What follows belongs to an exercise in optimizing a design on an open flow for small area; a production flow would make more cautious choices.
In this exercise RTL edits were held to simulation tests only and were not proved equivalent to the original.
Power is estimated from default activity; no workload was simulated.

Fig. 1: run 1, signal wires on met1
Bar = 200 um.
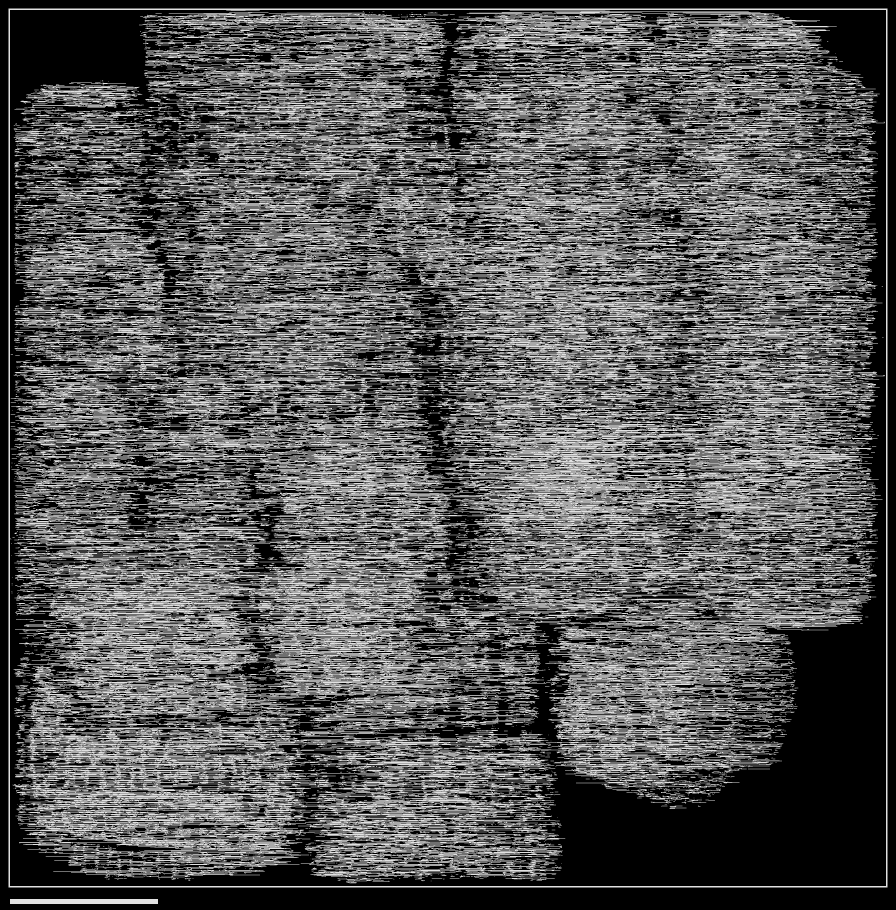
Fig. 2: run 1, metal 2
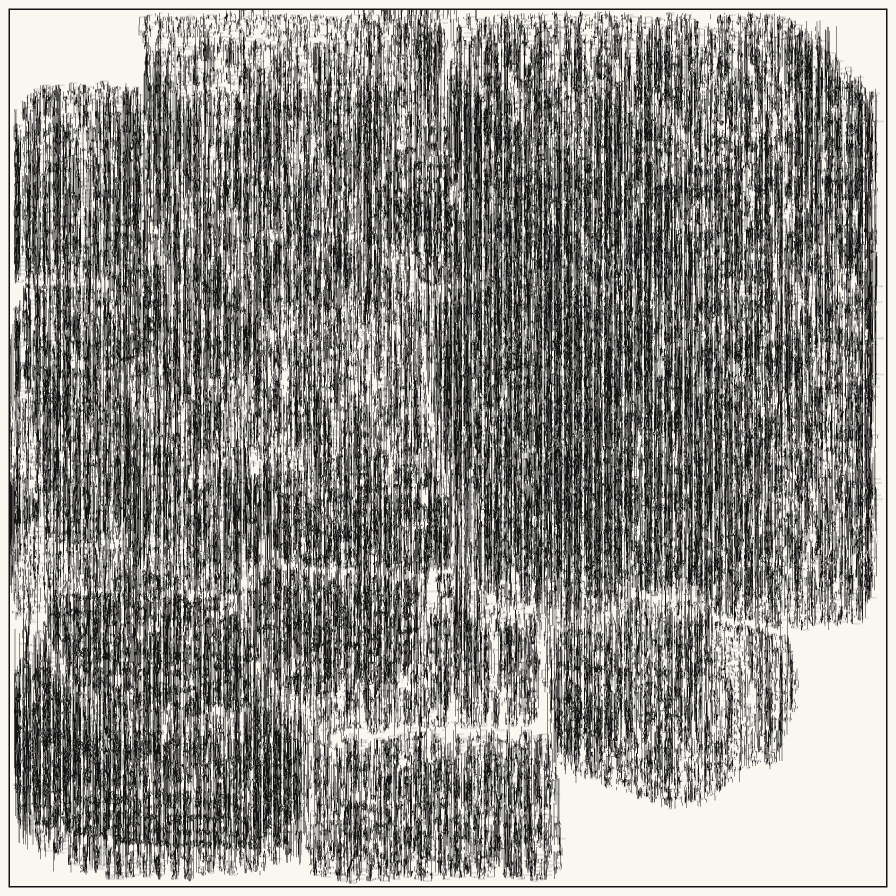
Fig. 3: run 1, M3 wires
Bar = 200 um.
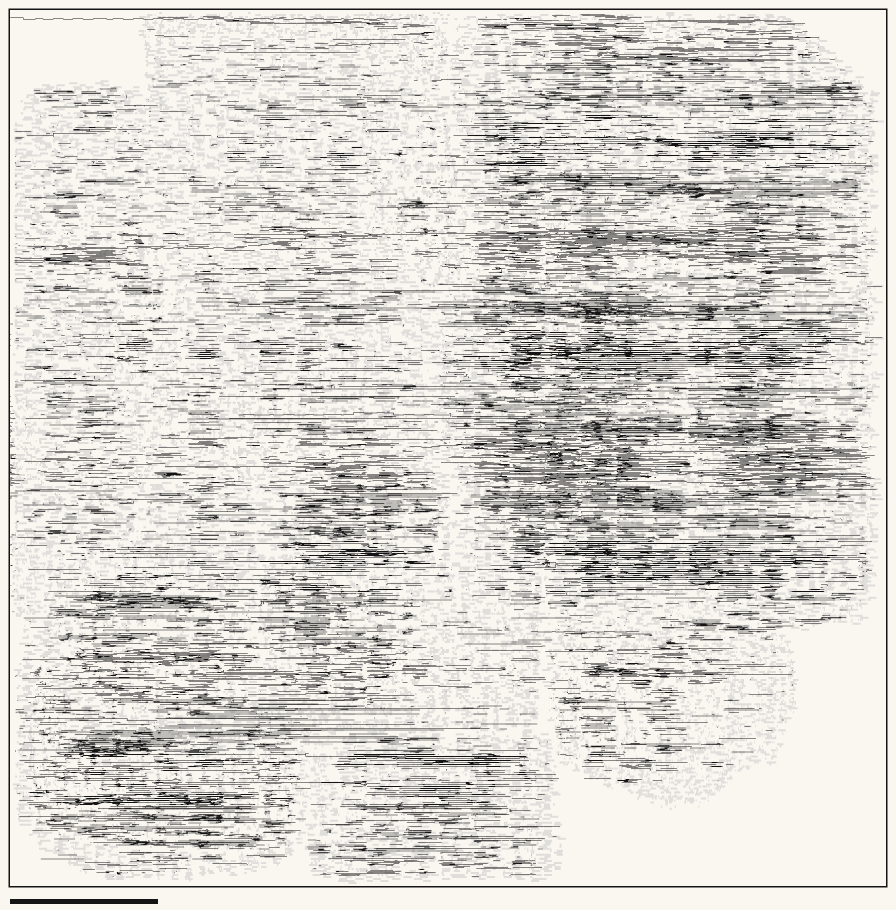
Fig. 4: run 1, signal wires on met4
Bar = 200 um.
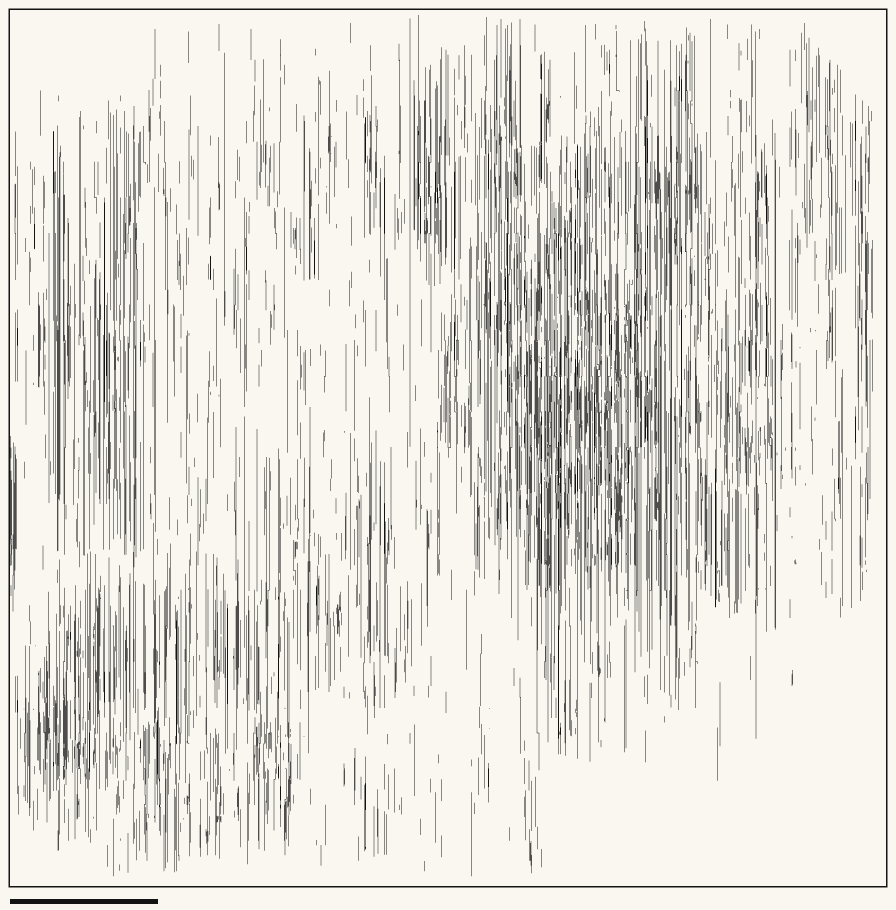
--- design/flow/constraint.sdc ---
create_clock -name core_clock -period 20.0 [get_ports {clk}]
set_input_delay 4.0000 -clock core_clock [delete_from_list [all_inputs] [get_ports {clk}]]
set_output_delay 4.0000 -clock core_clock [all_outputs]
set_load 0.01 [all_outputs]
--- design/flow/design.v ---
module rv2isa_InstUnpack
(
  input  [32-1:0]        inst,
  output [7-1:0] opcode,
  output [5-1:0]     rd,
  output [5-1:0]    rs1,
  output [5-1:0]    rs2,
  output [3-1:0] funct3,
  output [7-1:0] funct7,
  output [12-1:0]    csr
);
  assign opcode   = inst[6:0];
  assign rd       = inst[11:7];
  assign rs1      = inst[19:15];
  assign rs2      = inst[24:20];
  assign funct3   = inst[14:12];
  assign funct7   = inst[31:25];
  assign csr      = inst[31:20];
endmodule
module PRF (
    input clk,
    input reset,
    input stall,
    input [5:0] prs1_rfread_alu,
    input [5:0] prs2_rfread_alu,
    output wire [31:0] datars1_ex_alu,
    output wire [31:0] datars2_ex_alu,
    input [5:0] prs1_rfread_jmp,
    input [5:0] prs2_rfread_jmp,
    output wire [31:0] datars1_ex_jmp,
    output wire [31:0] datars2_ex_jmp,
    input req_alu_wb,
    input [31:0] result_alu_wb,
    input [5:0] prd_alu_wb,
    input req_jmp_wb,
    input rd_valid_jmp_wb,
    input [31:0] result_jmp_wb,
    input [5:0] prd_jmp_wb,
    input pc_recover_jmp,
    input [31:0] new_pc_jmp,
    output wire [31:0] cur_pc
);
reg [31:0] RF [0:63];
reg [31:0] PC;
integer i;
assign cur_pc = PC;
assign datars1_ex_alu = RF[prs1_rfread_alu];
assign datars2_ex_alu = RF[prs2_rfread_alu];
assign datars1_ex_jmp = RF[prs1_rfread_jmp];
assign datars2_ex_jmp = RF[prs2_rfread_jmp];
always @(posedge clk ) begin
    if (reset) begin
        for (i = 0; i < 64; i++ ) begin
            RF[i] <= 32'b0;
        end
        PC <= 32'h200;
    end else begin
        if (pc_recover_jmp) begin
            PC <= new_pc_jmp;
        end else if (!stall) begin
            PC <= PC + 32'b1000;   
        end
        if (req_alu_wb) begin
            RF[prd_alu_wb] <= result_alu_wb;
        end
        if (req_jmp_wb && rd_valid_jmp_wb) begin
            RF[prd_jmp_wb] <= result_jmp_wb;
        end
    end
end
endmodule
module RAT (
    input clk,
    input reset,
    input stall_RAT,
    input flush_iq,
    input [1:0] update_aRAT,
    input [4:0] update_pos_aRAT1,
    input [4:0] update_pos_aRAT2,
    input [5:0] update_data_aRAT1,
    input [5:0] update_data_aRAT2,
    input [4:0] raddrRATsr11,
    output wire [5:0] rdataRATsr11,
    input [4:0] raddrRATsr21,
    output wire [5:0] rdataRATsr21,
    input [4:0] raddrRATdest1,
    output wire [5:0] rdataRATdest1,
    input wenRATdest1,
    input [4:0] waddrRATdest1,
    input [5:0] wdataRATdest1,
    input [4:0] raddrRATsr12,
    output wire [5:0] rdataRATsr12,
    input [4:0] raddrRATsr22,
    output wire [5:0] rdataRATsr22,
    input [4:0] raddrRATdest2,
    output wire [5:0] rdataRATdest2,
    input wenRATdest2,
    input [4:0] waddrRATdest2,
    input [5:0] wdataRATdest2
);
reg [5:0] ARAT [0:31];
reg [5:0] SRAT [0:31];
integer i;
assign rdataRATsr11 = SRAT[raddrRATsr11];
assign rdataRATsr21 = SRAT[raddrRATsr21];
assign rdataRATdest1 = SRAT[raddrRATdest1];
assign rdataRATsr12 = SRAT[raddrRATsr12];
assign rdataRATsr22 = SRAT[raddrRATsr22];
assign rdataRATdest2 = SRAT[raddrRATdest2];
always @(posedge clk ) begin
    if (reset) begin
        for (i = 0; i<32 ;i++ ) begin   
            SRAT[i] <= i;
            ARAT[i] <= i;
        end
    end else begin
        if (update_aRAT == 2'b01) begin
            ARAT[update_pos_aRAT1] <= update_data_aRAT1;
        end else if (update_aRAT == 2'b10) begin
            ARAT[update_pos_aRAT1] <= update_data_aRAT1;
            ARAT[update_pos_aRAT2] <= update_data_aRAT2;
        end
        if (!stall_RAT) begin
            if (wenRATdest1) begin
                SRAT[waddrRATdest1] <= wdataRATdest1;
            end
            if (wenRATdest2) begin
                SRAT[waddrRATdest2] <= wdataRATdest2;
            end
        end
        if (flush_iq) begin
            for (i = 0; i < 32; i++) begin
                if (i == update_pos_aRAT1) begin
                    SRAT[update_pos_aRAT1] <= (update_aRAT==2'b01 | update_aRAT==2'b10)?update_data_aRAT1:ARAT[i];
                end else if (i == update_pos_aRAT2) begin
                    SRAT[update_pos_aRAT1] <= (update_aRAT==2'b10)?update_data_aRAT2:ARAT[i];
                end else begin
                    SRAT[i] <= ARAT[i];
                end
            end
        end
    end
end
endmodule
module freelist_RAT (
    input clk,
    input reset,
    input stall_freelist_RAT,
    input flush_iq,
    output wire no_free_pr,
    output wire one_free_pr,   
    input [1:0] pop_fl_RAT,
    output wire [5:0] pop_data_fl_RAT1,
    output wire [5:0] pop_data_fl_RAT2,
    input [1:0] push_fl_RAT,   
    input [5:0] push_data_fl_RAT1,
    input [5:0] push_data_fl_RAT2
);
reg [5:0] aheadp;
integer j;
reg [5:0] freelist [0:63];  
reg [5:0] headp;   
reg [5:0] tailp;   
wire [5:0] headp_next;
wire [5:0] tailp_next;
assign headp_next = headp+6'd1;
assign tailp_next = tailp+6'd1;
integer i;
assign no_free_pr = (headp == tailp)?1'b1:1'b0;
assign one_free_pr = (headp_next == tailp)?1'b1:1'b0;
assign pop_data_fl_RAT1 = freelist[headp];
assign pop_data_fl_RAT2 = freelist[headp_next];
always @(posedge clk ) begin
    if (reset) begin
        for (i = 0;i < 64 ;i++ ) begin
            freelist[i] <= 32+i;
        end
        headp <= 6'b0;
        tailp <= 6'b100000;
        aheadp <= 6'b0;
    end else begin
        if (flush_iq) begin
            if (push_fl_RAT == 2'b01) begin
                headp <= aheadp + 6'd1;
            end else if (push_fl_RAT == 2'b10) begin
                headp <= aheadp + 6'd2;
            end else begin
                headp <= aheadp;
            end
        end
        if (!stall_freelist_RAT) begin
            if (pop_fl_RAT == 2'b01) begin
                headp <= headp + 6'd1;
            end else if (pop_fl_RAT == 2'b10) begin
                headp <= headp + 6'd2;
            end
        end
        if (push_fl_RAT == 2'b01) begin
            freelist[tailp] <= push_data_fl_RAT1;
            tailp <= tailp + 6'd1;
            aheadp <= aheadp + 6'd1;
        end else if (push_fl_RAT == 2'b10) begin
            freelist[tailp] <= push_data_fl_RAT1;
            freelist[tailp_next] <= push_data_fl_RAT2;
            tailp <= tailp + 6'd2;
            aheadp <= aheadp + 6'd2;
        end
    end
end
endmodule
module ROB (
    input clk,
    input reset,
    output wire no_free_rob,
    output wire one_free_rob,   
    input [1:0] ins_valid_rob,
    input rd_valid1_rob,
    input [1:0] type1_rob,
    input [4:0] rd1_rob,
    input [5:0] prd1_rob,
    input [5:0] oprd1_rob,
    input [31:0] pc1_rob,
    input rd_valid2_rob,
    input [1:0] type2_rob,
    input [4:0] rd2_rob,
    input [5:0] prd2_rob,
    input [5:0] oprd2_rob,
    input [31:0] pc2_rob,
    output wire [5:0] pos1_rob,
    output wire [5:0] pos2_rob,
    input req_alu_wb,
    input [5:0] pos_alu_wb,
    input req_jmp_wb,
    input pc_recover_jmp_wb,
    input [5:0] pos_jmp_wb,
    output reg flush_iq,
    output reg [1:0] push_fl_RAT,
    output reg [5:0] push_data_fl_RAT1,
    output reg [5:0] push_data_fl_RAT2,
    output reg [4:0] update_pos_aRAT1,
    output reg [4:0] update_pos_aRAT2,
    output reg [5:0] update_data_aRAT1,
    output reg [5:0] update_data_aRAT2
);
reg Posbit [0:31];
reg [1:0] Type [0:31];
reg [4:0] Areg [0:31];
reg [5:0] Preg [0:31];
reg [5:0] OPreg [0:31];
reg RegVal [0:31];
reg [31:0] PC [0:31];
reg Exception [0:31];
reg Complete [0:31];
reg [5:0] headp;
reg [5:0] tailp;
wire [5:0] headp_next;
wire [5:0] tailp_next;
wire [5:0] headp_next_next;
wire [5:0] tailp_next_next;
assign no_free_rob = (headp[4:0]==tailp[4:0] && headp[5]!=tailp[5])?1'b1:1'b0;
assign one_free_rob = (headp[4:0]==tailp_next[4:0])?1'b1:1'b0;
assign pos1_rob = tailp;
assign pos2_rob = tailp+6'd1;
assign headp_next = headp+6'd1;
assign tailp_next = tailp+6'd1;
assign headp_next_next = headp+6'd2;
assign tailp_next_next = tailp+6'd2;
integer i;
always @(posedge clk ) begin
    if (reset) begin
        for (i = 0; i < 32; i++) begin
            Posbit[i] <= 1'b0;
            Type[i] <= 2'b0;
            Areg[i] <= 5'b0;
            Preg[i] <= 6'b0;
            OPreg[i] <= 6'b0;
            RegVal[i] <= 1'b0;
            Exception[i] <= 1'b0;
            Complete[i] <= 1'b0;
        end
        push_data_fl_RAT1 <= 6'b0;
        push_data_fl_RAT2 <= 6'b0;
        update_pos_aRAT1 <= 5'b0;
        update_pos_aRAT2 <= 5'b0;
        update_data_aRAT1 <= 6'b0;
        update_data_aRAT2 <= 6'b0;
        headp <= 6'b0;
        tailp <= 6'b0;
        push_fl_RAT <= 2'b0;
        Complete[0] <= 1'b0;
        flush_iq <= 1'b0;
    end else begin
        if (ins_valid_rob==2'b01) begin
            Posbit[tailp[4:0]] <= tailp[5];
            Type[tailp[4:0]] <= type1_rob;
            Areg[tailp[4:0]] <= rd1_rob;
            Preg[tailp[4:0]] <= prd1_rob;
            OPreg[tailp[4:0]] <= oprd1_rob;
            RegVal[tailp[4:0]] <= rd_valid1_rob;
            PC[tailp[4:0]] <= pc1_rob;
            Exception[tailp[4:0]] <= 1'b0;
            Complete[tailp[4:0]] <= 1'b0;
            tailp <= tailp + 6'd1;
            Complete[tailp_next[4:0]] <= 1'b0;
        end else if (ins_valid_rob==2'b10) begin
            Posbit[tailp[4:0]] <= tailp[5];
            Type[tailp[4:0]] <= type1_rob;
            Areg[tailp[4:0]] <= rd1_rob;
            Preg[tailp[4:0]] <= prd1_rob;
            OPreg[tailp[4:0]] <= oprd1_rob;
            RegVal[tailp[4:0]] <= rd_valid1_rob;
            PC[tailp[4:0]] <= pc1_rob;
            Exception[tailp[4:0]] <= 1'b0;
            Complete[tailp[4:0]] <= 1'b0;
            Posbit[tailp_next[4:0]] <= tailp_next[5];
            Type[tailp_next[4:0]] <= type2_rob;
            Areg[tailp_next[4:0]] <= rd2_rob;
            Preg[tailp_next[4:0]] <= prd2_rob;
            OPreg[tailp_next[4:0]] <= oprd2_rob;
            RegVal[tailp_next[4:0]] <= rd_valid2_rob;
            PC[tailp_next[4:0]] <= pc2_rob;
            Exception[tailp_next[4:0]] <= 1'b0;
            Complete[tailp_next[4:0]] <= 1'b0;
            tailp <= tailp + 6'd2;
            Complete[tailp_next_next[4:0]] <= 1'b0;
        end
        if (req_alu_wb) begin
            Complete[pos_alu_wb[4:0]] <= 1'b1;
        end
        if (req_jmp_wb) begin
            Complete[pos_jmp_wb[4:0]] <= 1'b1;
            if (pc_recover_jmp_wb) begin
                Exception[pos_jmp_wb[4:0]] <= 1'b1;
            end
        end
        if (Complete[headp[4:0]] == 1'b1) begin
            if (Exception[headp[4:0]] == 1'b1) begin
                flush_iq <= 1'b1;
                headp <= headp_next;
                tailp <= headp_next;
                if (RegVal[headp[4:0]] == 1'b1) begin
                    push_fl_RAT <= 2'b01;
                    push_data_fl_RAT1 <= OPreg[headp[4:0]];
                    update_pos_aRAT1 <= Areg[headp[4:0]];
                    update_data_aRAT1 <= Preg[headp[4:0]];
                end else begin
                    push_fl_RAT <= 2'b00;   
                end        
                Complete[headp_next[4:0]] <= 1'b0;
            end
            else if (Complete[headp_next[4:0]] == 1'b1) begin
                headp <= headp_next_next;
                if (RegVal[headp[4:0]] && RegVal[headp_next[4:0]]) begin
                    push_fl_RAT <= 2'b10;
                    push_data_fl_RAT1 <= OPreg[headp[4:0]];
                    push_data_fl_RAT2 <= OPreg[headp_next[4:0]];
                    update_pos_aRAT1 <= Areg[headp[4:0]];
                    update_pos_aRAT2 <= Areg[headp_next[4:0]];
                    update_data_aRAT1 <= Preg[headp[4:0]];
                    update_data_aRAT2 <= Preg[headp_next[4:0]];
                end else if (RegVal[headp[4:0]] && !RegVal[headp_next[4:0]]) begin
                    push_fl_RAT <= 2'b01;
                    push_data_fl_RAT1 <= OPreg[headp[4:0]];
                    update_pos_aRAT1 <= Areg[headp[4:0]];
                    update_data_aRAT1 <= Preg[headp[4:0]];
                end else if (!RegVal[headp[4:0]] && RegVal[headp_next[4:0]]) begin
                    push_fl_RAT <= 2'b01;
                    push_data_fl_RAT1 <= OPreg[headp_next[4:0]];
                    update_pos_aRAT1 <= Areg[headp_next[4:0]];
                    update_data_aRAT1 <= Preg[headp_next[4:0]];
                end else begin
                    push_fl_RAT <= 2'b00;
                end
                if (Exception[headp_next[4:0]] == 1'b1) begin
                    flush_iq <= 1'b1;
                    tailp <= headp_next_next;
                    Complete[headp_next_next[4:0]] <= 1'b0;   
                end else begin
                    flush_iq <= 1'b0;
                end
            end else begin
                headp <= headp + 6'd1;
                flush_iq <= 1'b0;
                if (RegVal[headp[4:0]]) begin
                    push_fl_RAT <= 2'b01;
                    push_data_fl_RAT1 <= OPreg[headp[4:0]];
                    update_pos_aRAT1 <= Areg[headp[4:0]];
                    update_data_aRAT1 <= Preg[headp[4:0]];
                end else begin
                    push_fl_RAT <= 2'b00;
                end
            end
        end else begin
            push_fl_RAT <= 2'b0;
            flush_iq <= 1'b0;
        end
    end
end
endmodule
module iq_alu (
    input clk,
    input reset,
    input flush_iq,
    output wire no_free_iq_alu,
    output wire one_free_iq_alu,
    input ins_valid1_alu,
    input [5:0] pos1_alu,
    input [5:0] prd1_alu,
    input [5:0] prs11_alu,
    input prs1_valid1_alu,
    input [5:0] prs21_alu,
    input prs2_valid1_alu,
    input [2:0] funct31_alu,
    input [6:0] funct71_alu,
    input isauipc1_alu,
    input [4:0] rs11_alu,
    input [4:0] rs21_alu,
    input [31:0] pc1_alu,
    input ins_valid2_alu,
    input [5:0] pos2_alu,
    input [5:0] prd2_alu,
    input [5:0] prs12_alu,
    input prs1_valid2_alu,
    input [5:0] prs22_alu,
    input prs2_valid2_alu,
    input [2:0] funct32_alu,
    input [6:0] funct72_alu,
    input isauipc2_alu,
    input [4:0] rs12_alu,
    input [4:0] rs22_alu,
    input [31:0] pc2_alu,
    input [5:0] prd1_lsq,
    input ins_valid1_lsq,
    input [5:0] prd2_lsq,
    input ins_valid2_lsq,
    input [5:0] prd1_jmp,
    input ins_valid1_jmp,
    input rd_valid1_jmp,
    input [5:0] prd2_jmp,
    input rd_valid2_jmp,
    input ins_valid2_jmp,
    input req_issue_jmp,
    input [5:0] prd_issue_jmp,
    output reg req_issue,
    output reg [5:0] pos_issue,
    output reg [5:0] prd_issue,
    output reg [5:0] prs1_issue,
    output reg prs1_valid_issue,
    output reg [5:0] prs2_issue,
    output reg prs2_valid_issue,
    output reg [2:0] funct3_issue,
    output reg [6:0] funct7_issue,
    output reg isauipc_issue,
    output reg [4:0] rs1_issue,
    output reg [4:0] rs2_issue,
    output reg [31:0] pc_issue,
    output reg alubypass1_issue,
    output reg alubypass2_issue,
    output reg jmpbypass1_issue,
    output reg jmpbypass2_issue
);
reg [5:0] Pos [0:7];
reg [5:0] Src1 [0:7];
reg Val1 [0:7];
reg Rdy1 [0:7];
reg [5:0] Src2 [0:7];
reg Val2 [0:7];
reg Rdy2 [0:7];
reg [5:0] Dest [0:7];
reg Issued [0:7];
reg [2:0] Funct3 [0:7];
reg [6:0] Funct7 [0:7];
reg Isauipc [0:7];
reg [4:0] RS1 [0:7];
reg [4:0] RS2 [0:7];
reg [31:0] PC [0:7];
integer k;
reg [2:0] FL [0:7];
reg [3:0] headp;   
reg [3:0] tailp;
wire [3:0] headp_next;
integer i;
reg [63:0] RdyTable;
reg [63:0] RdyAluBypass;
reg [63:0] RdyJmpBypass;
integer j, n;
reg Req [0:7];
integer m, s1, s2;
reg req_stage1 [0:3];
reg req_stage2 [0:1];
reg [5:0] age_stage1 [0:3];
reg [5:0] age_stage2 [0:1];
reg [2:0] p_stage1 [0:3];
reg [2:0] p_stage2 [0:1];
reg [2:0] p_issue;
wire [2:0] debug_pin1, debug_pin2;
assign debug_pin1 = FL[headp[2:0]];
assign debug_pin2 = FL[headp_next[2:0]];
wire [2:0] p_stage11,p_stage12,p_stage13,p_stage14;
assign p_stage11 = p_stage1[0];
assign p_stage12 = p_stage1[1];
assign p_stage13 = p_stage1[2];
assign p_stage14 = p_stage1[3];
wire [2:0] p_stage21,p_stage22;
assign p_stage21 = p_stage2[0];
assign p_stage22 = p_stage2[1];
wire [5:0] age_stage11,age_stage12,age_stage13,age_stage14;
assign age_stage11 = age_stage1[0];
assign age_stage12 = age_stage1[1];
assign age_stage13 = age_stage1[2];
assign age_stage14 = age_stage1[3];
wire [5:0] age_stage21,age_stage22;
assign age_stage21 = age_stage2[0];
assign age_stage22 = age_stage2[1];
wire req_stage11,req_stage12,req_stage13,req_stage14;
assign req_stage11 = req_stage1[0];
assign req_stage12 = req_stage1[1];
assign req_stage13 = req_stage1[2];
assign req_stage14 = req_stage1[3];
wire req_stage21,req_stage22;
assign req_stage21 = req_stage2[0];
assign req_stage22 = req_stage2[1];
reg [7:0] debug_val1, debug_val2, debug_req, debug_issued, debug_rdy1, debug_rdy2;
reg [7:0] debug_src1, debug_src2;
integer debug_i;
always @(*) begin
    for (debug_i = 0;debug_i < 8;debug_i++ ) begin
        debug_val1[debug_i] = Val1[debug_i];
        debug_val2[debug_i] = Val2[debug_i];
        debug_req[debug_i] = Req[debug_i];
        debug_issued[debug_i] = Issued[debug_i];
        debug_rdy1[debug_i] = Rdy1[debug_i];
        debug_rdy2[debug_i] = Rdy2[debug_i];
        debug_src1[debug_i] = Src1[debug_i];
        debug_src2[debug_i] = Src2[debug_i];
    end
end
assign no_free_iq_alu = (headp == tailp)?1'b1:1'b0;
assign one_free_iq_alu = (headp+4'd1 == tailp)?1'b1:1'b0;
always @(*) begin
    for (k = 0;k < 8; k++) begin
        Rdy1[k] = RdyTable[Src1[k]];
        Rdy2[k] = RdyTable[Src2[k]];
    end
end
always @(*) begin
    for (m = 0; m < 8; m++) begin
        Req[m] = !Issued[m] & (!Val1[m]|Rdy1[m]) & (!Val2[m]|Rdy2[m]);
    end
    for (s1 = 0; s1 < 4; s1++) begin
        if(Req[s1*2] && !Req[s1*2+1]) begin
            req_stage1[s1] = Req[s1*2];
            age_stage1[s1] = Pos[s1*2];
            p_stage1[s1] = s1*2;
        end
        else if(!Req[s1*2] && Req[s1*2+1]) begin
            req_stage1[s1] = Req[s1*2+1];
            age_stage1[s1] = Pos[s1*2+1];
            p_stage1[s1] = s1*2+1;
        end else begin
            if (Pos[s1*2][5] == Pos[s1*2+1][5]) begin
                req_stage1[s1] = (Pos[s1*2][4:0] < Pos[s1*2+1][4:0])?Req[s1*2]:Req[s1*2+1];
                age_stage1[s1] = (Pos[s1*2][4:0] < Pos[s1*2+1][4:0])?Pos[s1*2]:Pos[s1*2+1];
                p_stage1[s1] = (Pos[s1*2][4:0] < Pos[s1*2+1][4:0])?s1*2:s1*2+1;
            end else begin
                req_stage1[s1] = (Pos[s1*2][4:0] < Pos[s1*2+1][4:0])?Req[s1*2+1]:Req[s1*2];
                age_stage1[s1] = (Pos[s1*2][4:0] < Pos[s1*2+1][4:0])?Pos[s1*2+1]:Pos[s1*2];
                p_stage1[s1] = (Pos[s1*2][4:0] < Pos[s1*2+1][4:0])?s1*2+1:s1*2;
            end
        end
    end
    for (s2 = 0; s2 < 2; s2++) begin
        if(req_stage1[s2*2] && !req_stage1[s2*2+1]) begin
            req_stage2[s2] = req_stage1[s2*2];
            age_stage2[s2] = age_stage1[s2*2];
            p_stage2[s2] = p_stage1[s2*2];
        end else if(!req_stage1[s2*2] && req_stage1[s2*2+1]) begin
            req_stage2[s2] = req_stage1[s2*2+1];
            age_stage2[s2] = age_stage1[s2*2+1];
            p_stage2[s2] = p_stage1[s2*2+1];
        end else begin
            if (age_stage1[s2*2][5] == age_stage1[s2*2+1][5]) begin
                req_stage2[s2] = (age_stage1[s2*2][4:0] < age_stage1[s2*2+1][4:0])?req_stage1[s2*2]:req_stage1[s2*2+1];
                age_stage2[s2] = (age_stage1[s2*2][4:0] < age_stage1[s2*2+1][4:0])?age_stage1[s2*2]:age_stage1[s2*2+1];
                p_stage2[s2] = (age_stage1[s2*2][4:0] < age_stage1[s2*2+1][4:0])?p_stage1[s2*2]:p_stage1[s2*2+1];
            end else begin
                req_stage2[s2] = (age_stage1[s2*2][4:0] < age_stage1[s2*2+1][4:0])?req_stage1[s2*2+1]:req_stage1[s2*2];
                age_stage2[s2] = (age_stage1[s2*2][4:0] < age_stage1[s2*2+1][4:0])?age_stage1[s2*2+1]:age_stage1[s2*2];
                p_stage2[s2] = (age_stage1[s2*2][4:0] < age_stage1[s2*2+1][4:0])?p_stage1[s2*2+1]:p_stage1[s2*2];
            end
        end
    end
    if(req_stage2[0] && !req_stage2[1]) begin
        req_issue = req_stage2[0];
        p_issue = p_stage2[0];
    end else if(!req_stage2[0] && req_stage2[1]) begin
        req_issue = req_stage2[1];
        p_issue = p_stage2[1];
    end else begin
        if (age_stage2[0][5] == age_stage2[1][5]) begin
            req_issue = (age_stage2[0][4:0] < age_stage2[1][4:0])?req_stage2[0]:req_stage2[1];
            p_issue = (age_stage2[0][4:0] < age_stage2[1][4:0])?p_stage2[0]:p_stage2[1];
        end else begin
            req_issue = (age_stage2[0][4:0] < age_stage2[1][4:0])?req_stage2[1]:req_stage2[0];
            p_issue = (age_stage2[0][4:0] < age_stage2[1][4:0])?p_stage2[1]:p_stage2[0];
        end
    end
end
always @(*) begin
    pos_issue = Pos[p_issue];
    prd_issue = Dest[p_issue];
    prs1_issue = Src1[p_issue];
    prs1_valid_issue = Val1[p_issue];
    prs2_issue = Src2[p_issue];
    prs2_valid_issue = Val2[p_issue];
    funct3_issue = Funct3[p_issue];
    funct7_issue = Funct7[p_issue];
    isauipc_issue = Isauipc[p_issue];
    rs1_issue = RS1[p_issue];
    rs2_issue = RS2[p_issue];
    pc_issue = PC[p_issue];
    alubypass1_issue = RdyAluBypass[Src1[p_issue]];
    alubypass2_issue = RdyAluBypass[Src2[p_issue]];
    jmpbypass1_issue = RdyJmpBypass[Src1[p_issue]];
    jmpbypass2_issue = RdyJmpBypass[Src2[p_issue]];
end
assign headp_next = headp+4'd1;
always @(posedge clk ) begin
    if (reset | flush_iq) begin
        if (reset) begin
            for (i = 0; i < 8; i++) begin
                Pos[i] <= 6'b0;
                Src1[i] <= 6'b0;
                Val1[i] <= 1'b0;
                Src2[i] <= 6'b0;
                Val2[i] <= 1'b0;
                Dest[i] <= 6'b0;
                Funct3[i] <= 3'b0;
                Funct7[i] <= 7'b0;
                RS1[i] <= 5'b0;
                RS2[i] <= 5'b0;
                PC[i] <= 32'b0;
                Isauipc[i] <= 1'b0;
            end
        end
        for (i = 0; i < 8; i++) begin
            FL[i] <= i;
            Issued[i] <= 1'b1;
        end
        headp <= 4'b0;
        tailp <= 4'b1000;
        for (j = 0;j < 64; j++) begin
            RdyTable[j] <= 1'b1;
            RdyAluBypass[j] <= 1'b0;
            RdyJmpBypass[j] <= 1'b0;
        end
    end
    else begin
        if (ins_valid1_jmp && rd_valid1_jmp) begin
            RdyTable[prd1_jmp] <= 1'b0;
        end
        if (ins_valid2_jmp && rd_valid2_jmp) begin
            RdyTable[prd2_jmp] <= 1'b0;
        end
        if (req_issue_jmp) begin
            RdyTable[prd_issue_jmp] <= 1'b1;
            RdyJmpBypass[prd_issue_jmp] <= 1'b1;
        end
        if(ins_valid1_alu==1'b1 && ins_valid2_alu==1'b0) begin
            Pos[FL[headp[2:0]]] <= pos1_alu;
            Src1[FL[headp[2:0]]] <= prs11_alu;
            Val1[FL[headp[2:0]]] <= prs1_valid1_alu;
            Src2[FL[headp[2:0]]] <= prs21_alu;
            Val2[FL[headp[2:0]]] <= prs2_valid1_alu;
            Dest[FL[headp[2:0]]] <= prd1_alu;
            Issued[FL[headp[2:0]]] <= 1'b0;
            Funct3[FL[headp[2:0]]] <= funct31_alu;
            Funct7[FL[headp[2:0]]] <= funct71_alu;
            Isauipc[FL[headp[2:0]]] <= isauipc1_alu;
            RS1[FL[headp[2:0]]] <= rs11_alu;
            RS2[FL[headp[2:0]]] <= rs21_alu;
            PC[FL[headp[2:0]]] <= pc1_alu;
            RdyTable[prd1_alu] <= 1'b0;   
            headp <= headp + 4'd1;
        end else if(ins_valid1_alu==1'b0 && ins_valid2_alu==1'b1) begin
            Pos[FL[headp[2:0]]] <= pos2_alu;
            Src1[FL[headp[2:0]]] <= prs12_alu;
            Val1[FL[headp[2:0]]] <= prs1_valid2_alu;
            Src2[FL[headp[2:0]]] <= prs22_alu;
            Val2[FL[headp[2:0]]] <= prs2_valid2_alu;
            Dest[FL[headp[2:0]]] <= prd2_alu;
            Issued[FL[headp[2:0]]] <= 1'b0;
            Funct3[FL[headp[2:0]]] <= funct32_alu;
            Funct7[FL[headp[2:0]]] <= funct72_alu;
            Isauipc[FL[headp[2:0]]] <= isauipc2_alu;
            RS1[FL[headp[2:0]]] <= rs12_alu;
            RS2[FL[headp[2:0]]] <= rs22_alu;
            PC[FL[headp[2:0]]] <= pc2_alu;
            RdyTable[prd2_alu] <= 1'b0;
            headp <= headp + 4'd1;
        end else if (ins_valid1_alu==1'b1 && ins_valid2_alu==1'b1) begin
            Pos[FL[headp[2:0]]] <= pos1_alu;
            Src1[FL[headp[2:0]]] <= prs11_alu;
            Val1[FL[headp[2:0]]] <= prs1_valid1_alu;
            Src2[FL[headp[2:0]]] <= prs21_alu;
            Val2[FL[headp[2:0]]] <= prs2_valid1_alu;
            Dest[FL[headp[2:0]]] <= prd1_alu;
            Issued[FL[headp[2:0]]] <= 1'b0;
            Funct3[FL[headp[2:0]]] <= funct31_alu;
            Funct7[FL[headp[2:0]]] <= funct71_alu;
            Isauipc[FL[headp[2:0]]] <= isauipc1_alu;
            RS1[FL[headp[2:0]]] <= rs11_alu;
            RS2[FL[headp[2:0]]] <= rs21_alu;
            PC[FL[headp[2:0]]] <= pc1_alu;
            RdyTable[prd1_alu] <= 1'b0;
            Pos[FL[headp_next[2:0]]] <= pos2_alu;
            Src1[FL[headp_next[2:0]]] <= prs12_alu;
            Val1[FL[headp_next[2:0]]] <= prs1_valid2_alu;
            Src2[FL[headp_next[2:0]]] <= prs22_alu;
            Val2[FL[headp_next[2:0]]] <= prs2_valid2_alu;
            Dest[FL[headp_next[2:0]]] <= prd2_alu;
            Issued[FL[headp_next[2:0]]] <= 1'b0;
            Funct3[FL[headp_next[2:0]]] <= funct32_alu;
            Funct7[FL[headp_next[2:0]]] <= funct72_alu;
            Isauipc[FL[headp_next[2:0]]] <= isauipc2_alu;
            RS1[FL[headp_next[2:0]]] <= rs12_alu;
            RS2[FL[headp_next[2:0]]] <= rs22_alu;
            PC[FL[headp_next[2:0]]] <= pc2_alu;
            RdyTable[prd2_alu] <= 1'b0;
            headp <= headp + 4'd2;
        end
    end
    if (req_issue && !reset) begin
        RdyTable[Dest[p_issue]] <= 1'b1;
        RdyAluBypass[Dest[p_issue]] <= 1'b1;
    end
    for (n = 0; n < 64; n++) begin
        if (RdyAluBypass[n] == 1'b1) begin
            RdyAluBypass[n] <= 1'b0;
        end
        if (RdyJmpBypass[n] == 1'b1) begin
            RdyJmpBypass[n] <= 1'b0;
        end
    end
    if (req_issue && !reset) begin
        Issued[p_issue] <= 1'b1;
        FL[tailp[2:0]] <= p_issue;
        tailp <= tailp + 4'd1;
    end
end
endmodule
module iq_jmp (
    input clk,
    input reset,
    input flush_iq,
    output wire no_free_iq_jmp,
    output wire one_free_iq_jmp,
    input ins_valid1_jmp,
    input rd_valid1_jmp,
    input [5:0] pos1_jmp,
    input [5:0] prd1_jmp,
    input [5:0] prs11_jmp,
    input prs1_valid1_jmp,
    input [5:0] prs21_jmp,
    input prs2_valid1_jmp,
    input [2:0] funct31_jmp,
    input [6:0] funct71_jmp,
    input [4:0] rs11_jmp,
    input [4:0] rs21_jmp,
    input [4:0] rd1_jmp,
    input [31:0] pc1_jmp,
    input ins_valid2_jmp,
    input rd_valid2_jmp,
    input [5:0] pos2_jmp,
    input [5:0] prd2_jmp,
    input [5:0] prs12_jmp,
    input prs1_valid2_jmp,
    input [5:0] prs22_jmp,
    input prs2_valid2_jmp,
    input [2:0] funct32_jmp,
    input [6:0] funct72_jmp,
    input [4:0] rs12_jmp,
    input [4:0] rs22_jmp,
    input [4:0] rd2_jmp,
    input [31:0] pc2_jmp,
    input pc_grant,
    input [5:0] prd1_alu,
    input ins_valid1_alu,
    input [5:0] prd2_alu,
    input ins_valid2_alu,
    input [5:0] prd1_lsq,
    input ins_valid1_lsq,
    input [5:0] prd2_lsq,
    input ins_valid2_lsq,
    input req_issue_alu,
    input [5:0] prd_issue_alu,
    output reg req_issue,
    output reg [5:0] pos_issue,
    output reg [5:0] prd_issue,
    output reg [5:0] prs1_issue,
    output reg prs1_valid_issue,
    output reg [5:0] prs2_issue,
    output reg prs2_valid_issue,
    output reg [2:0] funct3_issue,
    output reg [6:0] funct7_issue,
    output reg [4:0] rs1_issue,
    output reg [4:0] rs2_issue,
    output reg [4:0] rd_issue,
    output reg [31:0] pc_issue,
    output reg alubypass1_issue,
    output reg alubypass2_issue,
    output reg jmpbypass1_issue,
    output reg jmpbypass2_issue
);
reg issue_grant;
reg [5:0] Pos [0:7];
reg [5:0] Src1 [0:7];
reg Val1 [0:7];
reg Rdy1 [0:7];
reg [5:0] Src2 [0:7];
reg Val2 [0:7];
reg Rdy2 [0:7];
reg [5:0] Dest [0:7];
reg [2:0] Funct3 [0:7];
reg [6:0] Funct7 [0:7];
reg [4:0] RS1 [0:7];
reg [4:0] RS2 [0:7];
reg [4:0] RD [0:7];
reg [31:0] PC [0:7];
integer k;
reg [3:0] headp;   
reg [3:0] tailp;   
wire [3:0] headp_next;
reg empty_free_iq_jmp;
assign headp_next = headp+4'd1;
reg [63:0] RdyTable;
reg [63:0] RdyAluBypass;
reg [63:0] RdyJmpBypass;
integer j, n;
integer i;
assign no_free_iq_jmp = (headp[3]!=tailp[3] && headp[2:0]==tailp[2:0])?1'b1:1'b0;
assign one_free_iq_jmp = (headp_next[2:0] == tailp[2:0])?1'b1:1'b0;
assign empty_free_iq_jmp = (headp == tailp)?1'b1:1'b0;
always @(*) begin
    for (k = 0;k < 8; k++) begin
        Rdy1[k] = RdyTable[Src1[k]];
        Rdy2[k] = RdyTable[Src2[k]];
    end
end
always @(*) begin
    req_issue = (!Val1[tailp]|Rdy1[tailp]) && (!Val2[tailp]|Rdy2[tailp]) && !empty_free_iq_jmp && issue_grant;
    pos_issue = Pos[tailp];
    prd_issue = Dest[tailp];
    prs1_issue = Src1[tailp];
    prs1_valid_issue = Val1[tailp];
    prs2_issue = Src2[tailp];
    prs2_valid_issue = Val2[tailp];
    funct3_issue = Funct3[tailp];
    funct7_issue = Funct7[tailp];
    rs1_issue = RS1[tailp];
    rs2_issue = RS2[tailp];
    rd_issue = RD[tailp];
    pc_issue = PC[tailp];
    alubypass1_issue = RdyAluBypass[Src1[tailp]];
    alubypass2_issue = RdyAluBypass[Src2[tailp]];
    jmpbypass1_issue = RdyJmpBypass[Src1[tailp]];
    jmpbypass2_issue = RdyJmpBypass[Src2[tailp]];
end
always @(posedge clk ) begin
    if (reset | flush_iq) begin
        if (reset) begin
            for (i = 0; i < 8; i++) begin
                Pos[i] <= 6'b0;
                Src1[i] <= 6'b0;
                Val1[i] <= 1'b0;
                Src2[i] <= 6'b0;
                Val2[i] <= 1'b0;
                Dest[i] <= 6'b0;
                Funct3[i] <= 3'b0;
                Funct7[i] <= 7'b0;
                RS1[i] <= 5'b0;
                RS2[i] <= 5'b0;
                PC[i] <= 32'b0;
                RD[i] <= 5'b0;
            end
        end
        headp <= 4'b0;
        tailp <= 4'b0;
        for (j = 0;j < 64; j++) begin
            RdyTable[j] <= 1'b1;
            RdyAluBypass[j] <= 1'b0;
            RdyJmpBypass[j] <= 1'b0;
        end
        issue_grant <= 1'b1;
    end
    else begin
        if (ins_valid1_alu) begin
            RdyTable[prd1_alu] <= 1'b0;
        end
        if (ins_valid2_alu) begin
            RdyTable[prd2_alu] <= 1'b0;
        end
        if (req_issue_alu) begin
            RdyTable[prd_issue_alu] <= 1'b1;
            RdyAluBypass[prd_issue_alu] <= 1'b1;
        end
        if(ins_valid1_jmp==1'b1 && ins_valid2_jmp==1'b0) begin
            Pos[headp[2:0]] <= pos1_jmp;
            Src1[headp[2:0]] <= prs11_jmp;
            Val1[headp[2:0]] <= prs1_valid1_jmp;
            Src2[headp[2:0]] <= prs21_jmp;
            Val2[headp[2:0]] <= prs2_valid1_jmp;
            Dest[headp[2:0]] <= prd1_jmp;
            Funct3[headp[2:0]] <= funct31_jmp;
            Funct7[headp[2:0]] <= funct71_jmp;
            RS1[headp[2:0]] <= rs11_jmp;
            RS2[headp[2:0]] <= rs21_jmp;
            RD[headp[2:0]] <= rd1_jmp;
            PC[headp[2:0]] <= pc1_jmp;
            if (rd_valid1_jmp) begin
                RdyTable[prd1_jmp] <= 1'b0;   
            end
            headp <= headp + 4'd1;
        end else if(ins_valid1_jmp==1'b0 && ins_valid2_jmp==1'b1) begin
            Pos[headp[2:0]] <= pos2_jmp;
            Src1[headp[2:0]] <= prs12_jmp;
            Val1[headp[2:0]] <= prs1_valid2_jmp;
            Src2[headp[2:0]] <= prs22_jmp;
            Val2[headp[2:0]] <= prs2_valid2_jmp;
            Dest[headp[2:0]] <= prd2_jmp;
            Funct3[headp[2:0]] <= funct32_jmp;
            Funct7[headp[2:0]] <= funct72_jmp;
            RS1[headp[2:0]] <= rs12_jmp;
            RS2[headp[2:0]] <= rs22_jmp;
            RD[headp[2:0]] <= rd2_jmp;
            PC[headp[2:0]] <= pc2_jmp;
            if (rd_valid2_jmp) begin
                RdyTable[prd2_jmp] <= 1'b0;
            end
            headp <= headp + 4'd1;
        end else if (ins_valid1_jmp==1'b1 && ins_valid2_jmp==1'b1) begin
            Pos[headp[2:0]] <= pos1_jmp;
            Src1[headp[2:0]] <= prs11_jmp;
            Val1[headp[2:0]] <= prs1_valid1_jmp;
            Src2[headp[2:0]] <= prs21_jmp;
            Val2[headp[2:0]] <= prs2_valid1_jmp;
            Dest[headp[2:0]] <= prd1_jmp;
            Funct3[headp[2:0]] <= funct31_jmp;
            Funct7[headp[2:0]] <= funct71_jmp;
            RS1[headp[2:0]] <= rs11_jmp;
            RS2[headp[2:0]] <= rs21_jmp;
            RD[headp[2:0]] <= rd1_jmp;
            PC[headp[2:0]] <= pc1_jmp;
            if (rd_valid1_jmp) begin
                RdyTable[prd1_jmp] <= 1'b0;
            end
            Pos[headp_next[2:0]] <= pos2_jmp;
            Src1[headp_next[2:0]] <= prs12_jmp;
            Val1[headp_next[2:0]] <= prs1_valid2_jmp;
            Src2[headp_next[2:0]] <= prs22_jmp;
            Val2[headp_next[2:0]] <= prs2_valid2_jmp;
            Dest[headp_next[2:0]] <= prd2_jmp;
            Funct3[headp_next[2:0]] <= funct32_jmp;
            Funct7[headp_next[2:0]] <= funct72_jmp;
            RS1[headp_next[2:0]] <= rs12_jmp;
            RS2[headp_next[2:0]] <= rs22_jmp;
            RD[headp_next[2:0]] <= rd2_jmp;
            PC[headp_next[2:0]] <= pc2_jmp;
            if (rd_valid2_jmp) begin
                RdyTable[prd2_jmp] <= 1'b0;
            end
            headp <= headp + 4'd2;
        end
    end
    if (req_issue && !reset) begin
        RdyTable[Dest[tailp]] <= 1'b1;
        RdyJmpBypass[Dest[tailp]] <= 1'b1;
    end
    for (n = 0; n < 64; n++) begin
        if (RdyAluBypass[n] == 1'b1) begin
            RdyAluBypass[n] <= 1'b0;
        end
        if (RdyJmpBypass[n] == 1'b1) begin
            RdyJmpBypass[n] <= 1'b0;
        end
    end
    if (req_issue && issue_grant && !reset) begin
        tailp <= tailp + 4'd1;
        issue_grant <= 1'b0;
    end
    if (pc_grant && !reset) begin
        issue_grant <= 1'b1;
    end
end
endmodule
module stage_if (
    input clk,
    input reset,
    input stall_if,
    input flush_if,
    input [31:0] fakeinstr1,
    input [31:0] fakeinstr2,
    input [31:0] fakepc1,
    input [31:0] fakepc2,
    output wire [31:0] instr1,
    output wire [31:0] pc1,
    output wire ins_valid1,
    output wire [31:0] instr2,
    output wire [31:0] pc2,
    output wire ins_valid2
);
reg [31:0] instr_buf [0:7];
reg [3:0] headp;
reg [3:0] tailp;
assign instr1 = fakeinstr1;
assign instr2 = fakeinstr2;
assign pc1 = fakepc1;
assign pc2 = fakepc2;
assign ins_valid1 = (reset|(pc1>32'h250))?1'b0:1'b1;
assign ins_valid2 = (reset|(pc2>32'h250))?1'b0:1'b1;
endmodule
module latch_if_id (
    input clk,
    input reset,
    input stall_if_id,
    input flush_if_id,
    input [31:0] instr1_if,
    input [31:0] pc1_if,
    input ins_valid1_if,
    input [31:0] instr2_if,
    input [31:0] pc2_if,
    input ins_valid2_if,
    output reg [31:0] instr1_id,
    output reg [31:0] pc1_id,
    output reg ins_valid1_id,
    output reg [31:0] instr2_id,
    output reg [31:0] pc2_id,
    output reg ins_valid2_id
);
always @(posedge clk) begin
    if (reset | flush_if_id) begin
        instr1_id <= 32'b0;
        pc1_id <= 32'b0;
        ins_valid1_id <= 1'b0;
        instr2_id <= 32'b0;
        pc2_id <= 32'b0;
        ins_valid2_id <= 1'b0;
    end else if (stall_if_id) begin
        instr1_id <= instr1_id;
        pc1_id <= pc1_id;
        ins_valid1_id <= ins_valid1_id;
        instr2_id <= instr2_id;
        pc2_id <= pc2_id;
        ins_valid2_id <= ins_valid2_id;
    end else begin
        instr1_id <= instr1_if;
        pc1_id <= pc1_if;
        ins_valid1_id <= ins_valid1_if;
        instr2_id <= instr2_if;
        pc2_id <= pc2_if;
        ins_valid2_id <= ins_valid2_if;
    end
end
endmodule
module latch_id_renaming (
    input clk,
    input reset,
    input stall_id_renaming,
    input flush_id_renaming,
    input flush_iq,
    input ins_valid1_if,
    output wire pc_recover_stall,
    input [31:0] pc1_id,
    input [6:0] opcode1_id,
    input [4:0] rd1_id,
    input [4:0] rs11_id,
    input [4:0] rs21_id,
    input [2:0] funct31_id,
    input [6:0] funct71_id,
    input [11:0] csr1_id,
    input ins_valid1_id,
    input [31:0] pc2_id,
    input [6:0] opcode2_id,
    input [4:0] rd2_id,
    input [4:0] rs12_id,
    input [4:0] rs22_id,
    input [2:0] funct32_id,
    input [6:0] funct72_id,
    input [11:0] csr2_id,
    input ins_valid2_id,
    output reg [31:0] pc1_renaming,
    output reg [6:0] opcode1_renaming,
    output reg [4:0] rd1_renaming,
    output reg [4:0] rs11_renaming,
    output reg [4:0] rs21_renaming,
    output reg [2:0] funct31_renaming,
    output reg [6:0] funct71_renaming,
    output reg [11:0] csr1_renaming,
    output reg ins_valid1_renaming,
    output reg [31:0] pc2_renaming,
    output reg [6:0] opcode2_renaming,
    output reg [4:0] rd2_renaming,
    output reg [4:0] rs12_renaming,
    output reg [4:0] rs22_renaming,
    output reg [2:0] funct32_renaming,
    output reg [6:0] funct72_renaming,
    output reg [11:0] csr2_renaming,
    output reg ins_valid2_renaming
);
reg [1:0] pc_recover_stall_state;
assign pc_recover_stall = (pc_recover_stall_state==2'b10)?1'b1:1'b0;
always @(posedge clk ) begin
    if (reset | flush_id_renaming) begin
        pc1_renaming <= 32'b0;
        opcode1_renaming <= 7'b0;
        rd1_renaming <= 5'b0;
        rs11_renaming <= 5'b0;
        rs21_renaming <= 5'b0;
        funct31_renaming <= 3'b0;
        funct71_renaming <= 7'b0;
        csr1_renaming <= 12'b0;
        ins_valid1_renaming <= 1'b0;
        pc2_renaming <= 32'b0;
        opcode2_renaming <= 7'b0;
        rd2_renaming <= 5'b0;
        rs12_renaming <= 5'b0;
        rs22_renaming <= 5'b0;
        funct32_renaming <= 3'b0;
        funct72_renaming <= 7'b0;
        csr2_renaming <= 12'b0;
        ins_valid2_renaming <= 1'b0;
        pc_recover_stall_state <= (reset)?2'b00:2'b01;
    end else begin
        if (pc_recover_stall_state==2'b01 && ins_valid1_if) begin
            pc_recover_stall_state <= 2'b10;
        end
        if (flush_iq) begin
            pc_recover_stall_state <= 2'b00;
        end
        if (stall_id_renaming) begin
            pc1_renaming <= pc1_renaming;
            opcode1_renaming <= opcode1_renaming;
            rd1_renaming <= rd1_renaming;
            rs11_renaming <= rs11_renaming;
            rs21_renaming <= rs21_renaming;
            funct31_renaming <= funct31_renaming;
            funct71_renaming <= funct71_renaming;
            csr1_renaming <= csr1_renaming;
            ins_valid1_renaming <= ins_valid1_renaming;
            pc2_renaming <= pc2_renaming;
            opcode2_renaming <= opcode2_renaming;
            rd2_renaming <= rd2_renaming;
            rs12_renaming <= rs12_renaming;
            rs22_renaming <= rs22_renaming;
            funct32_renaming <= funct32_renaming;
            funct72_renaming <= funct72_renaming;
            csr2_renaming <= csr2_renaming;
            ins_valid2_renaming <= ins_valid2_renaming;
        end else begin
            pc1_renaming <= pc1_id;
            opcode1_renaming <= opcode1_id;
            rd1_renaming <= rd1_id;
            rs11_renaming <= rs11_id;
            rs21_renaming <= rs21_id;
            funct31_renaming <= funct31_id;
            funct71_renaming <= funct71_id;
            csr1_renaming <= csr1_id;
            ins_valid1_renaming <= ins_valid1_id;
            pc2_renaming <= pc2_id;
            opcode2_renaming <= opcode2_id;
            rd2_renaming <= rd2_id;
            rs12_renaming <= rs12_id;
            rs22_renaming <= rs22_id;
            funct32_renaming <= funct32_id;
            funct72_renaming <= funct72_id;
            csr2_renaming <= csr2_id;
            ins_valid2_renaming <= ins_valid2_id;
        end
    end 
end
endmodule
module stage_renaming (
    input clk,
    input reset,
    input ins_valid1,
    input [6:0] opcode1,
    input [4:0] rd1,
    input [4:0] rs11,
    input [4:0] rs21,
    input ins_valid2,
    input [6:0] opcode2,
    input [4:0] rd2,
    input [4:0] rs12,
    input [4:0] rs22,
    output reg ins_renamed_valid1,
    output wire rd_valid1,
    output reg [5:0] prd1,   
    output reg [5:0] oprd1,
    output reg [5:0] prs11,
    output reg [5:0] prs21,
    output reg ins_renamed_valid2,
    output wire rd_valid2,
    output reg [5:0] prd2,
    output reg [5:0] oprd2,
    output reg [5:0] prs12,
    output reg [5:0] prs22,
    output reg [4:0] raddrRATsr11,
    input [5:0] rdataRATsr11,
    output reg [4:0] raddrRATsr21,
    input [5:0] rdataRATsr21,
    output reg [4:0] raddrRATdest1,
    input [5:0] rdataRATdest1,
    output reg wenRATdest1,   
    output reg [4:0] waddrRATdest1,
    output reg [5:0] wdataRATdest1,
    output reg [4:0] raddrRATsr12,
    input [5:0] rdataRATsr12,
    output reg [4:0] raddrRATsr22,
    input [5:0] rdataRATsr22,
    output reg [4:0] raddrRATdest2,
    input [5:0] rdataRATdest2,
    output reg wenRATdest2,   
    output reg [4:0] waddrRATdest2,
    output reg [5:0] wdataRATdest2,
    input no_free_pr,
    input one_free_pr,
    output reg [1:0] pop_fl_RAT,   
    input [5:0] pop_data_fl_RAT1,
    input [5:0] pop_data_fl_RAT2,
    output reg stall_renaming   
);
assign rd_valid1 = !(opcode1==7'b1100011 | opcode1==7'b0100011 | (opcode1==7'b1100111&&rd1==5'b0));
assign rd_valid2 = !(opcode2==7'b1100011 | opcode2==7'b0100011 | (opcode2==7'b1100111&&rd2==5'b0));
always @(*) begin
    ins_renamed_valid1 = 1'b0;
    ins_renamed_valid2 = 1'b0;
    prd1 = 6'b0;
    oprd1 = 6'b0;
    prs11 = 6'b0;
    prs21 = 6'b0;
    prd2 = 6'b0;
    oprd2 = 6'b0;
    prs12 = 6'b0;
    prs22 = 6'b0;
    raddrRATsr11 = 5'b0;
    raddrRATsr21 = 5'b0;
    raddrRATdest1 = 5'b0;
    wenRATdest1 = 1'b0;
    waddrRATdest1 = 5'b0;
    wdataRATdest1 = 6'b0;
    raddrRATsr12 = 5'b0;
    raddrRATsr22 = 5'b0;
    raddrRATdest2 = 5'b0;
    wenRATdest2 = 1'b0;
    waddrRATdest2 = 5'b0;
    wdataRATdest2 = 6'b0;
    pop_fl_RAT = 2'b0;
    stall_renaming = 1'b0;
    if (!ins_valid1) begin   
        wenRATdest1 = 1'b0;   
        wenRATdest2 = 1'b0;   
        pop_fl_RAT = 2'b0;   
        ins_renamed_valid1 = 1'b0;   
        ins_renamed_valid2 = 1'b0;   
        stall_renaming = 1'b0;   
    end else if (!ins_valid2) begin   
        wenRATdest2 = 1'b0;   
        ins_renamed_valid2 = 1'b0;   
        if (!rd_valid1) begin
            wenRATdest1 = 1'b0;   
            pop_fl_RAT = 2'b0;   
            ins_renamed_valid1 = 1'b1;   
            stall_renaming = 1'b0;   
            raddrRATsr11 = rs11;
            raddrRATsr21 = rs21;
            prs11 = rdataRATsr11;
            prs21 = rdataRATsr21;
        end
        else if (no_free_pr) begin   
            wenRATdest1 = 1'b0;   
            pop_fl_RAT = 2'b0;   
            ins_renamed_valid1 = 1'b0;   
            stall_renaming = 1'b1;   
        end else begin
            pop_fl_RAT = 2'b01;   
            raddrRATsr11 = rs11;
            raddrRATsr21 = rs21;
            raddrRATdest1 = rd1;
            wenRATdest1 = 1'b1;   
            waddrRATdest1 = rd1;
            wdataRATdest1 = pop_data_fl_RAT1;
            ins_renamed_valid1 = 1'b1;   
            prd1 = pop_data_fl_RAT1;
            oprd1 = rdataRATdest1;
            prs11 = rdataRATsr11;
            prs21 = rdataRATsr21;
            stall_renaming = 1'b0;   
        end
    end else begin   
        if (!rd_valid1 && !rd_valid2) begin   
            wenRATdest2 = 1'b0;   
            pop_fl_RAT = 2'b0;   
            ins_renamed_valid1 = 1'b1;   
            ins_renamed_valid2 = 1'b1;   
            raddrRATsr11 = rs11;
            raddrRATsr21 = rs21;
            raddrRATsr12 = rs12;
            raddrRATsr22 = rs22;
            prs11 = rdataRATsr11;
            prs21 = rdataRATsr21;
            prs12 = rdataRATsr12;
            prs22 = rdataRATsr22;
            wenRATdest1 = 1'b0;   
            stall_renaming = 1'b0;   
        end else if (rd_valid1 && !rd_valid2) begin   
            if (no_free_pr) begin
                wenRATdest1 = 1'b0;   
                wenRATdest2 = 1'b0;   
                pop_fl_RAT = 2'b0;   
                ins_renamed_valid1 = 1'b0;   
                ins_renamed_valid2 = 1'b0;   
                stall_renaming = 1'b1;   
            end else begin
                wenRATdest2 = 1'b0;   
                pop_fl_RAT = 2'b01;   
                ins_renamed_valid1 = 1'b1;   
                ins_renamed_valid2 = 1'b1;   
                raddrRATsr11 = rs11;
                raddrRATsr21 = rs21;
                raddrRATdest1 = rd1;
                raddrRATsr12 = rs12;
                raddrRATsr22 = rs22;
                prs11 = rdataRATsr11;
                prs21 = rdataRATsr21;
                prd1 = pop_data_fl_RAT1;
                oprd1 = rdataRATdest1;
                if (rs12 == rd1) begin
                    prs12 = pop_data_fl_RAT1;
                end else begin
                    prs12 = rdataRATsr12;
                end
                if (rs22 == rd1) begin
                    prs22 = pop_data_fl_RAT1;
                end else begin
                    prs22 = rdataRATsr22;
                end
                wenRATdest1 = 1'b1;   
                waddrRATdest1 = rd1;
                wdataRATdest1 = pop_data_fl_RAT1;
                stall_renaming = 1'b0;   
            end    
        end else if (!rd_valid1 && rd_valid2) begin   
            if (no_free_pr) begin
                wenRATdest1 = 1'b0;   
                wenRATdest2 = 1'b0;   
                pop_fl_RAT = 2'b0;   
                ins_renamed_valid1 = 1'b0;   
                ins_renamed_valid2 = 1'b0;   
                stall_renaming = 1'b1;   
            end else begin
                wenRATdest2 = 1'b1;   
                waddrRATdest2 = rd2;
                pop_fl_RAT = 2'b01;   
                wdataRATdest2 = pop_data_fl_RAT1;
                ins_renamed_valid1 = 1'b1;   
                ins_renamed_valid2 = 1'b1;   
                raddrRATsr11 = rs11;
                raddrRATsr21 = rs21;
                raddrRATsr12 = rs12;
                raddrRATsr22 = rs22;
                raddrRATdest2 = rd2;
                prs11 = rdataRATsr11;
                prs21 = rdataRATsr21;
                prd2 = pop_data_fl_RAT1;
                prs12 = rdataRATsr12;
                prs22 = rdataRATsr22;
                wenRATdest1 = 1'b0;   
                oprd2 = rdataRATdest2;
                stall_renaming = 1'b0;   
            end
        end else begin  
            if (no_free_pr | one_free_pr) begin
                wenRATdest1 = 1'b0;   
                wenRATdest2 = 1'b0;   
                pop_fl_RAT = 2'b0;   
                ins_renamed_valid1 = 1'b0;   
                ins_renamed_valid2 = 1'b0;   
                stall_renaming = 1'b1;   
            end else begin
                wenRATdest2 = 1'b1;   
                waddrRATdest2 = rd2;
                pop_fl_RAT = 2'b10;   
                wdataRATdest2 = pop_data_fl_RAT2;
                ins_renamed_valid1 = 1'b1;   
                ins_renamed_valid2 = 1'b1;   
                raddrRATsr11 = rs11;
                raddrRATsr21 = rs21;
                raddrRATdest1 = rd1;
                raddrRATsr12 = rs12;
                raddrRATsr22 = rs22;
                raddrRATdest2 = rd2;
                prs11 = rdataRATsr11;
                prs21 = rdataRATsr21;
                prd1 = pop_data_fl_RAT1;
                prd2 = pop_data_fl_RAT2;
                oprd1 = rdataRATdest1;
                if (rs12 == rd1) begin
                    prs12 = pop_data_fl_RAT1;
                end else begin
                    prs12 = rdataRATsr12;
                end
                if (rs22 == rd1) begin
                    prs22 = pop_data_fl_RAT1;
                end else begin
                    prs22 = rdataRATsr22;
                end
                if (rd1 == rd2) begin
                    wenRATdest1 = 1'b0;   
                    oprd2 = pop_data_fl_RAT1;
                end else begin
                    wenRATdest1 = 1'b1;   
                    waddrRATdest1 = rd1;
                    wdataRATdest1 = pop_data_fl_RAT1;
                    oprd2 = rdataRATdest2;
                end
                stall_renaming = 1'b0;   
            end
        end
    end
end
endmodule
module latch_renaming_dispatch (
    input clk,
    input reset,
    input stall_renaming_dispatch,
    input flush_renaming_dispatch,
    input [31:0] pc1_renaming,
    input [6:0] opcode1_renaming,
    input [4:0] rd1_renaming,
    input [4:0] rs11_renaming,
    input [4:0] rs21_renaming,
    input [5:0] prd1_renaming,
    input [5:0] oprd1_renaming,
    input [5:0] prs11_renaming,
    input [5:0] prs21_renaming,
    input [2:0] funct31_renaming,
    input [6:0] funct71_renaming,
    input [11:0] csr1_renaming,
    input ins_renamed_valid1_renaming,
    input rd_valid1_renaming,
    input [31:0] pc2_renaming,
    input [6:0] opcode2_renaming,
    input [4:0] rd2_renaming,
    input [4:0] rs12_renaming,
    input [4:0] rs22_renaming,
    input [5:0] prd2_renaming,
    input [5:0] oprd2_renaming,
    input [5:0] prs12_renaming,
    input [5:0] prs22_renaming,
    input [2:0] funct32_renaming,
    input [6:0] funct72_renaming,
    input [11:0] csr2_renaming,
    input ins_renamed_valid2_renaming,
    input rd_valid2_renaming,
    output reg [31:0] pc1_dispatch,
    output reg [6:0] opcode1_dispatch,
    output reg [4:0] rd1_dispatch,
    output reg [4:0] rs11_dispatch,
    output reg [4:0] rs21_dispatch,
    output reg [5:0] prd1_dispatch,
    output reg [5:0] oprd1_dispatch,
    output reg [5:0] prs11_dispatch,
    output reg [5:0] prs21_dispatch,
    output reg [2:0] funct31_dispatch,
    output reg [6:0] funct71_dispatch,
    output reg [11:0] csr1_dispatch,
    output reg ins_valid1_dispatch,
    output reg rd_valid1_dispatch,
    output reg [31:0] pc2_dispatch,
    output reg [6:0] opcode2_dispatch,
    output reg [4:0] rd2_dispatch,
    output reg [4:0] rs12_dispatch,
    output reg [4:0] rs22_dispatch,
    output reg [5:0] prd2_dispatch,
    output reg [5:0] oprd2_dispatch,
    output reg [5:0] prs12_dispatch,
    output reg [5:0] prs22_dispatch,
    output reg [2:0] funct32_dispatch,
    output reg [6:0] funct72_dispatch,
    output reg [11:0] csr2_dispatch,
    output reg ins_valid2_dispatch,
    output reg rd_valid2_dispatch
);
always @(posedge clk) begin
    if (reset | flush_renaming_dispatch) begin
        pc1_dispatch <= 32'b0;
        opcode1_dispatch <= 7'b0;
        rd1_dispatch <= 5'b0;
        rs11_dispatch <= 5'b0;
        rs21_dispatch <= 5'b0;
        prd1_dispatch <= 6'b0;
        oprd1_dispatch <= 6'b0;
        prs11_dispatch <= 6'b0;
        prs21_dispatch <= 6'b0;
        funct31_dispatch <= 3'b0;
        funct71_dispatch <= 7'b0;
        csr1_dispatch <= 12'b0;
        ins_valid1_dispatch <= 1'b0;
        rd_valid1_dispatch <= 1'b0;
        pc2_dispatch <= 32'b0;
        opcode2_dispatch <= 7'b0;
        rd2_dispatch <= 5'b0;
        rs12_dispatch <= 5'b0;
        rs22_dispatch <= 5'b0;
        prd2_dispatch <= 6'b0;
        oprd2_dispatch <= 6'b0;
        prs12_dispatch <= 6'b0;
        prs22_dispatch <= 6'b0;
        funct32_dispatch <= 3'b0;
        funct72_dispatch <= 7'b0;
        csr2_dispatch <= 12'b0;
        ins_valid2_dispatch <= 1'b0;
        rd_valid2_dispatch <= 1'b0;
    end else if (stall_renaming_dispatch) begin
        pc1_dispatch <= pc1_dispatch;
        opcode1_dispatch <= opcode1_dispatch;
        rd1_dispatch <= rd1_dispatch;
        rs11_dispatch <= rs11_dispatch;
        rs21_dispatch <= rs21_dispatch;
        prd1_dispatch <= prd1_dispatch;
        oprd1_dispatch <= oprd1_dispatch;
        prs11_dispatch <= prs11_dispatch;
        prs21_dispatch <= prs21_dispatch;
        funct31_dispatch <= funct31_dispatch;
        funct71_dispatch <= funct71_dispatch;
        csr1_dispatch <= csr1_dispatch;
        ins_valid1_dispatch <= ins_valid1_dispatch;
        rd_valid1_dispatch <= rd_valid1_dispatch;
        pc2_dispatch <= pc2_dispatch;
        opcode2_dispatch <= opcode2_dispatch;
        rd2_dispatch <= rd2_dispatch;
        rs12_dispatch <= rs12_dispatch;
        rs22_dispatch <= rs22_dispatch;
        prd2_dispatch <= prd2_dispatch;
        oprd2_dispatch <= oprd2_dispatch;
        prs12_dispatch <= prs12_dispatch;
        prs22_dispatch <= prs22_dispatch;
        funct32_dispatch <= funct32_dispatch;
        funct72_dispatch <= funct72_dispatch;
        csr2_dispatch <= csr2_dispatch;
        ins_valid2_dispatch <= ins_valid2_dispatch;
        rd_valid2_dispatch <= rd_valid2_dispatch;
    end else begin
        pc1_dispatch <= pc1_renaming;
        opcode1_dispatch <= opcode1_renaming;
        rd1_dispatch <= rd1_renaming;
        rs11_dispatch <= rs11_renaming;
        rs21_dispatch <= rs21_renaming;
        prd1_dispatch <= prd1_renaming;
        oprd1_dispatch <= oprd1_renaming;
        prs11_dispatch <= prs11_renaming;
        prs21_dispatch <= prs21_renaming;
        funct31_dispatch <= funct31_renaming;
        funct71_dispatch <= funct71_renaming;
        csr1_dispatch <= csr1_renaming;
        ins_valid1_dispatch <= ins_renamed_valid1_renaming;
        rd_valid1_dispatch <= rd_valid1_renaming;
        pc2_dispatch <= pc2_renaming;
        opcode2_dispatch <= opcode2_renaming;
        rd2_dispatch <= rd2_renaming;
        rs12_dispatch <= rs12_renaming;
        rs22_dispatch <= rs22_renaming;
        prd2_dispatch <= prd2_renaming;
        oprd2_dispatch <= oprd2_renaming;
        prs12_dispatch <= prs12_renaming;
        prs22_dispatch <= prs22_renaming;
        funct32_dispatch <= funct32_renaming;
        funct72_dispatch <= funct72_renaming;
        csr2_dispatch <= csr2_renaming;
        ins_valid2_dispatch <= ins_renamed_valid2_renaming;
        rd_valid2_dispatch <= rd_valid2_renaming;
    end
end
endmodule
module stage_dispatch (
    input clk,
    input reset,
    input [6:0] opcode1,
    input [2:0] funct31,
    input ins_valid1,
    input [6:0] opcode2,
    input [2:0] funct32,
    input ins_valid2,
    input no_free_iq_alu,
    input one_free_iq_alu,
    output reg ins_valid1_alu,
    output reg prs1_valid1_alu,
    output reg prs2_valid1_alu,
    output reg isauipc1_alu,   
    output reg ins_valid2_alu,
    output reg prs1_valid2_alu,
    output reg prs2_valid2_alu,
    output reg isauipc2_alu,
    input no_free_iq_lsq,
    input one_free_iq_lsq,
    output reg ins_valid1_lsq,
    output reg prd_valid1_lsq,
    output reg prs2_valid1_lsq,
    output reg ins_valid2_lsq,
    output reg prd_valid2_lsq,
    output reg prs2_valid2_lsq,
    input no_free_iq_jmp,
    input one_free_iq_jmp,
    output reg ins_valid1_jmp,
    output reg prs1_valid1_jmp,
    output reg prs2_valid1_jmp,
    output reg ins_valid2_jmp,
    output reg prs1_valid2_jmp,
    output reg prs2_valid2_jmp,
    input no_free_rob,
    input one_free_rob,
    output reg [1:0] ins_valid_rob,
    output reg [1:0] ins1_type_rob,   
    output reg [1:0] ins2_type_rob,
    output reg stall_dispatch
);
always @(*) begin
    ins_valid1_alu = 1'b0;
    ins_valid2_alu = 1'b0;
    ins_valid1_lsq = 1'b0;
    ins_valid2_lsq = 1'b0;
    ins_valid1_jmp = 1'b0;
    ins_valid2_jmp = 1'b0;
    stall_dispatch = 1'b0;
    ins_valid_rob = 2'b00;
    if (!ins_valid1) begin
        ins_valid1_alu = 1'b0;
        ins_valid2_alu = 1'b0;
        ins_valid1_lsq = 1'b0;
        ins_valid2_lsq = 1'b0;
        ins_valid1_jmp = 1'b0;
        ins_valid2_jmp = 1'b0;
        stall_dispatch = 1'b0;
        ins_valid_rob = 2'b00;
    end else if (!ins_valid2) begin   
        ins_valid2_alu = 1'b0;
        ins_valid2_lsq = 1'b0;
        ins_valid2_jmp = 1'b0;
        if (ins1_type_rob == 2'b00) begin   
            ins_valid1_alu = (no_free_iq_alu | no_free_rob)?1'b0:1'b1;
            ins_valid1_lsq = 1'b0;
            ins_valid1_jmp = 1'b0;
            stall_dispatch = (no_free_iq_alu | no_free_rob)?1'b1:1'b0; 
        end else if (ins1_type_rob == 2'b01) begin   
            ins_valid1_alu = 1'b0;
            ins_valid1_lsq = (no_free_iq_lsq | no_free_rob)?1'b0:1'b1;
            ins_valid1_jmp = 1'b0;
            stall_dispatch = (no_free_iq_lsq | no_free_rob)?1'b1:1'b0; 
        end else if (ins1_type_rob == 2'b10) begin   
            ins_valid1_alu = 1'b0;
            ins_valid1_lsq = 1'b0;
            ins_valid1_jmp = (no_free_iq_jmp | no_free_rob)?1'b0:1'b1;
            stall_dispatch = (no_free_iq_jmp | no_free_rob)?1'b1:1'b0; 
        end
    end else begin   
        if (ins1_type_rob == 2'b00 && ins2_type_rob == 2'b00) begin   
            ins_valid1_alu = (no_free_iq_alu | one_free_iq_alu | no_free_rob | one_free_rob)?1'b0:1'b1;
            ins_valid2_alu = (no_free_iq_alu | one_free_iq_alu | no_free_rob | one_free_rob)?1'b0:1'b1;
            ins_valid1_lsq = 1'b0;
            ins_valid2_lsq = 1'b0;
            ins_valid1_jmp = 1'b0;
            ins_valid2_jmp = 1'b0;
            stall_dispatch = (no_free_iq_alu | one_free_iq_alu | no_free_rob | one_free_rob)?1'b1:1'b0;
        end else if (ins1_type_rob == 2'b00 && ins2_type_rob == 2'b01) begin   
            ins_valid1_alu = (no_free_iq_alu | no_free_iq_lsq | no_free_rob | one_free_rob)?1'b0:1'b1;
            ins_valid2_alu = 1'b0;
            ins_valid1_lsq = 1'b0;
            ins_valid2_lsq = (no_free_iq_alu | no_free_iq_lsq | no_free_rob | one_free_rob)?1'b0:1'b1;
            ins_valid1_jmp = 1'b0;
            ins_valid2_jmp = 1'b0;
            stall_dispatch = (no_free_iq_alu | no_free_iq_lsq | no_free_rob | one_free_rob)?1'b1:1'b0;
        end else if (ins1_type_rob == 2'b00 && ins2_type_rob == 2'b10) begin   
            ins_valid1_alu = (no_free_iq_alu | no_free_iq_jmp | no_free_rob | one_free_rob)?1'b0:1'b1;
            ins_valid2_alu = 1'b0;
            ins_valid1_lsq = 1'b0;
            ins_valid2_lsq = 1'b0;
            ins_valid1_jmp = 1'b0;
            ins_valid2_jmp = (no_free_iq_alu | no_free_iq_jmp | no_free_rob | one_free_rob)?1'b0:1'b1;
            stall_dispatch = (no_free_iq_alu | no_free_iq_jmp | no_free_rob | one_free_rob)?1'b1:1'b0;
        end else if (ins1_type_rob == 2'b01 && ins2_type_rob == 2'b00) begin   
            ins_valid1_alu = 1'b0;
            ins_valid2_alu = (no_free_iq_alu | no_free_iq_lsq | no_free_rob | one_free_rob)?1'b0:1'b1;
            ins_valid1_lsq = (no_free_iq_alu | no_free_iq_lsq | no_free_rob | one_free_rob)?1'b0:1'b1;
            ins_valid2_lsq = 1'b0;
            ins_valid1_jmp = 1'b0;
            ins_valid2_jmp = 1'b0;
            stall_dispatch = (no_free_iq_alu | no_free_iq_lsq | no_free_rob | one_free_rob)?1'b1:1'b0;
        end else if (ins1_type_rob == 2'b01 && ins2_type_rob == 2'b01) begin   
            ins_valid1_alu = 1'b0;
            ins_valid2_alu = 1'b0;
            ins_valid1_lsq = (no_free_iq_lsq | one_free_iq_lsq | no_free_rob | one_free_rob)?1'b0:1'b1;
            ins_valid2_lsq = (no_free_iq_lsq | one_free_iq_lsq | no_free_rob | one_free_rob)?1'b0:1'b1;
            ins_valid1_jmp = 1'b0;
            ins_valid2_jmp = 1'b0;
            stall_dispatch = (no_free_iq_lsq | one_free_iq_lsq | no_free_rob | one_free_rob)?1'b1:1'b0;
        end else if (ins1_type_rob == 2'b01 && ins2_type_rob == 2'b10) begin   
            ins_valid1_alu = 1'b0;
            ins_valid2_alu = 1'b0;
            ins_valid1_lsq = (no_free_iq_lsq | no_free_iq_jmp | no_free_rob | one_free_rob)?1'b0:1'b1;
            ins_valid2_lsq = 1'b0;
            ins_valid1_jmp = 1'b0;
            ins_valid2_jmp = (no_free_iq_lsq | no_free_iq_jmp | no_free_rob | one_free_rob)?1'b0:1'b1;
            stall_dispatch = (no_free_iq_lsq | no_free_iq_jmp | no_free_rob | one_free_rob)?1'b1:1'b0;
        end else if (ins1_type_rob == 2'b10 && ins2_type_rob == 2'b00) begin   
            ins_valid1_alu = 1'b0;
            ins_valid2_alu = (no_free_iq_alu | no_free_iq_jmp | no_free_rob | one_free_rob)?1'b0:1'b1;
            ins_valid1_lsq = 1'b0;
            ins_valid2_lsq = 1'b0;
            ins_valid1_jmp = (no_free_iq_alu | no_free_iq_jmp | no_free_rob | one_free_rob)?1'b0:1'b1;
            ins_valid2_jmp = 1'b0;
            stall_dispatch = (no_free_iq_alu | no_free_iq_jmp | no_free_rob | one_free_rob)?1'b1:1'b0;
        end else if (ins1_type_rob == 2'b10 && ins2_type_rob == 2'b01) begin   
            ins_valid1_alu = 1'b0;
            ins_valid2_alu = 1'b0;
            ins_valid1_lsq = 1'b0;
            ins_valid2_lsq = (no_free_iq_lsq | no_free_iq_jmp | no_free_rob | one_free_rob)?1'b0:1'b1;
            ins_valid1_jmp = (no_free_iq_lsq | no_free_iq_jmp | no_free_rob | one_free_rob)?1'b0:1'b1;
            ins_valid2_jmp = 1'b0;
            stall_dispatch = (no_free_iq_lsq | no_free_iq_jmp | no_free_rob | one_free_rob)?1'b1:1'b0;
        end else if (ins1_type_rob == 2'b10 && ins2_type_rob == 2'b10) begin   
            ins_valid1_alu = 1'b0;
            ins_valid2_alu = 1'b0;
            ins_valid1_lsq = 1'b0;
            ins_valid2_lsq = 1'b0;
            ins_valid1_jmp = (no_free_iq_jmp | one_free_iq_jmp | no_free_rob | one_free_rob)?1'b0:1'b1;
            ins_valid2_jmp = (no_free_iq_jmp | one_free_iq_jmp | no_free_rob | one_free_rob)?1'b0:1'b1;
            stall_dispatch = (no_free_iq_jmp | one_free_iq_jmp | no_free_rob | one_free_rob)?1'b1:1'b0;
        end
    end
    if (ins_valid1 && !stall_dispatch) begin
        ins_valid_rob = (ins_valid2)?2'b10:2'b01;
    end
end
always @(*) begin
    ins1_type_rob = 2'b11;
    ins2_type_rob = 2'b11;
    prs1_valid1_alu = 1'b0;
    prs2_valid1_alu = 1'b0;
    isauipc1_alu = 1'b0;
    prs1_valid1_jmp = 1'b0;
    prs2_valid1_jmp = 1'b0;
    prs1_valid2_alu = 1'b0;
    prs2_valid2_alu = 1'b0;
    isauipc2_alu = 1'b0;
    prs1_valid2_jmp = 1'b0;
    prs2_valid2_jmp = 1'b0;
    if (opcode1 == 7'b0110011) begin
        ins1_type_rob = 2'b00;
        prs1_valid1_alu = 1'b1;
        prs2_valid1_alu = 1'b1;
        isauipc1_alu = 1'b0;
    end else if (opcode1 == 7'b0010011) begin
        ins1_type_rob = 2'b00;
        prs1_valid1_alu = 1'b1;
        prs2_valid1_alu = 1'b0;
        isauipc1_alu = 1'b0;
    end else if (opcode1 == 7'b0110111) begin
        ins1_type_rob = 2'b00;
        prs1_valid1_alu = 1'b0;
        prs2_valid1_alu = 1'b0;
        isauipc1_alu = 1'b0;
    end else if (opcode1 == 7'b0010111) begin
        ins1_type_rob = 2'b00;
        prs1_valid1_alu = 1'b0;
        prs2_valid1_alu = 1'b0;
        isauipc1_alu = 1'b1;
    end else if (opcode1 == 7'b1101111) begin   
        ins1_type_rob = 2'b10;
        prs1_valid1_jmp = 1'b0;
        prs2_valid1_jmp = 1'b0;
    end else if (opcode1 == 7'b1100111) begin
        ins1_type_rob = 2'b10;
        prs1_valid1_jmp = 1'b1;
        prs2_valid1_jmp = 1'b0;
    end else if (opcode1 == 7'b1100011) begin
        ins1_type_rob = 2'b10;
        prs1_valid1_jmp = 1'b1;
        prs2_valid1_jmp = 1'b1;
    end
    if (opcode2 == 7'b0110011) begin
        ins2_type_rob = 2'b00;
        prs1_valid2_alu = 1'b1;
        prs2_valid2_alu = 1'b1;
        isauipc2_alu = 1'b0;
    end else if (opcode2 == 7'b0010011) begin
        ins2_type_rob = 2'b00;
        prs1_valid2_alu = 1'b1;
        prs2_valid2_alu = 1'b0;
        isauipc2_alu = 1'b0;
    end else if (opcode2 == 7'b0110111) begin
        ins2_type_rob = 2'b00;
        prs1_valid2_alu = 1'b0;
        prs2_valid2_alu = 1'b0;
        isauipc2_alu = 1'b0;
    end else if (opcode2 == 7'b0010111) begin
        ins2_type_rob = 2'b00;
        prs1_valid2_alu = 1'b0;
        prs2_valid2_alu = 1'b0;
        isauipc2_alu = 1'b1;
    end else if (opcode2 == 7'b1101111) begin   
        ins2_type_rob = 2'b10;
        prs1_valid2_jmp = 1'b0;
        prs2_valid2_jmp = 1'b0;
    end else if (opcode2 == 7'b1100111) begin
        ins2_type_rob = 2'b10;
        prs1_valid2_jmp = 1'b1;
        prs2_valid2_jmp = 1'b0;
    end else if (opcode2 == 7'b1100011) begin
        ins2_type_rob = 2'b10;
        prs1_valid2_jmp = 1'b1;
        prs2_valid2_jmp = 1'b1;
    end
end
endmodule
module stage_rfread_alu (
    input clk,
    input reset,
    input flush_iq,
    input req_issue,
    input [5:0] pos_issue,
    input [5:0] prd_issue,
    input [5:0] prs1_issue,
    input prs1_valid_issue,
    input [5:0] prs2_issue,
    input prs2_valid_issue,
    input [2:0] funct3_issue,
    input [6:0] funct7_issue,
    input isauipc_issue,
    input [4:0] rs1_issue,
    input [4:0] rs2_issue,
    input [31:0] pc_issue,
    input alubypass1_issue,
    input alubypass2_issue,
    input jmpbypass1_issue,
    input jmpbypass2_issue,
    output reg req_ex,
    output reg [5:0] pos_ex,
    output reg [5:0] prd_ex,
    output reg [2:0] funct3_ex,
    output reg [2:0] src1_mux,   
    output reg [2:0] src2_mux,   
    output reg [19:0] imm,
    output reg [31:0] pc_ex,
    output reg [1:0] op_mux,
    output reg [5:0] prs1_rfread,
    output reg [5:0] prs2_rfread
);
reg req_rfread;
reg [5:0] pos_rfread;
reg [5:0] prd_rfread;
reg prs1_valid_rfread;
reg prs2_valid_rfread;
reg [2:0] funct3_rfread;
reg [6:0] funct7_rfread;
reg isauipc_rfread;
reg [4:0] rs1_rfread;
reg [4:0] rs2_rfread;
reg [31:0] pc_rfread;
reg alubypass1_rfread;
reg alubypass2_rfread;
reg jmpbypass1_rfread;
reg jmpbypass2_rfread;
always @(posedge clk) begin
    if (reset | flush_iq) begin
        req_rfread <= 1'b0;
    end else begin
        req_rfread <= req_issue;
        pos_rfread <= pos_issue;
        prd_rfread <= prd_issue;
        prs1_rfread <= prs1_issue;
        prs1_valid_rfread <= prs1_valid_issue;
        prs2_rfread <= prs2_issue;
        prs2_valid_rfread <= prs2_valid_issue;
        funct3_rfread <= funct3_issue;
        funct7_rfread <= funct7_issue;
        isauipc_rfread <= isauipc_issue;
        rs1_rfread <= rs1_issue;
        rs2_rfread <= rs2_issue;
        pc_rfread <= pc_issue;
        alubypass1_rfread <= alubypass1_issue;
        alubypass2_rfread <= alubypass2_issue;
        jmpbypass1_rfread <= jmpbypass1_issue;
        jmpbypass2_rfread <= jmpbypass2_issue;
    end    
end
always @(*) begin
    req_ex = req_rfread;
    pos_ex = pos_rfread;
    prd_ex = prd_rfread;
    imm = {funct7_rfread,rs2_rfread,rs1_rfread,funct3_rfread};
    pc_ex = pc_rfread;
    if (prs1_valid_rfread && prs2_valid_rfread) begin
        src1_mux = (alubypass1_rfread)?3'b100:(jmpbypass1_rfread)?3'b110:3'b0;
        src2_mux = (alubypass2_rfread)?3'b100:(jmpbypass2_rfread)?3'b110:3'b0;
        funct3_ex = funct3_rfread;
        op_mux = {funct7_rfread[5],funct7_rfread[0]};
    end else if (!prs1_valid_rfread && !prs2_valid_rfread) begin
        src1_mux = (isauipc_rfread)?3'b01:3'b10;
        src2_mux = 3'b11;
        funct3_ex = 3'b0;
        op_mux = 2'b0;
    end else begin
        if (funct3_rfread==3'b101 | funct3_rfread==3'b001) begin
            src1_mux = (alubypass1_rfread)?3'b100:(jmpbypass1_rfread)?3'b110:3'b0;
            src2_mux = 3'b10;
            funct3_ex = funct3_rfread;
            op_mux = {funct7_rfread[5],funct7_rfread[0]};
        end else begin
            src1_mux = (alubypass1_rfread)?3'b100:(jmpbypass1_rfread)?3'b110:3'b0;
            src2_mux = 3'b01;
            funct3_ex = funct3_rfread;
            op_mux = {funct7_rfread[5],funct7_rfread[0]};
        end
    end
end
endmodule
module stage_rfread_jmp (
    input clk,
    input reset,
    input flush_iq,
    input req_issue,
    input [5:0] pos_issue,
    input [5:0] prd_issue,
    input [5:0] prs1_issue,
    input prs1_valid_issue,
    input [5:0] prs2_issue,
    input prs2_valid_issue,
    input [2:0] funct3_issue,
    input [6:0] funct7_issue,
    input [4:0] rs1_issue,
    input [4:0] rs2_issue,
    input [4:0] rd_issue,
    input [31:0] pc_issue,
    input alubypass1_issue,
    input alubypass2_issue,
    input jmpbypass1_issue,
    input jmpbypass2_issue,
    output reg req_ex,
    output reg [5:0] pos_ex,
    output reg [5:0] prd_ex,
    output reg [2:0] funct3_ex,
    output reg [1:0] src1_mux,   
    output reg [1:0] src2_mux,
    output reg [19:0] imm,
    output reg [31:0] pc_ex,
    output reg [1:0] op_mux,   
    output reg [5:0] prs1_rfread,
    output reg [5:0] prs2_rfread
);
reg req_rfread;
reg [5:0] pos_rfread;
reg [5:0] prd_rfread;
reg prs1_valid_rfread;
reg prs2_valid_rfread;
reg [2:0] funct3_rfread;
reg [6:0] funct7_rfread;
reg [4:0] rs1_rfread;
reg [4:0] rs2_rfread;
reg [4:0] rd_rfread;
reg [31:0] pc_rfread;
reg alubypass1_rfread;
reg alubypass2_rfread;
reg jmpbypass1_rfread;
reg jmpbypass2_rfread;
always @(posedge clk) begin
    if (reset | flush_iq) begin
        req_rfread <= 1'b0;
    end else begin
        req_rfread <= req_issue;
        pos_rfread <= pos_issue;
        prd_rfread <= prd_issue;
        prs1_rfread <= prs1_issue;
        prs1_valid_rfread <= prs1_valid_issue;
        prs2_rfread <= prs2_issue;
        prs2_valid_rfread <= prs2_valid_issue;
        funct3_rfread <= funct3_issue;
        funct7_rfread <= funct7_issue;
        rs1_rfread <= rs1_issue;
        rs2_rfread <= rs2_issue;
        rd_rfread <= rd_issue;
        pc_rfread <= pc_issue;
        alubypass1_rfread <= alubypass1_issue;
        alubypass2_rfread <= alubypass2_issue;
        jmpbypass1_rfread <= jmpbypass1_issue;
        jmpbypass2_rfread <= jmpbypass2_issue;
    end    
end
always @(*) begin
    req_ex = req_rfread;
    pos_ex = pos_rfread;
    prd_ex = prd_rfread;
    funct3_ex = funct3_rfread;
    pc_ex = pc_rfread;
    src1_mux = (alubypass1_rfread)?2'b01:(jmpbypass1_rfread)?2'b11:2'b0;
    src2_mux = (alubypass2_rfread)?2'b01:(jmpbypass2_rfread)?2'b11:2'b0;
    if (prs1_valid_rfread && prs2_valid_rfread) begin     
        imm = {8'b0,funct7_rfread,rd_rfread};
        op_mux = 2'b11;
    end else if (!prs1_valid_rfread && !prs2_valid_rfread) begin
        imm = {funct7_rfread,rs2_rfread,rs1_rfread,funct3_rfread};
        op_mux = 2'b00;
    end else begin
        if (rd_rfread == 5'b0) begin
            imm = 20'b0;
            op_mux = 2'b01;
        end else begin
            imm = {8'b0,funct7_rfread,rs2_rfread};
            op_mux = 2'b10;
        end
    end
end
endmodule
module stage_ex_alu (
    input clk,
    input reset,
    input req_ex,
    input [2:0] funct3_ex,
    input [1:0] op_mux,
    input [2:0] src1_mux,
    input [2:0] src2_mux,
    input [31:0] datars1_ex_alu,
    input [31:0] datars2_ex_alu,
    input [31:0] pc_ex,
    input [19:0] imm,
    input [31:0] alubypass,
    input [31:0] jmpbypass,
    output reg [31:0] result_ex
);
integer i;
reg [31:0] src1;
reg [31:0] src2;
always @(*) begin
    src1 = 32'b0;
    src2 = 32'b0;
    result_ex = 32'b0;
    if (req_ex) begin
        if (src1_mux == 3'b0) begin
            src1 = datars1_ex_alu;
        end else if (src1_mux == 3'b01) begin
            src1 = pc_ex;
        end else if (src1_mux == 3'b10) begin
            src1 = 32'b0;
        end else if (src1_mux == 3'b100) begin
            src1 = alubypass;
        end else if (src1_mux == 3'b110) begin
            src1 = jmpbypass;
        end
        if (src2_mux == 3'b0) begin
            src2 = datars2_ex_alu;
        end else if (src2_mux == 3'b01) begin
            src2 = {{21{imm[19]}},imm[18:8]};
        end else if (src2_mux == 3'b10) begin
            src2 = {27'b0,imm[12:8]};
        end else if (src2_mux == 3'b11) begin
            src2 = {imm,12'b0};
        end else if (src2_mux == 3'b100) begin
            src2 = alubypass;
        end else if (src2_mux == 3'b110) begin
            src2 = jmpbypass;
        end
        if (funct3_ex == 3'b000) begin
            if (op_mux == 2'b0) begin
                result_ex = src1 + src2;
            end else if (op_mux == 2'b01) begin
                result_ex = ($signed(src1)) * ($signed(src2));
            end else if (op_mux == 2'b10) begin
                result_ex = src1 - src2;
            end
        end else if (funct3_ex == 3'b111) begin
            result_ex = src1 & src2;
        end else if (funct3_ex == 3'b110) begin
            result_ex = src1 | src2;
        end else if (funct3_ex == 3'b100) begin
            result_ex = src1 ^ src2;
        end else if (funct3_ex == 3'b010) begin
            if (src1[31] && !src2[31]) begin   
                result_ex = 32'b1;
            end else if (!src1[31] && src2[31]) begin   
                result_ex = 32'b0;
            end else begin   
                result_ex = (src1 < src2)? 32'b1: 32'b0;
            end
        end else if (funct3_ex == 3'b011) begin
            result_ex = (src1 < src2)? 32'b1: 32'b0;
        end else if (funct3_ex == 3'b101) begin
            if (op_mux == 2'b00) begin
                result_ex = src1 >> src2[4:0];
            end else begin
                result_ex = ($signed(src1)) >>> src2[4:0];
            end
        end else if (funct3_ex == 3'b001) begin
            result_ex = src1 << src2[4:0];
        end
    end
end
endmodule
module stage_ex_jmp (
    input clk,
    input reset,
    input req_ex,
    input [2:0] funct3_ex,
    input [1:0] op_mux,
    input [1:0] src1_mux,
    input [1:0] src2_mux,
    input [31:0] datars1_ex_alu,
    input [31:0] datars2_ex_alu,
    input [31:0] pc_ex,
    input [19:0] imm,
    input [31:0] alubypass,
    input [31:0] jmpbypass,
    output reg rd_valid_ex,
    output reg [31:0] result_ex,
    output reg pc_recover,   
    output reg [31:0] new_pc
);
integer i;
reg [31:0] src1;
reg [31:0] src2;
wire pc_miss_branch;
wire [31:0] pc_branch;
assign pc_miss_branch = (imm[11:0]==12'd4)?1'b0:1'b1;
assign pc_branch = pc_ex + {{21{imm[11]}},imm[10:0]};
wire [31:0] pc_jalr;
assign pc_jalr = src1+{{21{imm[11]}},imm[10:0]};
always @(*) begin
    src1 = 32'b0;
    src2 = 32'b0;
    result_ex = 32'b0;
    rd_valid_ex = 1'b0;
    pc_recover = 1'b0;
    new_pc = 32'b0;
    if (req_ex) begin
        if (src1_mux == 2'b0) begin
            src1 = datars1_ex_alu;
        end else if (src1_mux == 2'b01) begin
            src1 = alubypass;
        end else if (src1_mux == 2'b11) begin
            src1 = jmpbypass;
        end
        if (src2_mux == 2'b0) begin
            src2 = datars2_ex_alu;
        end else if (src2_mux == 2'b01) begin
            src2 = alubypass;
        end else if (src2_mux == 2'b11) begin
            src2 = jmpbypass;
        end
        if (op_mux == 2'b0) begin
            rd_valid_ex = 1'b1;
            result_ex = pc_ex + 32'd4;
            if (imm == 20'd4) begin
                pc_recover = 1'b0;
            end else begin
                pc_recover = 1'b1;
                new_pc = pc_ex + {{13{imm[19]}},imm[18:0]};
            end
        end else if (op_mux == 2'b01) begin
            rd_valid_ex = 1'b0;
            if (src1 == pc_ex+32'd4) begin
                pc_recover = 1'b0;
            end else begin
                pc_recover = 1'b1;
                new_pc = src1; 
            end
        end else if (op_mux == 2'b10) begin
            rd_valid_ex = 1'b1;
            result_ex = pc_ex + 32'd4;
            if ({pc_jalr[31:1],1'b0} == result_ex) begin
                pc_recover = 1'b0;
            end else begin
                pc_recover = 1'b1;
                new_pc = {pc_jalr[31:1],1'b0}; 
            end
        end else if (op_mux == 2'b11) begin
            rd_valid_ex = 1'b0;
            new_pc = pc_branch;
            if (funct3_ex == 3'b000) begin
                pc_recover = (src1==src2 && pc_miss_branch)?1'b1:1'b0;
            end else if (funct3_ex == 3'b001) begin
                pc_recover = (src1!=src2 && pc_miss_branch)?1'b1:1'b0;
            end else if (funct3_ex == 3'b100) begin
                pc_recover = (($signed(src1))<($signed(src2)) && pc_miss_branch)?1'b1:1'b0;
            end else if (funct3_ex == 3'b101) begin
                pc_recover = (($signed(src1))>=($signed(src2)) && pc_miss_branch)?1'b1:1'b0;
            end else if (funct3_ex == 3'b110) begin
                pc_recover = (($unsigned(src1))<($unsigned(src2)) && pc_miss_branch)?1'b1:1'b0;
            end else if (funct3_ex == 3'b111) begin
                pc_recover = (($unsigned(src1))>=($unsigned(src2)) && pc_miss_branch)?1'b1:1'b0;
            end
        end
    end else begin
        pc_recover = 1'b0;
    end
end
endmodule
module stage_wb (
    input clk,
    input reset,
    input flush_iq,
    input req_ex_alu,
    input [31:0] result_ex_alu,
    input [5:0] pos_ex_alu,
    input [5:0] prd_ex_alu,
    output reg req_alu_wb,
    output reg [31:0] result_alu_wb,
    output reg [5:0] pos_alu_wb,
    output reg [5:0] prd_alu_wb,
    input req_ex_jmp,
    input rd_valid_ex_jmp,
    input [31:0] result_ex_jmp,
    input pc_recover_jmp,
    input [5:0] pos_ex_jmp,
    input [5:0] prd_ex_jmp,
    output reg req_jmp_wb,
    output reg rd_valid_jmp_wb,
    output reg [31:0] result_jmp_wb,
    output reg pc_recover_jmp_wb,
    output reg [5:0] pos_jmp_wb,
    output reg [5:0] prd_jmp_wb
);
always @(posedge clk) begin
    if (reset | flush_iq) begin
        req_alu_wb <= 1'b0;
        if (reset) begin
            req_jmp_wb <= 1'b0;
        end
    end else begin
        req_alu_wb <= req_ex_alu;
        result_alu_wb <= result_ex_alu;
        pos_alu_wb <= pos_ex_alu;
        prd_alu_wb <= prd_ex_alu;
        req_jmp_wb <= req_ex_jmp;
        rd_valid_jmp_wb <= rd_valid_ex_jmp;
        result_jmp_wb <= result_ex_jmp;
        pc_recover_jmp_wb <= pc_recover_jmp;
        pos_jmp_wb <= pos_ex_jmp;
        prd_jmp_wb <= prd_ex_jmp;
    end
end
endmodule
module ProcAltVRTL
(
  input  wire        clk,
  input  wire        reset,
  output wire [31:0] fakepc1,
  output wire [31:0] fakepc2,
  input  wire [31:0] fakeinstr1,
  input  wire [31:0] fakeinstr2
);
wire [31:0] cur_pc;
wire [31:0] instr1_if, instr2_if;
wire [31:0] pc1_if, pc2_if;
wire ins_valid1_if, ins_valid2_if;
assign fakepc1 = cur_pc;
assign fakepc2 = cur_pc+32'd4;
wire [31:0] instr1_id, instr2_id;
wire [31:0] pc1_id, pc2_id;
wire ins_valid1_id, ins_valid2_id;
wire [6:0] opcode1_id, opcode2_id;
wire [4:0]     rd1_id, rd2_id;
wire [4:0]    rs11_id, rs12_id;
wire [4:0]    rs21_id, rs22_id;
wire [2:0] funct31_id, funct32_id;
wire [6:0] funct71_id, funct72_id;
wire [11:0]    csr1_id, csr2_id;
wire pc_recover_stall_renaming;
wire ins_valid1_renaming, ins_valid2_renaming;
wire [31:0] pc1_renaming, pc2_renaming;
wire [6:0] opcode1_renaming, opcode2_renaming;
wire [4:0]     rd1_renaming, rd2_renaming;
wire [4:0]    rs11_renaming, rs12_renaming;
wire [4:0]    rs21_renaming, rs22_renaming;
wire [2:0] funct31_renaming, funct32_renaming;
wire [6:0] funct71_renaming, funct72_renaming;
wire [11:0]    csr1_renaming, csr2_renaming;
wire ins_renamed_valid1_renaming, ins_renamed_valid2_renaming;
wire rd_valid1_renaming, rd_valid2_renaming;
wire [5:0] prd1_renaming, prd2_renaming;
wire [5:0] oprd1_renaming, oprd2_renaming;
wire [5:0] prs11_renaming, prs12_renaming;
wire [5:0] prs21_renaming, prs22_renaming;
wire [4:0] raddrRATsr11_renaming, raddrRATsr12_renaming;
wire [5:0] rdataRATsr11_renaming, rdataRATsr12_renaming;
wire [4:0] raddrRATsr21_renaming, raddrRATsr22_renaming;
wire [5:0] rdataRATsr21_renaming, rdataRATsr22_renaming;
wire [4:0] raddrRATdest1_renaming, raddrRATdest2_renaming;
wire [5:0] rdataRATdest1_renaming, rdataRATdest2_renaming;
wire wenRATdest1_renaming, wenRATdest2_renaming;
wire [4:0] waddrRATdest1_renaming, waddrRATdest2_renaming;
wire [5:0] wdataRATdest1_renaming, wdataRATdest2_renaming;
wire no_free_pr_renaming, one_free_pr_renaming;
wire [1:0] pop_fl_RAT_renaming;
wire [5:0] pop_data_fl_RAT1_renaming;
wire [5:0] pop_data_fl_RAT2_renaming;
wire stall_renaming;
wire ins_valid1_dispatch, ins_valid2_dispatch;
wire rd_valid1_dispatch, rd_valid2_dispatch;
wire [1:0] ins1_type_dispatch, ins2_type_dispatch;
wire [31:0] pc1_dispatch, pc2_dispatch;
wire [6:0] opcode1_dispatch, opcode2_dispatch;
wire [4:0] rd1_dispatch, rd2_dispatch;
wire [4:0] rs11_dispatch, rs12_dispatch;
wire [4:0] rs21_dispatch, rs22_dispatch;
wire [5:0]     prd1_dispatch, prd2_dispatch;
wire [5:0]     oprd1_dispatch, oprd2_dispatch;
wire [5:0]    prs11_dispatch, prs12_dispatch;
wire [5:0]    prs21_dispatch, prs22_dispatch;
wire [2:0] funct31_dispatch, funct32_dispatch;
wire [6:0] funct71_dispatch, funct72_dispatch;
wire [11:0]    csr1_dispatch, csr2_dispatch;
wire no_free_iq_alu_dispatch, one_free_iq_alu_dispatch;
wire ins_valid1_alu_dispatch, ins_valid2_alu_dispatch;
wire prs1_valid1_alu_dispatch, prs1_valid2_alu_dispatch;
wire prs2_valid1_alu_dispatch, prs2_valid2_alu_dispatch;
wire isauipc1_alu_dispatch, isauipc2_alu_dispatch;
wire no_free_iq_lsq_dispatch, one_free_iq_lsq_dispatch;
wire ins_valid1_lsq_dispatch, ins_valid2_lsq_dispatch;
wire prd_valid1_lsq_dispatch, prd_valid2_lsq_dispatch;
wire prs2_valid1_lsq_dispatch, prs2_valid2_lsq_dispatch;
wire no_free_iq_jmp_dispatch, one_free_iq_jmp_dispatch;
wire ins_valid1_jmp_dispatch, ins_valid2_jmp_dispatch;
wire prs1_valid1_jmp_dispatch, prs1_valid2_jmp_dispatch;
wire prs2_valid1_jmp_dispatch, prs2_valid2_jmp_dispatch;
wire no_free_rob_dispatch, one_free_rob_dispatch;
wire [1:0] ins_valid_rob_dispatch;
wire [1:0] ins1_type_rob_dispatch, ins2_type_rob_dispatch;
wire [5:0] pos1_rob_dispatch, pos2_rob_dispatch;
wire stall_dispatch;
assign no_free_iq_lsq_dispatch = 1'b0;
assign one_free_iq_lsq_dispatch = 1'b0;
wire req_issue_alu;
wire [5:0] pos_issue_alu;
wire [5:0] prd_issue_alu;
wire [5:0] prs1_issue_alu, prs2_issue_alu;
wire prs1_valid_issue_alu, prs2_valid_issue_alu;
wire [2:0] funct3_issue_alu;
wire [6:0] funct7_issue_alu;
wire isauipc_issue_alu;
wire [4:0] rs1_issue_alu, rs2_issue_alu;
wire [31:0] pc_issue_alu;
wire alubypass1_issue_alu, alubypass2_issue_alu;
wire jmpbypass1_issue_alu, jmpbypass2_issue_alu;
wire req_issue_jmp;
wire [5:0] pos_issue_jmp;
wire [5:0] prd_issue_jmp;
wire [5:0] prs1_issue_jmp, prs2_issue_jmp;
wire prs1_valid_issue_jmp, prs2_valid_issue_jmp;
wire [2:0] funct3_issue_jmp;
wire [6:0] funct7_issue_jmp;
wire [4:0] rs1_issue_jmp, rs2_issue_jmp, rd_issue_jmp;
wire [31:0] pc_issue_jmp;
wire alubypass1_issue_jmp, alubypass2_issue_jmp;
wire jmpbypass1_issue_jmp, jmpbypass2_issue_jmp;
wire [5:0] prs1_rfread_alu, prs2_rfread_alu;
wire [5:0] prs1_rfread_jmp, prs2_rfread_jmp;
wire req_ex_alu;
wire [5:0] pos_ex_alu;
wire [5:0] prd_ex_alu;
wire [2:0] funct3_ex_alu;
wire [2:0] src1_mux_ex_alu, src2_mux_ex_alu;
wire [19:0] imm_ex_alu;
wire [31:0] pc_ex_alu;
wire [1:0] op_mux_ex_alu;
wire [31:0] datars1_ex_alu, datars2_ex_alu;
wire [31:0] result_ex_alu;
wire req_ex_jmp;
wire [5:0] pos_ex_jmp;
wire [5:0] prd_ex_jmp;
wire [2:0] funct3_ex_jmp;
wire [1:0] src1_mux_ex_jmp, src2_mux_ex_jmp;
wire [19:0] imm_ex_jmp;
wire [31:0] pc_ex_jmp;
wire [1:0] op_mux_ex_jmp;
wire [31:0] datars1_ex_jmp, datars2_ex_jmp;
wire rd_valid_ex_jmp, pc_recover_jmp;
wire [31:0] result_ex_jmp, new_pc_jmp;
wire req_alu_wb, req_jmp_wb;
wire [5:0] pos_alu_wb, pos_jmp_wb;
wire [31:0] result_alu_wb, result_jmp_wb;
wire [5:0] prd_alu_wb, prd_jmp_wb;
wire rd_valid_jmp_wb, pc_recover_jmp_wb;
wire [1:0] push_fl_RAT_commit;
wire [5:0] push_data_fl_RAT1_commit, push_data_fl_RAT2_commit;
wire [4:0] update_pos_aRAT1_commit, update_pos_aRAT2_commit;
wire [5:0] update_data_aRAT1_commit, update_data_aRAT2_commit;
wire flush_iq_commit;
PRF PRF(
  .clk(clk),
  .reset(reset),
  .stall(stall_renaming | stall_dispatch | pc_recover_stall_renaming),
  .prs1_rfread_alu(prs1_rfread_alu),
  .prs2_rfread_alu(prs2_rfread_alu),
  .datars1_ex_alu(datars1_ex_alu),
  .datars2_ex_alu(datars2_ex_alu),
  .prs1_rfread_jmp(prs1_rfread_jmp),
  .prs2_rfread_jmp(prs2_rfread_jmp),
  .datars1_ex_jmp(datars1_ex_jmp),
  .datars2_ex_jmp(datars2_ex_jmp),
  .req_alu_wb(req_alu_wb),
  .result_alu_wb(result_alu_wb),
  .prd_alu_wb(prd_alu_wb),
  .req_jmp_wb(req_jmp_wb),
  .rd_valid_jmp_wb(rd_valid_jmp_wb),
  .result_jmp_wb(result_jmp_wb),
  .prd_jmp_wb(prd_jmp_wb),
  .pc_recover_jmp(pc_recover_jmp),
  .new_pc_jmp(new_pc_jmp),
  .cur_pc(cur_pc)
);
RAT RAT(
  .clk(clk),
  .reset(reset),
  .stall_RAT(stall_dispatch),   
  .flush_iq(flush_iq_commit),
  .update_aRAT(push_fl_RAT_commit),
  .update_pos_aRAT1(update_pos_aRAT1_commit),
  .update_pos_aRAT2(update_pos_aRAT2_commit),
  .update_data_aRAT1(update_data_aRAT1_commit),
  .update_data_aRAT2(update_data_aRAT2_commit),
  .raddrRATsr11(raddrRATsr11_renaming),
  .rdataRATsr11(rdataRATsr11_renaming),
  .raddrRATsr21(raddrRATsr21_renaming),
  .rdataRATsr21(rdataRATsr21_renaming),
  .raddrRATdest1(raddrRATdest1_renaming),
  .rdataRATdest1(rdataRATdest1_renaming),
  .wenRATdest1(wenRATdest1_renaming),
  .waddrRATdest1(waddrRATdest1_renaming),
  .wdataRATdest1(wdataRATdest1_renaming),
  .raddrRATsr12(raddrRATsr12_renaming),
  .rdataRATsr12(rdataRATsr12_renaming),
  .raddrRATsr22(raddrRATsr22_renaming),
  .rdataRATsr22(rdataRATsr22_renaming),
  .raddrRATdest2(raddrRATdest2_renaming),
  .rdataRATdest2(rdataRATdest2_renaming),
  .wenRATdest2(wenRATdest2_renaming),
  .waddrRATdest2(waddrRATdest2_renaming),
  .wdataRATdest2(wdataRATdest2_renaming)
);
freelist_RAT freelist_RAT(
  .clk(clk),
  .reset(reset),
  .stall_freelist_RAT(stall_dispatch),   
  .flush_iq(flush_iq_commit),
  .no_free_pr(no_free_pr_renaming),
  .one_free_pr(one_free_pr_renaming),
  .pop_fl_RAT(pop_fl_RAT_renaming),
  .pop_data_fl_RAT1(pop_data_fl_RAT1_renaming),
  .pop_data_fl_RAT2(pop_data_fl_RAT2_renaming),
  .push_fl_RAT(push_fl_RAT_commit),   
  .push_data_fl_RAT1(push_data_fl_RAT1_commit),
  .push_data_fl_RAT2(push_data_fl_RAT2_commit)
);
ROB ROB (
  .clk(clk),
  .reset(reset),
  .no_free_rob(no_free_rob_dispatch),
  .one_free_rob(one_free_rob_dispatch),
  .ins_valid_rob(ins_valid_rob_dispatch),
  .rd_valid1_rob(rd_valid1_dispatch),
  .type1_rob(ins1_type_rob_dispatch),
  .rd1_rob(rd1_dispatch),
  .prd1_rob(prd1_dispatch),
  .oprd1_rob(oprd1_dispatch),
  .pc1_rob(pc1_dispatch),
  .rd_valid2_rob(rd_valid2_dispatch),
  .type2_rob(ins2_type_rob_dispatch),
  .rd2_rob(rd2_dispatch),
  .prd2_rob(prd2_dispatch),
  .oprd2_rob(oprd2_dispatch),
  .pc2_rob(pc2_dispatch),
  .pos1_rob(pos1_rob_dispatch),
  .pos2_rob(pos2_rob_dispatch),
  .req_alu_wb(req_alu_wb),
  .pos_alu_wb(pos_alu_wb),
  .req_jmp_wb(req_jmp_wb),
  .pc_recover_jmp_wb(pc_recover_jmp_wb),
  .pos_jmp_wb(pos_jmp_wb),
  .flush_iq(flush_iq_commit),
  .push_fl_RAT(push_fl_RAT_commit),
  .push_data_fl_RAT1(push_data_fl_RAT1_commit),
  .push_data_fl_RAT2(push_data_fl_RAT2_commit),
  .update_pos_aRAT1(update_pos_aRAT1_commit),
  .update_pos_aRAT2(update_pos_aRAT2_commit),
  .update_data_aRAT1(update_data_aRAT1_commit),
  .update_data_aRAT2(update_data_aRAT2_commit)
);
stage_if stage_if(
  .clk(clk),
  .reset(reset),
  .stall_if(pc_recover_stall_renaming),
  .flush_if(pc_recover_jmp),
  .fakeinstr1(fakeinstr1),
  .fakeinstr2(fakeinstr2),
  .fakepc1(fakepc1),
  .fakepc2(fakepc2),
  .instr1(instr1_if),
  .pc1(pc1_if),
  .ins_valid1(ins_valid1_if),
  .instr2(instr2_if),
  .pc2(pc2_if),
  .ins_valid2(ins_valid2_if)
);
latch_if_id latch_if_id(
  .clk(clk),
  .reset(reset),
  .stall_if_id(stall_renaming | stall_dispatch | pc_recover_stall_renaming),
  .flush_if_id(pc_recover_jmp),
  .instr1_if(instr1_if),
  .pc1_if(pc1_if),
  .ins_valid1_if(ins_valid1_if),
  .instr2_if(instr2_if),
  .pc2_if(pc2_if),
  .ins_valid2_if(ins_valid2_if),
  .instr1_id(instr1_id),
  .pc1_id(pc1_id),
  .ins_valid1_id(ins_valid1_id),
  .instr2_id(instr2_id),
  .pc2_id(pc2_id),
  .ins_valid2_id(ins_valid2_id)
);
rv2isa_InstUnpack stage_id1(
  .inst(instr1_id),
  .opcode(opcode1_id),
  .rd(rd1_id),
  .rs1(rs11_id),
  .rs2(rs21_id),
  .funct3(funct31_id),
  .funct7(funct71_id),
  .csr(csr1_id)
);
rv2isa_InstUnpack stage_id2(
  .inst(instr2_id),
  .opcode(opcode2_id),
  .rd(rd2_id),
  .rs1(rs12_id),
  .rs2(rs22_id),
  .funct3(funct32_id),
  .funct7(funct72_id),
  .csr(csr2_id)
);
latch_id_renaming latch_id_renaming(
  .clk(clk),
  .reset(reset),
  .stall_id_renaming(stall_renaming | stall_dispatch | pc_recover_stall_renaming),
  .flush_id_renaming(pc_recover_jmp),
  .flush_iq(flush_iq_commit),
  .ins_valid1_if(ins_valid1_if),
  .pc_recover_stall(pc_recover_stall_renaming),
  .pc1_id(pc1_id),
  .opcode1_id(opcode1_id),
  .rd1_id(rd1_id),
  .rs11_id(rs11_id),
  .rs21_id(rs21_id),
  .funct31_id(funct31_id),
  .funct71_id(funct71_id),
  .csr1_id(csr1_id),
  .ins_valid1_id(ins_valid1_id),
  .pc2_id(pc2_id),
  .opcode2_id(opcode2_id),
  .rd2_id(rd2_id),
  .rs12_id(rs12_id),
  .rs22_id(rs22_id),
  .funct32_id(funct32_id),
  .funct72_id(funct72_id),
  .csr2_id(csr2_id),
  .ins_valid2_id(ins_valid2_id),
  .pc1_renaming(pc1_renaming),
  .opcode1_renaming(opcode1_renaming),
  .rd1_renaming(rd1_renaming),
  .rs11_renaming(rs11_renaming),
  .rs21_renaming(rs21_renaming),
  .funct31_renaming(funct31_renaming),
  .funct71_renaming(funct71_renaming),
  .csr1_renaming(csr1_renaming),
  .ins_valid1_renaming(ins_valid1_renaming),
  .pc2_renaming(pc2_renaming),
  .opcode2_renaming(opcode2_renaming),
  .rd2_renaming(rd2_renaming),
  .rs12_renaming(rs12_renaming),
  .rs22_renaming(rs22_renaming),
  .funct32_renaming(funct32_renaming),
  .funct72_renaming(funct72_renaming),
  .csr2_renaming(csr2_renaming),
  .ins_valid2_renaming(ins_valid2_renaming)
);
stage_renaming stage_renaming(
  .clk(clk),
  .reset(reset),
  .ins_valid1(ins_valid1_renaming),
  .opcode1(opcode1_renaming),
  .rd1(rd1_renaming),
  .rs11(rs11_renaming),
  .rs21(rs21_renaming),
  .ins_valid2(ins_valid2_renaming),
  .opcode2(opcode2_renaming),
  .rd2(rd2_renaming),
  .rs12(rs12_renaming),
  .rs22(rs22_renaming),
  .ins_renamed_valid1(ins_renamed_valid1_renaming),
  .rd_valid1(rd_valid1_renaming),
  .prd1(prd1_renaming),
  .oprd1(oprd1_renaming),
  .prs11(prs11_renaming),
  .prs21(prs21_renaming),
  .ins_renamed_valid2(ins_renamed_valid2_renaming),
  .rd_valid2(rd_valid2_renaming),
  .prd2(prd2_renaming),
  .oprd2(oprd2_renaming),
  .prs12(prs12_renaming),
  .prs22(prs22_renaming),
  .raddrRATsr11(raddrRATsr11_renaming),
  .rdataRATsr11(rdataRATsr11_renaming),
  .raddrRATsr21(raddrRATsr21_renaming),
  .rdataRATsr21(rdataRATsr21_renaming),
  .raddrRATdest1(raddrRATdest1_renaming),
  .rdataRATdest1(rdataRATdest1_renaming),
  .wenRATdest1(wenRATdest1_renaming),
  .waddrRATdest1(waddrRATdest1_renaming),
  .wdataRATdest1(wdataRATdest1_renaming),
  .raddrRATsr12(raddrRATsr12_renaming),
  .rdataRATsr12(rdataRATsr12_renaming),
  .raddrRATsr22(raddrRATsr22_renaming),
  .rdataRATsr22(rdataRATsr22_renaming),
  .raddrRATdest2(raddrRATdest2_renaming),
  .rdataRATdest2(rdataRATdest2_renaming),
  .wenRATdest2(wenRATdest2_renaming),
  .waddrRATdest2(waddrRATdest2_renaming),
  .wdataRATdest2(wdataRATdest2_renaming),
  .no_free_pr(no_free_pr_renaming),
  .one_free_pr(one_free_pr_renaming),
  .pop_fl_RAT(pop_fl_RAT_renaming),
  .pop_data_fl_RAT1(pop_data_fl_RAT1_renaming),
  .pop_data_fl_RAT2(pop_data_fl_RAT2_renaming),
  .stall_renaming(stall_renaming)
);
latch_renaming_dispatch latch_renaming_dispatch(
  .clk(clk),
  .reset(reset),
  .stall_renaming_dispatch(stall_dispatch),   
  .flush_renaming_dispatch(pc_recover_jmp),
  .pc1_renaming(pc1_renaming),
  .opcode1_renaming(opcode1_renaming),
  .rd1_renaming(rd1_renaming),
  .rs11_renaming(rs11_renaming),
  .rs21_renaming(rs21_renaming),
  .prd1_renaming(prd1_renaming),
  .oprd1_renaming(oprd1_renaming),
  .prs11_renaming(prs11_renaming),
  .prs21_renaming(prs21_renaming),
  .funct31_renaming(funct31_renaming),
  .funct71_renaming(funct71_renaming),
  .csr1_renaming(csr1_renaming),
  .ins_renamed_valid1_renaming(ins_renamed_valid1_renaming),
  .rd_valid1_renaming(rd_valid1_renaming),
  .pc2_renaming(pc2_renaming),
  .opcode2_renaming(opcode2_renaming),
  .rd2_renaming(rd2_renaming),
  .rs12_renaming(rs12_renaming),
  .rs22_renaming(rs22_renaming),
  .prd2_renaming(prd2_renaming),
  .oprd2_renaming(oprd2_renaming),
  .prs12_renaming(prs12_renaming),
  .prs22_renaming(prs22_renaming),
  .funct32_renaming(funct32_renaming),
  .funct72_renaming(funct72_renaming),
  .csr2_renaming(csr2_renaming),
  .ins_renamed_valid2_renaming(ins_renamed_valid2_renaming),
  .rd_valid2_renaming(rd_valid2_renaming),
  .pc1_dispatch(pc1_dispatch),
  .opcode1_dispatch(opcode1_dispatch),
  .rd1_dispatch(rd1_dispatch),
  .rs11_dispatch(rs11_dispatch),
  .rs21_dispatch(rs21_dispatch),
  .prd1_dispatch(prd1_dispatch),
  .oprd1_dispatch(oprd1_dispatch),
  .prs11_dispatch(prs11_dispatch),
  .prs21_dispatch(prs21_dispatch),
  .funct31_dispatch(funct31_dispatch),
  .funct71_dispatch(funct71_dispatch),
  .csr1_dispatch(csr1_dispatch),
  .ins_valid1_dispatch(ins_valid1_dispatch),
  .rd_valid1_dispatch(rd_valid1_dispatch),
  .pc2_dispatch(pc2_dispatch),
  .opcode2_dispatch(opcode2_dispatch),
  .rd2_dispatch(rd2_dispatch),
  .rs12_dispatch(rs12_dispatch),
  .rs22_dispatch(rs22_dispatch),
  .prd2_dispatch(prd2_dispatch),
  .oprd2_dispatch(oprd2_dispatch),
  .prs12_dispatch(prs12_dispatch),
  .prs22_dispatch(prs22_dispatch),
  .funct32_dispatch(funct32_dispatch),
  .funct72_dispatch(funct72_dispatch),
  .csr2_dispatch(csr2_dispatch),
  .ins_valid2_dispatch(ins_valid2_dispatch),
  .rd_valid2_dispatch(rd_valid2_dispatch)
);
stage_dispatch stage_dispatch (
  .clk(clk),
  .reset(reset),
  .opcode1(opcode1_dispatch),
  .funct31(funct31_dispatch),
  .ins_valid1(ins_valid1_dispatch),
  .opcode2(opcode2_dispatch),
  .funct32(funct32_dispatch),
  .ins_valid2(ins_valid2_dispatch),
  .no_free_iq_alu(no_free_iq_alu_dispatch),
  .one_free_iq_alu(one_free_iq_alu_dispatch),
  .ins_valid1_alu(ins_valid1_alu_dispatch),
  .prs1_valid1_alu(prs1_valid1_alu_dispatch),
  .prs2_valid1_alu(prs2_valid1_alu_dispatch),
  .isauipc1_alu(isauipc1_alu_dispatch),
  .ins_valid2_alu(ins_valid2_alu_dispatch),
  .prs1_valid2_alu(prs1_valid2_alu_dispatch),
  .prs2_valid2_alu(prs2_valid2_alu_dispatch),
  .isauipc2_alu(isauipc2_alu_dispatch),
  .no_free_iq_lsq(no_free_iq_lsq_dispatch),
  .one_free_iq_lsq(one_free_iq_lsq_dispatch),
  .ins_valid1_lsq(ins_valid1_lsq_dispatch),
  .prd_valid1_lsq(prd_valid1_lsq_dispatch),
  .prs2_valid1_lsq(prs2_valid1_lsq_dispatch),
  .ins_valid2_lsq(ins_valid2_lsq_dispatch),
  .prd_valid2_lsq(prd_valid2_lsq_dispatch),
  .prs2_valid2_lsq(prs2_valid2_lsq_dispatch),
  .no_free_iq_jmp(no_free_iq_jmp_dispatch),
  .one_free_iq_jmp(one_free_iq_jmp_dispatch),
  .ins_valid1_jmp(ins_valid1_jmp_dispatch),
  .prs1_valid1_jmp(prs1_valid1_jmp_dispatch),
  .prs2_valid1_jmp(prs2_valid1_jmp_dispatch),
  .ins_valid2_jmp(ins_valid2_jmp_dispatch),
  .prs1_valid2_jmp(prs1_valid2_jmp_dispatch),
  .prs2_valid2_jmp(prs2_valid2_jmp_dispatch),
  .no_free_rob(no_free_rob_dispatch),
  .one_free_rob(one_free_rob_dispatch),
  .ins_valid_rob(ins_valid_rob_dispatch),
  .ins1_type_rob(ins1_type_rob_dispatch),
  .ins2_type_rob(ins2_type_rob_dispatch),
  .stall_dispatch(stall_dispatch)
);
iq_alu iq_alu(
  .clk(clk),
  .reset(reset),
  .flush_iq(flush_iq_commit),
  .no_free_iq_alu(no_free_iq_alu_dispatch),
  .one_free_iq_alu(one_free_iq_alu_dispatch),
  .ins_valid1_alu(ins_valid1_alu_dispatch),
  .pos1_alu(pos1_rob_dispatch),
  .prd1_alu(prd1_dispatch),
  .prs11_alu(prs11_dispatch),
  .prs1_valid1_alu(prs1_valid1_alu_dispatch),
  .prs21_alu(prs21_dispatch),
  .prs2_valid1_alu(prs2_valid1_alu_dispatch),
  .funct31_alu(funct31_dispatch),
  .funct71_alu(funct71_dispatch),
  .isauipc1_alu(isauipc1_alu_dispatch),
  .rs11_alu(rs11_dispatch),
  .rs21_alu(rs21_dispatch),
  .pc1_alu(pc1_dispatch),
  .ins_valid2_alu(ins_valid2_alu_dispatch),
  .pos2_alu(pos2_rob_dispatch),
  .prd2_alu(prd2_dispatch),
  .prs12_alu(prs12_dispatch),
  .prs1_valid2_alu(prs1_valid2_alu_dispatch),
  .prs22_alu(prs22_dispatch),
  .prs2_valid2_alu(prs2_valid2_alu_dispatch),
  .funct32_alu(funct32_dispatch),
  .funct72_alu(funct72_dispatch),
  .isauipc2_alu(isauipc2_alu_dispatch),
  .rs12_alu(rs12_dispatch),
  .rs22_alu(rs22_dispatch),
  .pc2_alu(pc2_dispatch),
  .prd1_lsq(),
  .ins_valid1_lsq(),
  .prd2_lsq(),
  .ins_valid2_lsq(),
  .prd1_jmp(prd1_dispatch),
  .rd_valid1_jmp(rd_valid1_dispatch),
  .ins_valid1_jmp(ins_valid1_jmp_dispatch),
  .prd2_jmp(prd2_dispatch),
  .rd_valid2_jmp(rd_valid2_dispatch),
  .ins_valid2_jmp(ins_valid2_jmp_dispatch),
  .req_issue_jmp(req_issue_jmp),
  .prd_issue_jmp(prd_issue_jmp),
  .req_issue(req_issue_alu),
  .pos_issue(pos_issue_alu),
  .prd_issue(prd_issue_alu),
  .prs1_issue(prs1_issue_alu),
  .prs1_valid_issue(prs1_valid_issue_alu),
  .prs2_issue(prs2_issue_alu),
  .prs2_valid_issue(prs2_valid_issue_alu),
  .funct3_issue(funct3_issue_alu),
  .funct7_issue(funct7_issue_alu),
  .isauipc_issue(isauipc_issue_alu),
  .rs1_issue(rs1_issue_alu),
  .rs2_issue(rs2_issue_alu),
  .pc_issue(pc_issue_alu),
  .alubypass1_issue(alubypass1_issue_alu),
  .alubypass2_issue(alubypass2_issue_alu),
  .jmpbypass1_issue(jmpbypass1_issue_alu),
  .jmpbypass2_issue(jmpbypass2_issue_alu)
);
stage_rfread_alu stage_rfread_alu(
  .clk(clk),
  .reset(reset),
  .flush_iq(flush_iq_commit),
  .req_issue(req_issue_alu),
  .pos_issue(pos_issue_alu),
  .prd_issue(prd_issue_alu),
  .prs1_issue(prs1_issue_alu),
  .prs1_valid_issue(prs1_valid_issue_alu),
  .prs2_issue(prs2_issue_alu),
  .prs2_valid_issue(prs2_valid_issue_alu),
  .funct3_issue(funct3_issue_alu),
  .funct7_issue(funct7_issue_alu),
  .isauipc_issue(isauipc_issue_alu),
  .rs1_issue(rs1_issue_alu),
  .rs2_issue(rs2_issue_alu),
  .pc_issue(pc_issue_alu),
  .alubypass1_issue(alubypass1_issue_alu),
  .alubypass2_issue(alubypass2_issue_alu),
  .jmpbypass1_issue(jmpbypass1_issue_alu),
  .jmpbypass2_issue(jmpbypass2_issue_alu),
  .req_ex(req_ex_alu),
  .pos_ex(pos_ex_alu),
  .prd_ex(prd_ex_alu),
  .funct3_ex(funct3_ex_alu),
  .src1_mux(src1_mux_ex_alu),
  .src2_mux(src2_mux_ex_alu),
  .imm(imm_ex_alu),
  .pc_ex(pc_ex_alu),
  .op_mux(op_mux_ex_alu),
  .prs1_rfread(prs1_rfread_alu),
  .prs2_rfread(prs2_rfread_alu)
);
stage_ex_alu stage_ex_alu(
  .clk(clk),
  .reset(reset),
  .req_ex(req_ex_alu),
  .funct3_ex(funct3_ex_alu),
  .op_mux(op_mux_ex_alu),
  .src1_mux(src1_mux_ex_alu),
  .src2_mux(src2_mux_ex_alu),
  .datars1_ex_alu(datars1_ex_alu),
  .datars2_ex_alu(datars2_ex_alu),
  .pc_ex(pc_ex_alu),
  .imm(imm_ex_alu),
  .alubypass(result_alu_wb),
  .jmpbypass(result_jmp_wb),
  .result_ex(result_ex_alu)
);
iq_jmp iq_jmp(
  .clk(clk),
  .reset(reset),
  .flush_iq(flush_iq_commit),
  .no_free_iq_jmp(no_free_iq_jmp_dispatch),
  .one_free_iq_jmp(one_free_iq_jmp_dispatch),
  .ins_valid1_jmp(ins_valid1_jmp_dispatch),
  .rd_valid1_jmp(rd_valid1_dispatch),
  .pos1_jmp(pos1_rob_dispatch),
  .prd1_jmp(prd1_dispatch),
  .prs11_jmp(prs11_dispatch),
  .prs1_valid1_jmp(prs1_valid1_jmp_dispatch),
  .prs21_jmp(prs21_dispatch),
  .prs2_valid1_jmp(prs2_valid1_jmp_dispatch),
  .funct31_jmp(funct31_dispatch),
  .funct71_jmp(funct71_dispatch),
  .rs11_jmp(rs11_dispatch),
  .rs21_jmp(rs21_dispatch),
  .rd1_jmp(rd1_dispatch),
  .pc1_jmp(pc1_dispatch),
  .ins_valid2_jmp(ins_valid2_jmp_dispatch),
  .rd_valid2_jmp(rd_valid2_dispatch),
  .pos2_jmp(pos2_rob_dispatch),
  .prd2_jmp(prd2_dispatch),
  .prs12_jmp(prs12_dispatch),
  .prs1_valid2_jmp(prs1_valid2_jmp_dispatch),
  .prs22_jmp(prs22_dispatch),
  .prs2_valid2_jmp(prs2_valid2_jmp_dispatch),
  .funct32_jmp(funct32_dispatch),
  .funct72_jmp(funct72_dispatch),
  .rs12_jmp(rs12_dispatch),
  .rs22_jmp(rs22_dispatch),
  .rd2_jmp(rd2_dispatch),
  .pc2_jmp(pc2_dispatch),
  .pc_grant(!pc_recover_jmp && req_ex_jmp),   
  .prd1_alu(prd1_dispatch),
  .ins_valid1_alu(ins_valid1_alu_dispatch),
  .prd2_alu(prd2_dispatch),
  .ins_valid2_alu(ins_valid2_alu_dispatch),
  .prd1_lsq(),
  .ins_valid1_lsq(),
  .prd2_lsq(),
  .ins_valid2_lsq(),
  .req_issue_alu(req_issue_alu),
  .prd_issue_alu(prd_issue_alu),
  .req_issue(req_issue_jmp),
  .pos_issue(pos_issue_jmp),
  .prd_issue(prd_issue_jmp),
  .prs1_issue(prs1_issue_jmp),
  .prs1_valid_issue(prs1_valid_issue_jmp),
  .prs2_issue(prs2_issue_jmp),
  .prs2_valid_issue(prs2_valid_issue_jmp),
  .funct3_issue(funct3_issue_jmp),
  .funct7_issue(funct7_issue_jmp),
  .rs1_issue(rs1_issue_jmp),
  .rs2_issue(rs2_issue_jmp),
  .rd_issue(rd_issue_jmp),
  .pc_issue(pc_issue_jmp),
  .alubypass1_issue(alubypass1_issue_jmp),
  .alubypass2_issue(alubypass2_issue_jmp),
  .jmpbypass1_issue(jmpbypass1_issue_jmp),
  .jmpbypass2_issue(jmpbypass2_issue_jmp)
);
stage_rfread_jmp stage_rfread_jmp(
  .clk(clk),
  .reset(reset),
  .flush_iq(flush_iq_commit),
  .req_issue(req_issue_jmp),
  .pos_issue(pos_issue_jmp),
  .prd_issue(prd_issue_jmp),
  .prs1_issue(prs1_issue_jmp),
  .prs1_valid_issue(prs1_valid_issue_jmp),
  .prs2_issue(prs2_issue_jmp),
  .prs2_valid_issue(prs2_valid_issue_jmp),
  .funct3_issue(funct3_issue_jmp),
  .funct7_issue(funct7_issue_jmp),
  .rs1_issue(rs1_issue_jmp),
  .rs2_issue(rs2_issue_jmp),
  .rd_issue(rd_issue_jmp),
  .pc_issue(pc_issue_jmp),
  .alubypass1_issue(alubypass1_issue_jmp),
  .alubypass2_issue(alubypass2_issue_jmp),
  .jmpbypass1_issue(jmpbypass1_issue_jmp),
  .jmpbypass2_issue(jmpbypass2_issue_jmp),
  .req_ex(req_ex_jmp),
  .pos_ex(pos_ex_jmp),
  .prd_ex(prd_ex_jmp),
  .funct3_ex(funct3_ex_jmp),
  .src1_mux(src1_mux_ex_jmp),
  .src2_mux(src2_mux_ex_jmp),
  .imm(imm_ex_jmp),
  .pc_ex(pc_ex_jmp),
  .op_mux(op_mux_ex_jmp),
  .prs1_rfread(prs1_rfread_jmp),
  .prs2_rfread(prs2_rfread_jmp)
);
stage_ex_jmp stage_ex_jmp(
  .clk(clk),
  .reset(reset),
  .req_ex(req_ex_jmp),
  .funct3_ex(funct3_ex_jmp),
  .op_mux(op_mux_ex_jmp),
  .src1_mux(src1_mux_ex_jmp),
  .src2_mux(src2_mux_ex_jmp),
  .datars1_ex_alu(datars1_ex_jmp),
  .datars2_ex_alu(datars2_ex_jmp),
  .pc_ex(pc_ex_jmp),
  .imm(imm_ex_jmp),
  .alubypass(result_alu_wb),
  .jmpbypass(result_jmp_wb),
  .rd_valid_ex(rd_valid_ex_jmp),
  .result_ex(result_ex_jmp),
  .pc_recover(pc_recover_jmp),
  .new_pc(new_pc_jmp)
);
stage_wb stage_wb(
  .clk(clk),
  .reset(reset),
  .flush_iq(flush_iq_commit),
  .req_ex_alu(req_ex_alu),
  .result_ex_alu(result_ex_alu),
  .pos_ex_alu(pos_ex_alu),
  .prd_ex_alu(prd_ex_alu),
  .req_alu_wb(req_alu_wb),
  .result_alu_wb(result_alu_wb),
  .pos_alu_wb(pos_alu_wb),
  .prd_alu_wb(prd_alu_wb),
  .req_ex_jmp(req_ex_jmp),
  .rd_valid_ex_jmp(rd_valid_ex_jmp),
  .result_ex_jmp(result_ex_jmp),
  .pc_recover_jmp(pc_recover_jmp),
  .pos_ex_jmp(pos_ex_jmp),
  .prd_ex_jmp(prd_ex_jmp),
  .req_jmp_wb(req_jmp_wb),
  .rd_valid_jmp_wb(rd_valid_jmp_wb),
  .result_jmp_wb(result_jmp_wb),
  .pc_recover_jmp_wb(pc_recover_jmp_wb),
  .pos_jmp_wb(pos_jmp_wb),
  .prd_jmp_wb(prd_jmp_wb)
);
endmodule
--- design/flow/config.mk ---
export PLATFORM = sky130hd
export DESIGN_NAME = ProcAltVRTL
export DESIGN_NICKNAME = ProcAltVRTL
export VERILOG_FILES = /design/flow/design.v
export SDC_FILE = /design/flow/constraint.sdc
export NUM_CORES = 8
export LEC_CHECK = 0
export CAP_MARGIN = 20
export CORE_MARGIN = 2
export CORE_UTILIZATION = 30
export PLACE_DENSITY = 0.35
export SLEW_MARGIN = 20
--- design/flow/run.sh ---
#!/bin/bash
# synth_recipe.tcl (not shown) runs the flow's synth.tcl, then flattens the netlist and writes it again
# the make line also repeats each setting of config.mk as NAME=value (left out here)
make -C /OpenROAD-flow-scripts/flow DESIGN_CONFIG=/design/flow/config.mk WORK_HOME=/design/flow/orfs CLKGATE_MAP_FILE= SYNTH_SCRIPT=/design/flow/synth_recipe.tcl finish
==> run_results.csv <==
group,metric,value,unit
yosys,synth_warnings,29,
floorplan,start_util,30.0,%
detailed_routing,drt-met1-wl,1010000,um
clock_network,ctsHoldBuffers,0,
critical_path,crit_path_end_kind,"flip-flop",
floorplan,taps,18530,
yosys,syn_area,419000,um^2
final_layout,inverters,935,
final_layout,final_cell_mix,"nand2_1, edfxtp_1, mux4_2, o21ai_0, a21oi_1",
yosys,ys_top_cells_by_count,"nand2_1, edfxtp_1, mux4_2",
worst_hold_path,min_path_cells,0,
detailed_routing,wl_per_cell,45.3,um
yosys,synth.distinct_cells,119,
critical_path,max_stage_delay,0.89,ns
critical_path,cp.depth,40,
job,cap_viol_max_count,0,
clock_network,cts_buffers,781,
placement,place.gp.congestion,0.971,
yosys,avgSynthCellArea,10.3,um^2
final_layout,multi_input_area_share,49.7,%
detailed_routing,ant_nets,0,
floorplan,core,1390000,um^2
power,powerDensity,200,nW/um^2
final_layout,design_area,470000,um^2
clock_network,clkTransAtPathRegs,0.06,ns
clock_network,clk_path_buf_depth,5,
detailed_routing,post_drt_via_cell_ratio,6.47,
final_layout,syn_to_final_growth,12.2,%
yosys,synth_seq_area_share,40.3,%
grt,grt_first_pass_wirelength,3450000,um
floorplan,io_pins,130,
final_layout,largest_class,"multi-input combinational cells",
sta,setup_violations,0,
critical_path,ff2ff_setup_slack,6.05,ns
clock_network,postCtsSetupBuffers,0,
grt,gr-total-overflow,0,
grt,grt_use_total,36.1,%
floorplan,fp.dieW,1190,um
detailed_routing,drtPass1Iterations,9,
sta,slew_headroom,9.04,%
grt,grt_max_degree,127,
clock_network,cts_sinks,6004,
clock_network,cts-root-buf,"clkbuf_16",
yosys,synth_area_leaders,"edfxtp_1, mux4_2, nand2_1, dfxtp_1, o21ai_0",
final_layout,top_register,"PRF.RF",
yosys,synth.most_common_cell,"nand2_1",
final_layout,top_regs,"PRF.RF (2048), freelist_RAT.freelist (384)",
sta,hold_viol,0,
worst_hold_path,hold_class,"flip-flop to flip-flop",
yosys,synth_top_area_share,34.9,%
yosys,yosys_most_used_dff,"edfxtp_1",
yosys,yosys_register_bits,6004,
yosys,synth-edff-count,4863,
detailed_routing,top_layer,"met5",
placement,placed_area,444000,um^2
grt,antenna_found_initial,279,
sta,worst_slew_pin_slew,1.36,ns
sta,fmax,71.7,MHz
critical_path,crit_fanout,39,
detailed_routing,routed-via-count,375888,
yosys,synth_nets,41516,
final_layout,fin_nets,39711,
detailed_routing,drtIter0Drc,56132,
final_layout,sh_seq_area,36.0,%
final_layout,nMultiInputCombCells,29249,
final_layout,final_common_cell,"nand2_1",
sta,timing.final.crit_share,69.7,%
sta,rsz0062_at_grt,"false",
worst_hold_path,min_from,"stage_rfread_jmp.pos_rfread[4]",
sta,slew_violations,0,
critical_path,cp_data_arrival_time,14.85,ns
critical_path,cp_top_family,"compound AO/OA/AOI/OAI gates",
detailed_routing,routed-wl-met3,264000,um
critical_path,slowest_stage,"o21ai_4",
detailed_routing,wl,2630000,um
critical_path,crit_end,"stage_wb.result_alu_wb[31]",
final_layout,fill_cells,139551,
outcome,status,"finished clean",
critical_path,worst-path-buf-inv,8,
final_layout,layout.nonclk_buf_share,3.12,%
grt,first_global_vias,353689,
clock_network,ctsResizeCount,0,
sta,fin_tns_setup,0,ns
clock_network,h-tree-depth,6,
sta,skew,0.133,ns
critical_path,reg2reg_depth,40,
power,total_power,94.0,mW
final_layout,seqCellArea,169000,um^2
clock_network,clk_latency,1.30,ns
yosys,syn_inst,40575,
clock_network,cts_tree,"done",
placement,port_buffers,129,
floorplan,die_h,1190,um
final_layout,instances_no_fill,58127,
placement,dp_hpwl,1750000,um
floorplan,dieArea,1410000,um^2
final_layout,clock_buffer_count,1052,
Back to the opening pictures, Fig. 1:
nets with wire on the layer: 37951
longest straight run: 248 um
main direction: horizontal
wire length on this layer: 1010 mm
share of all routed wire: 38%

Back to the opening pictures, Fig. 2:
main direction: vertical
wire length on this layer: 1160 mm
longest straight run: 301 um
nets with wire on the layer: 30804

Back to the opening pictures, Fig. 3:
longest straight run: 456 um
nets with wire on the layer: 5271

Back to the opening pictures, Fig. 4:
longest straight run: 669 um
wire length on this layer: 204 mm
nets with wire on the layer: 1470
main direction: vertical

==> run 1: kinds of logic (layout without fill, tap and decap cells) <==
| group | Yosys count | count (layout) | share of synthesized area, % |
|---|---|---|---|
| and+or+nand+nor | 13640 | 13640 | 13.5 |
| AOI/OAI and AO/OA | 9544 | 9544 | 14.4 |
| DFF | 6004 | 6004 | 40.3 |
| buffers and inverters | 5322 | 4179 | 4.84 |
| muxes | 4733 | 4733 | 22.6 |
| adders and majority gates | 887 | 887 | 3.38 |
| xor gates and xnor gates | 445 | 445 | 0.952 |
| other | 0 | 165 | 0 |
==> run 1: through the flow <==
step / setup slack [ns] / utilization (%)
2_1_floorplan: 6.97 / -
3_3_place_gp: 5.52 / 31.8
3_5_place_dp: 6.19 / 31.8
4_1_cts: 6.12 / 33.7
5_1_grt: 5.45 / 33.7
6_report: 6.05 / 33.7
==> run 1: per-layer routing <==
layer	global-route usage, %	up-vias
li1	-	148873
met1	45.6	195643
met2	55.0	25179
met3	9.40	6063
met4	23.1	130
met5	0.0370	-
==> run 1: power breakdown <==
group          internal, mW  switching, mW
clock network          8.37           6.45
registers              14.4           1.46
logic                  22.4           41.0
total                  45.1           48.9

==> re-timing with driven ports <==
No port has a modelled driver above. Below, the same layout with a new extraction and two added sets of constraints.
Step 1 sets driving cells, clkbuf_16 on the clock port and buf_2 on the other inputs (assumed; they add their load-dependent delay and slew).
Step 2 also shifts input and output timing later by t, the mid clock arrival at the registers, as if the neighbouring blocks saw the same clock.
Slacks: no drivers / after step 1 / after step 2; pairs: no drivers / after step 1.
shift t [ns]: 1.435
slack for setup (ns): 6.055 / 6.055 / 6.055
worst setup path at the end: register to register
worst slew at a driven data input, ns: 0.20
pins driven straight from the clock port: 1
After both steps setup and hold are still met in this run. For this run, drivers alone change the setup slack by 0.000 ns; drivers and shift together by 0.000 ns.
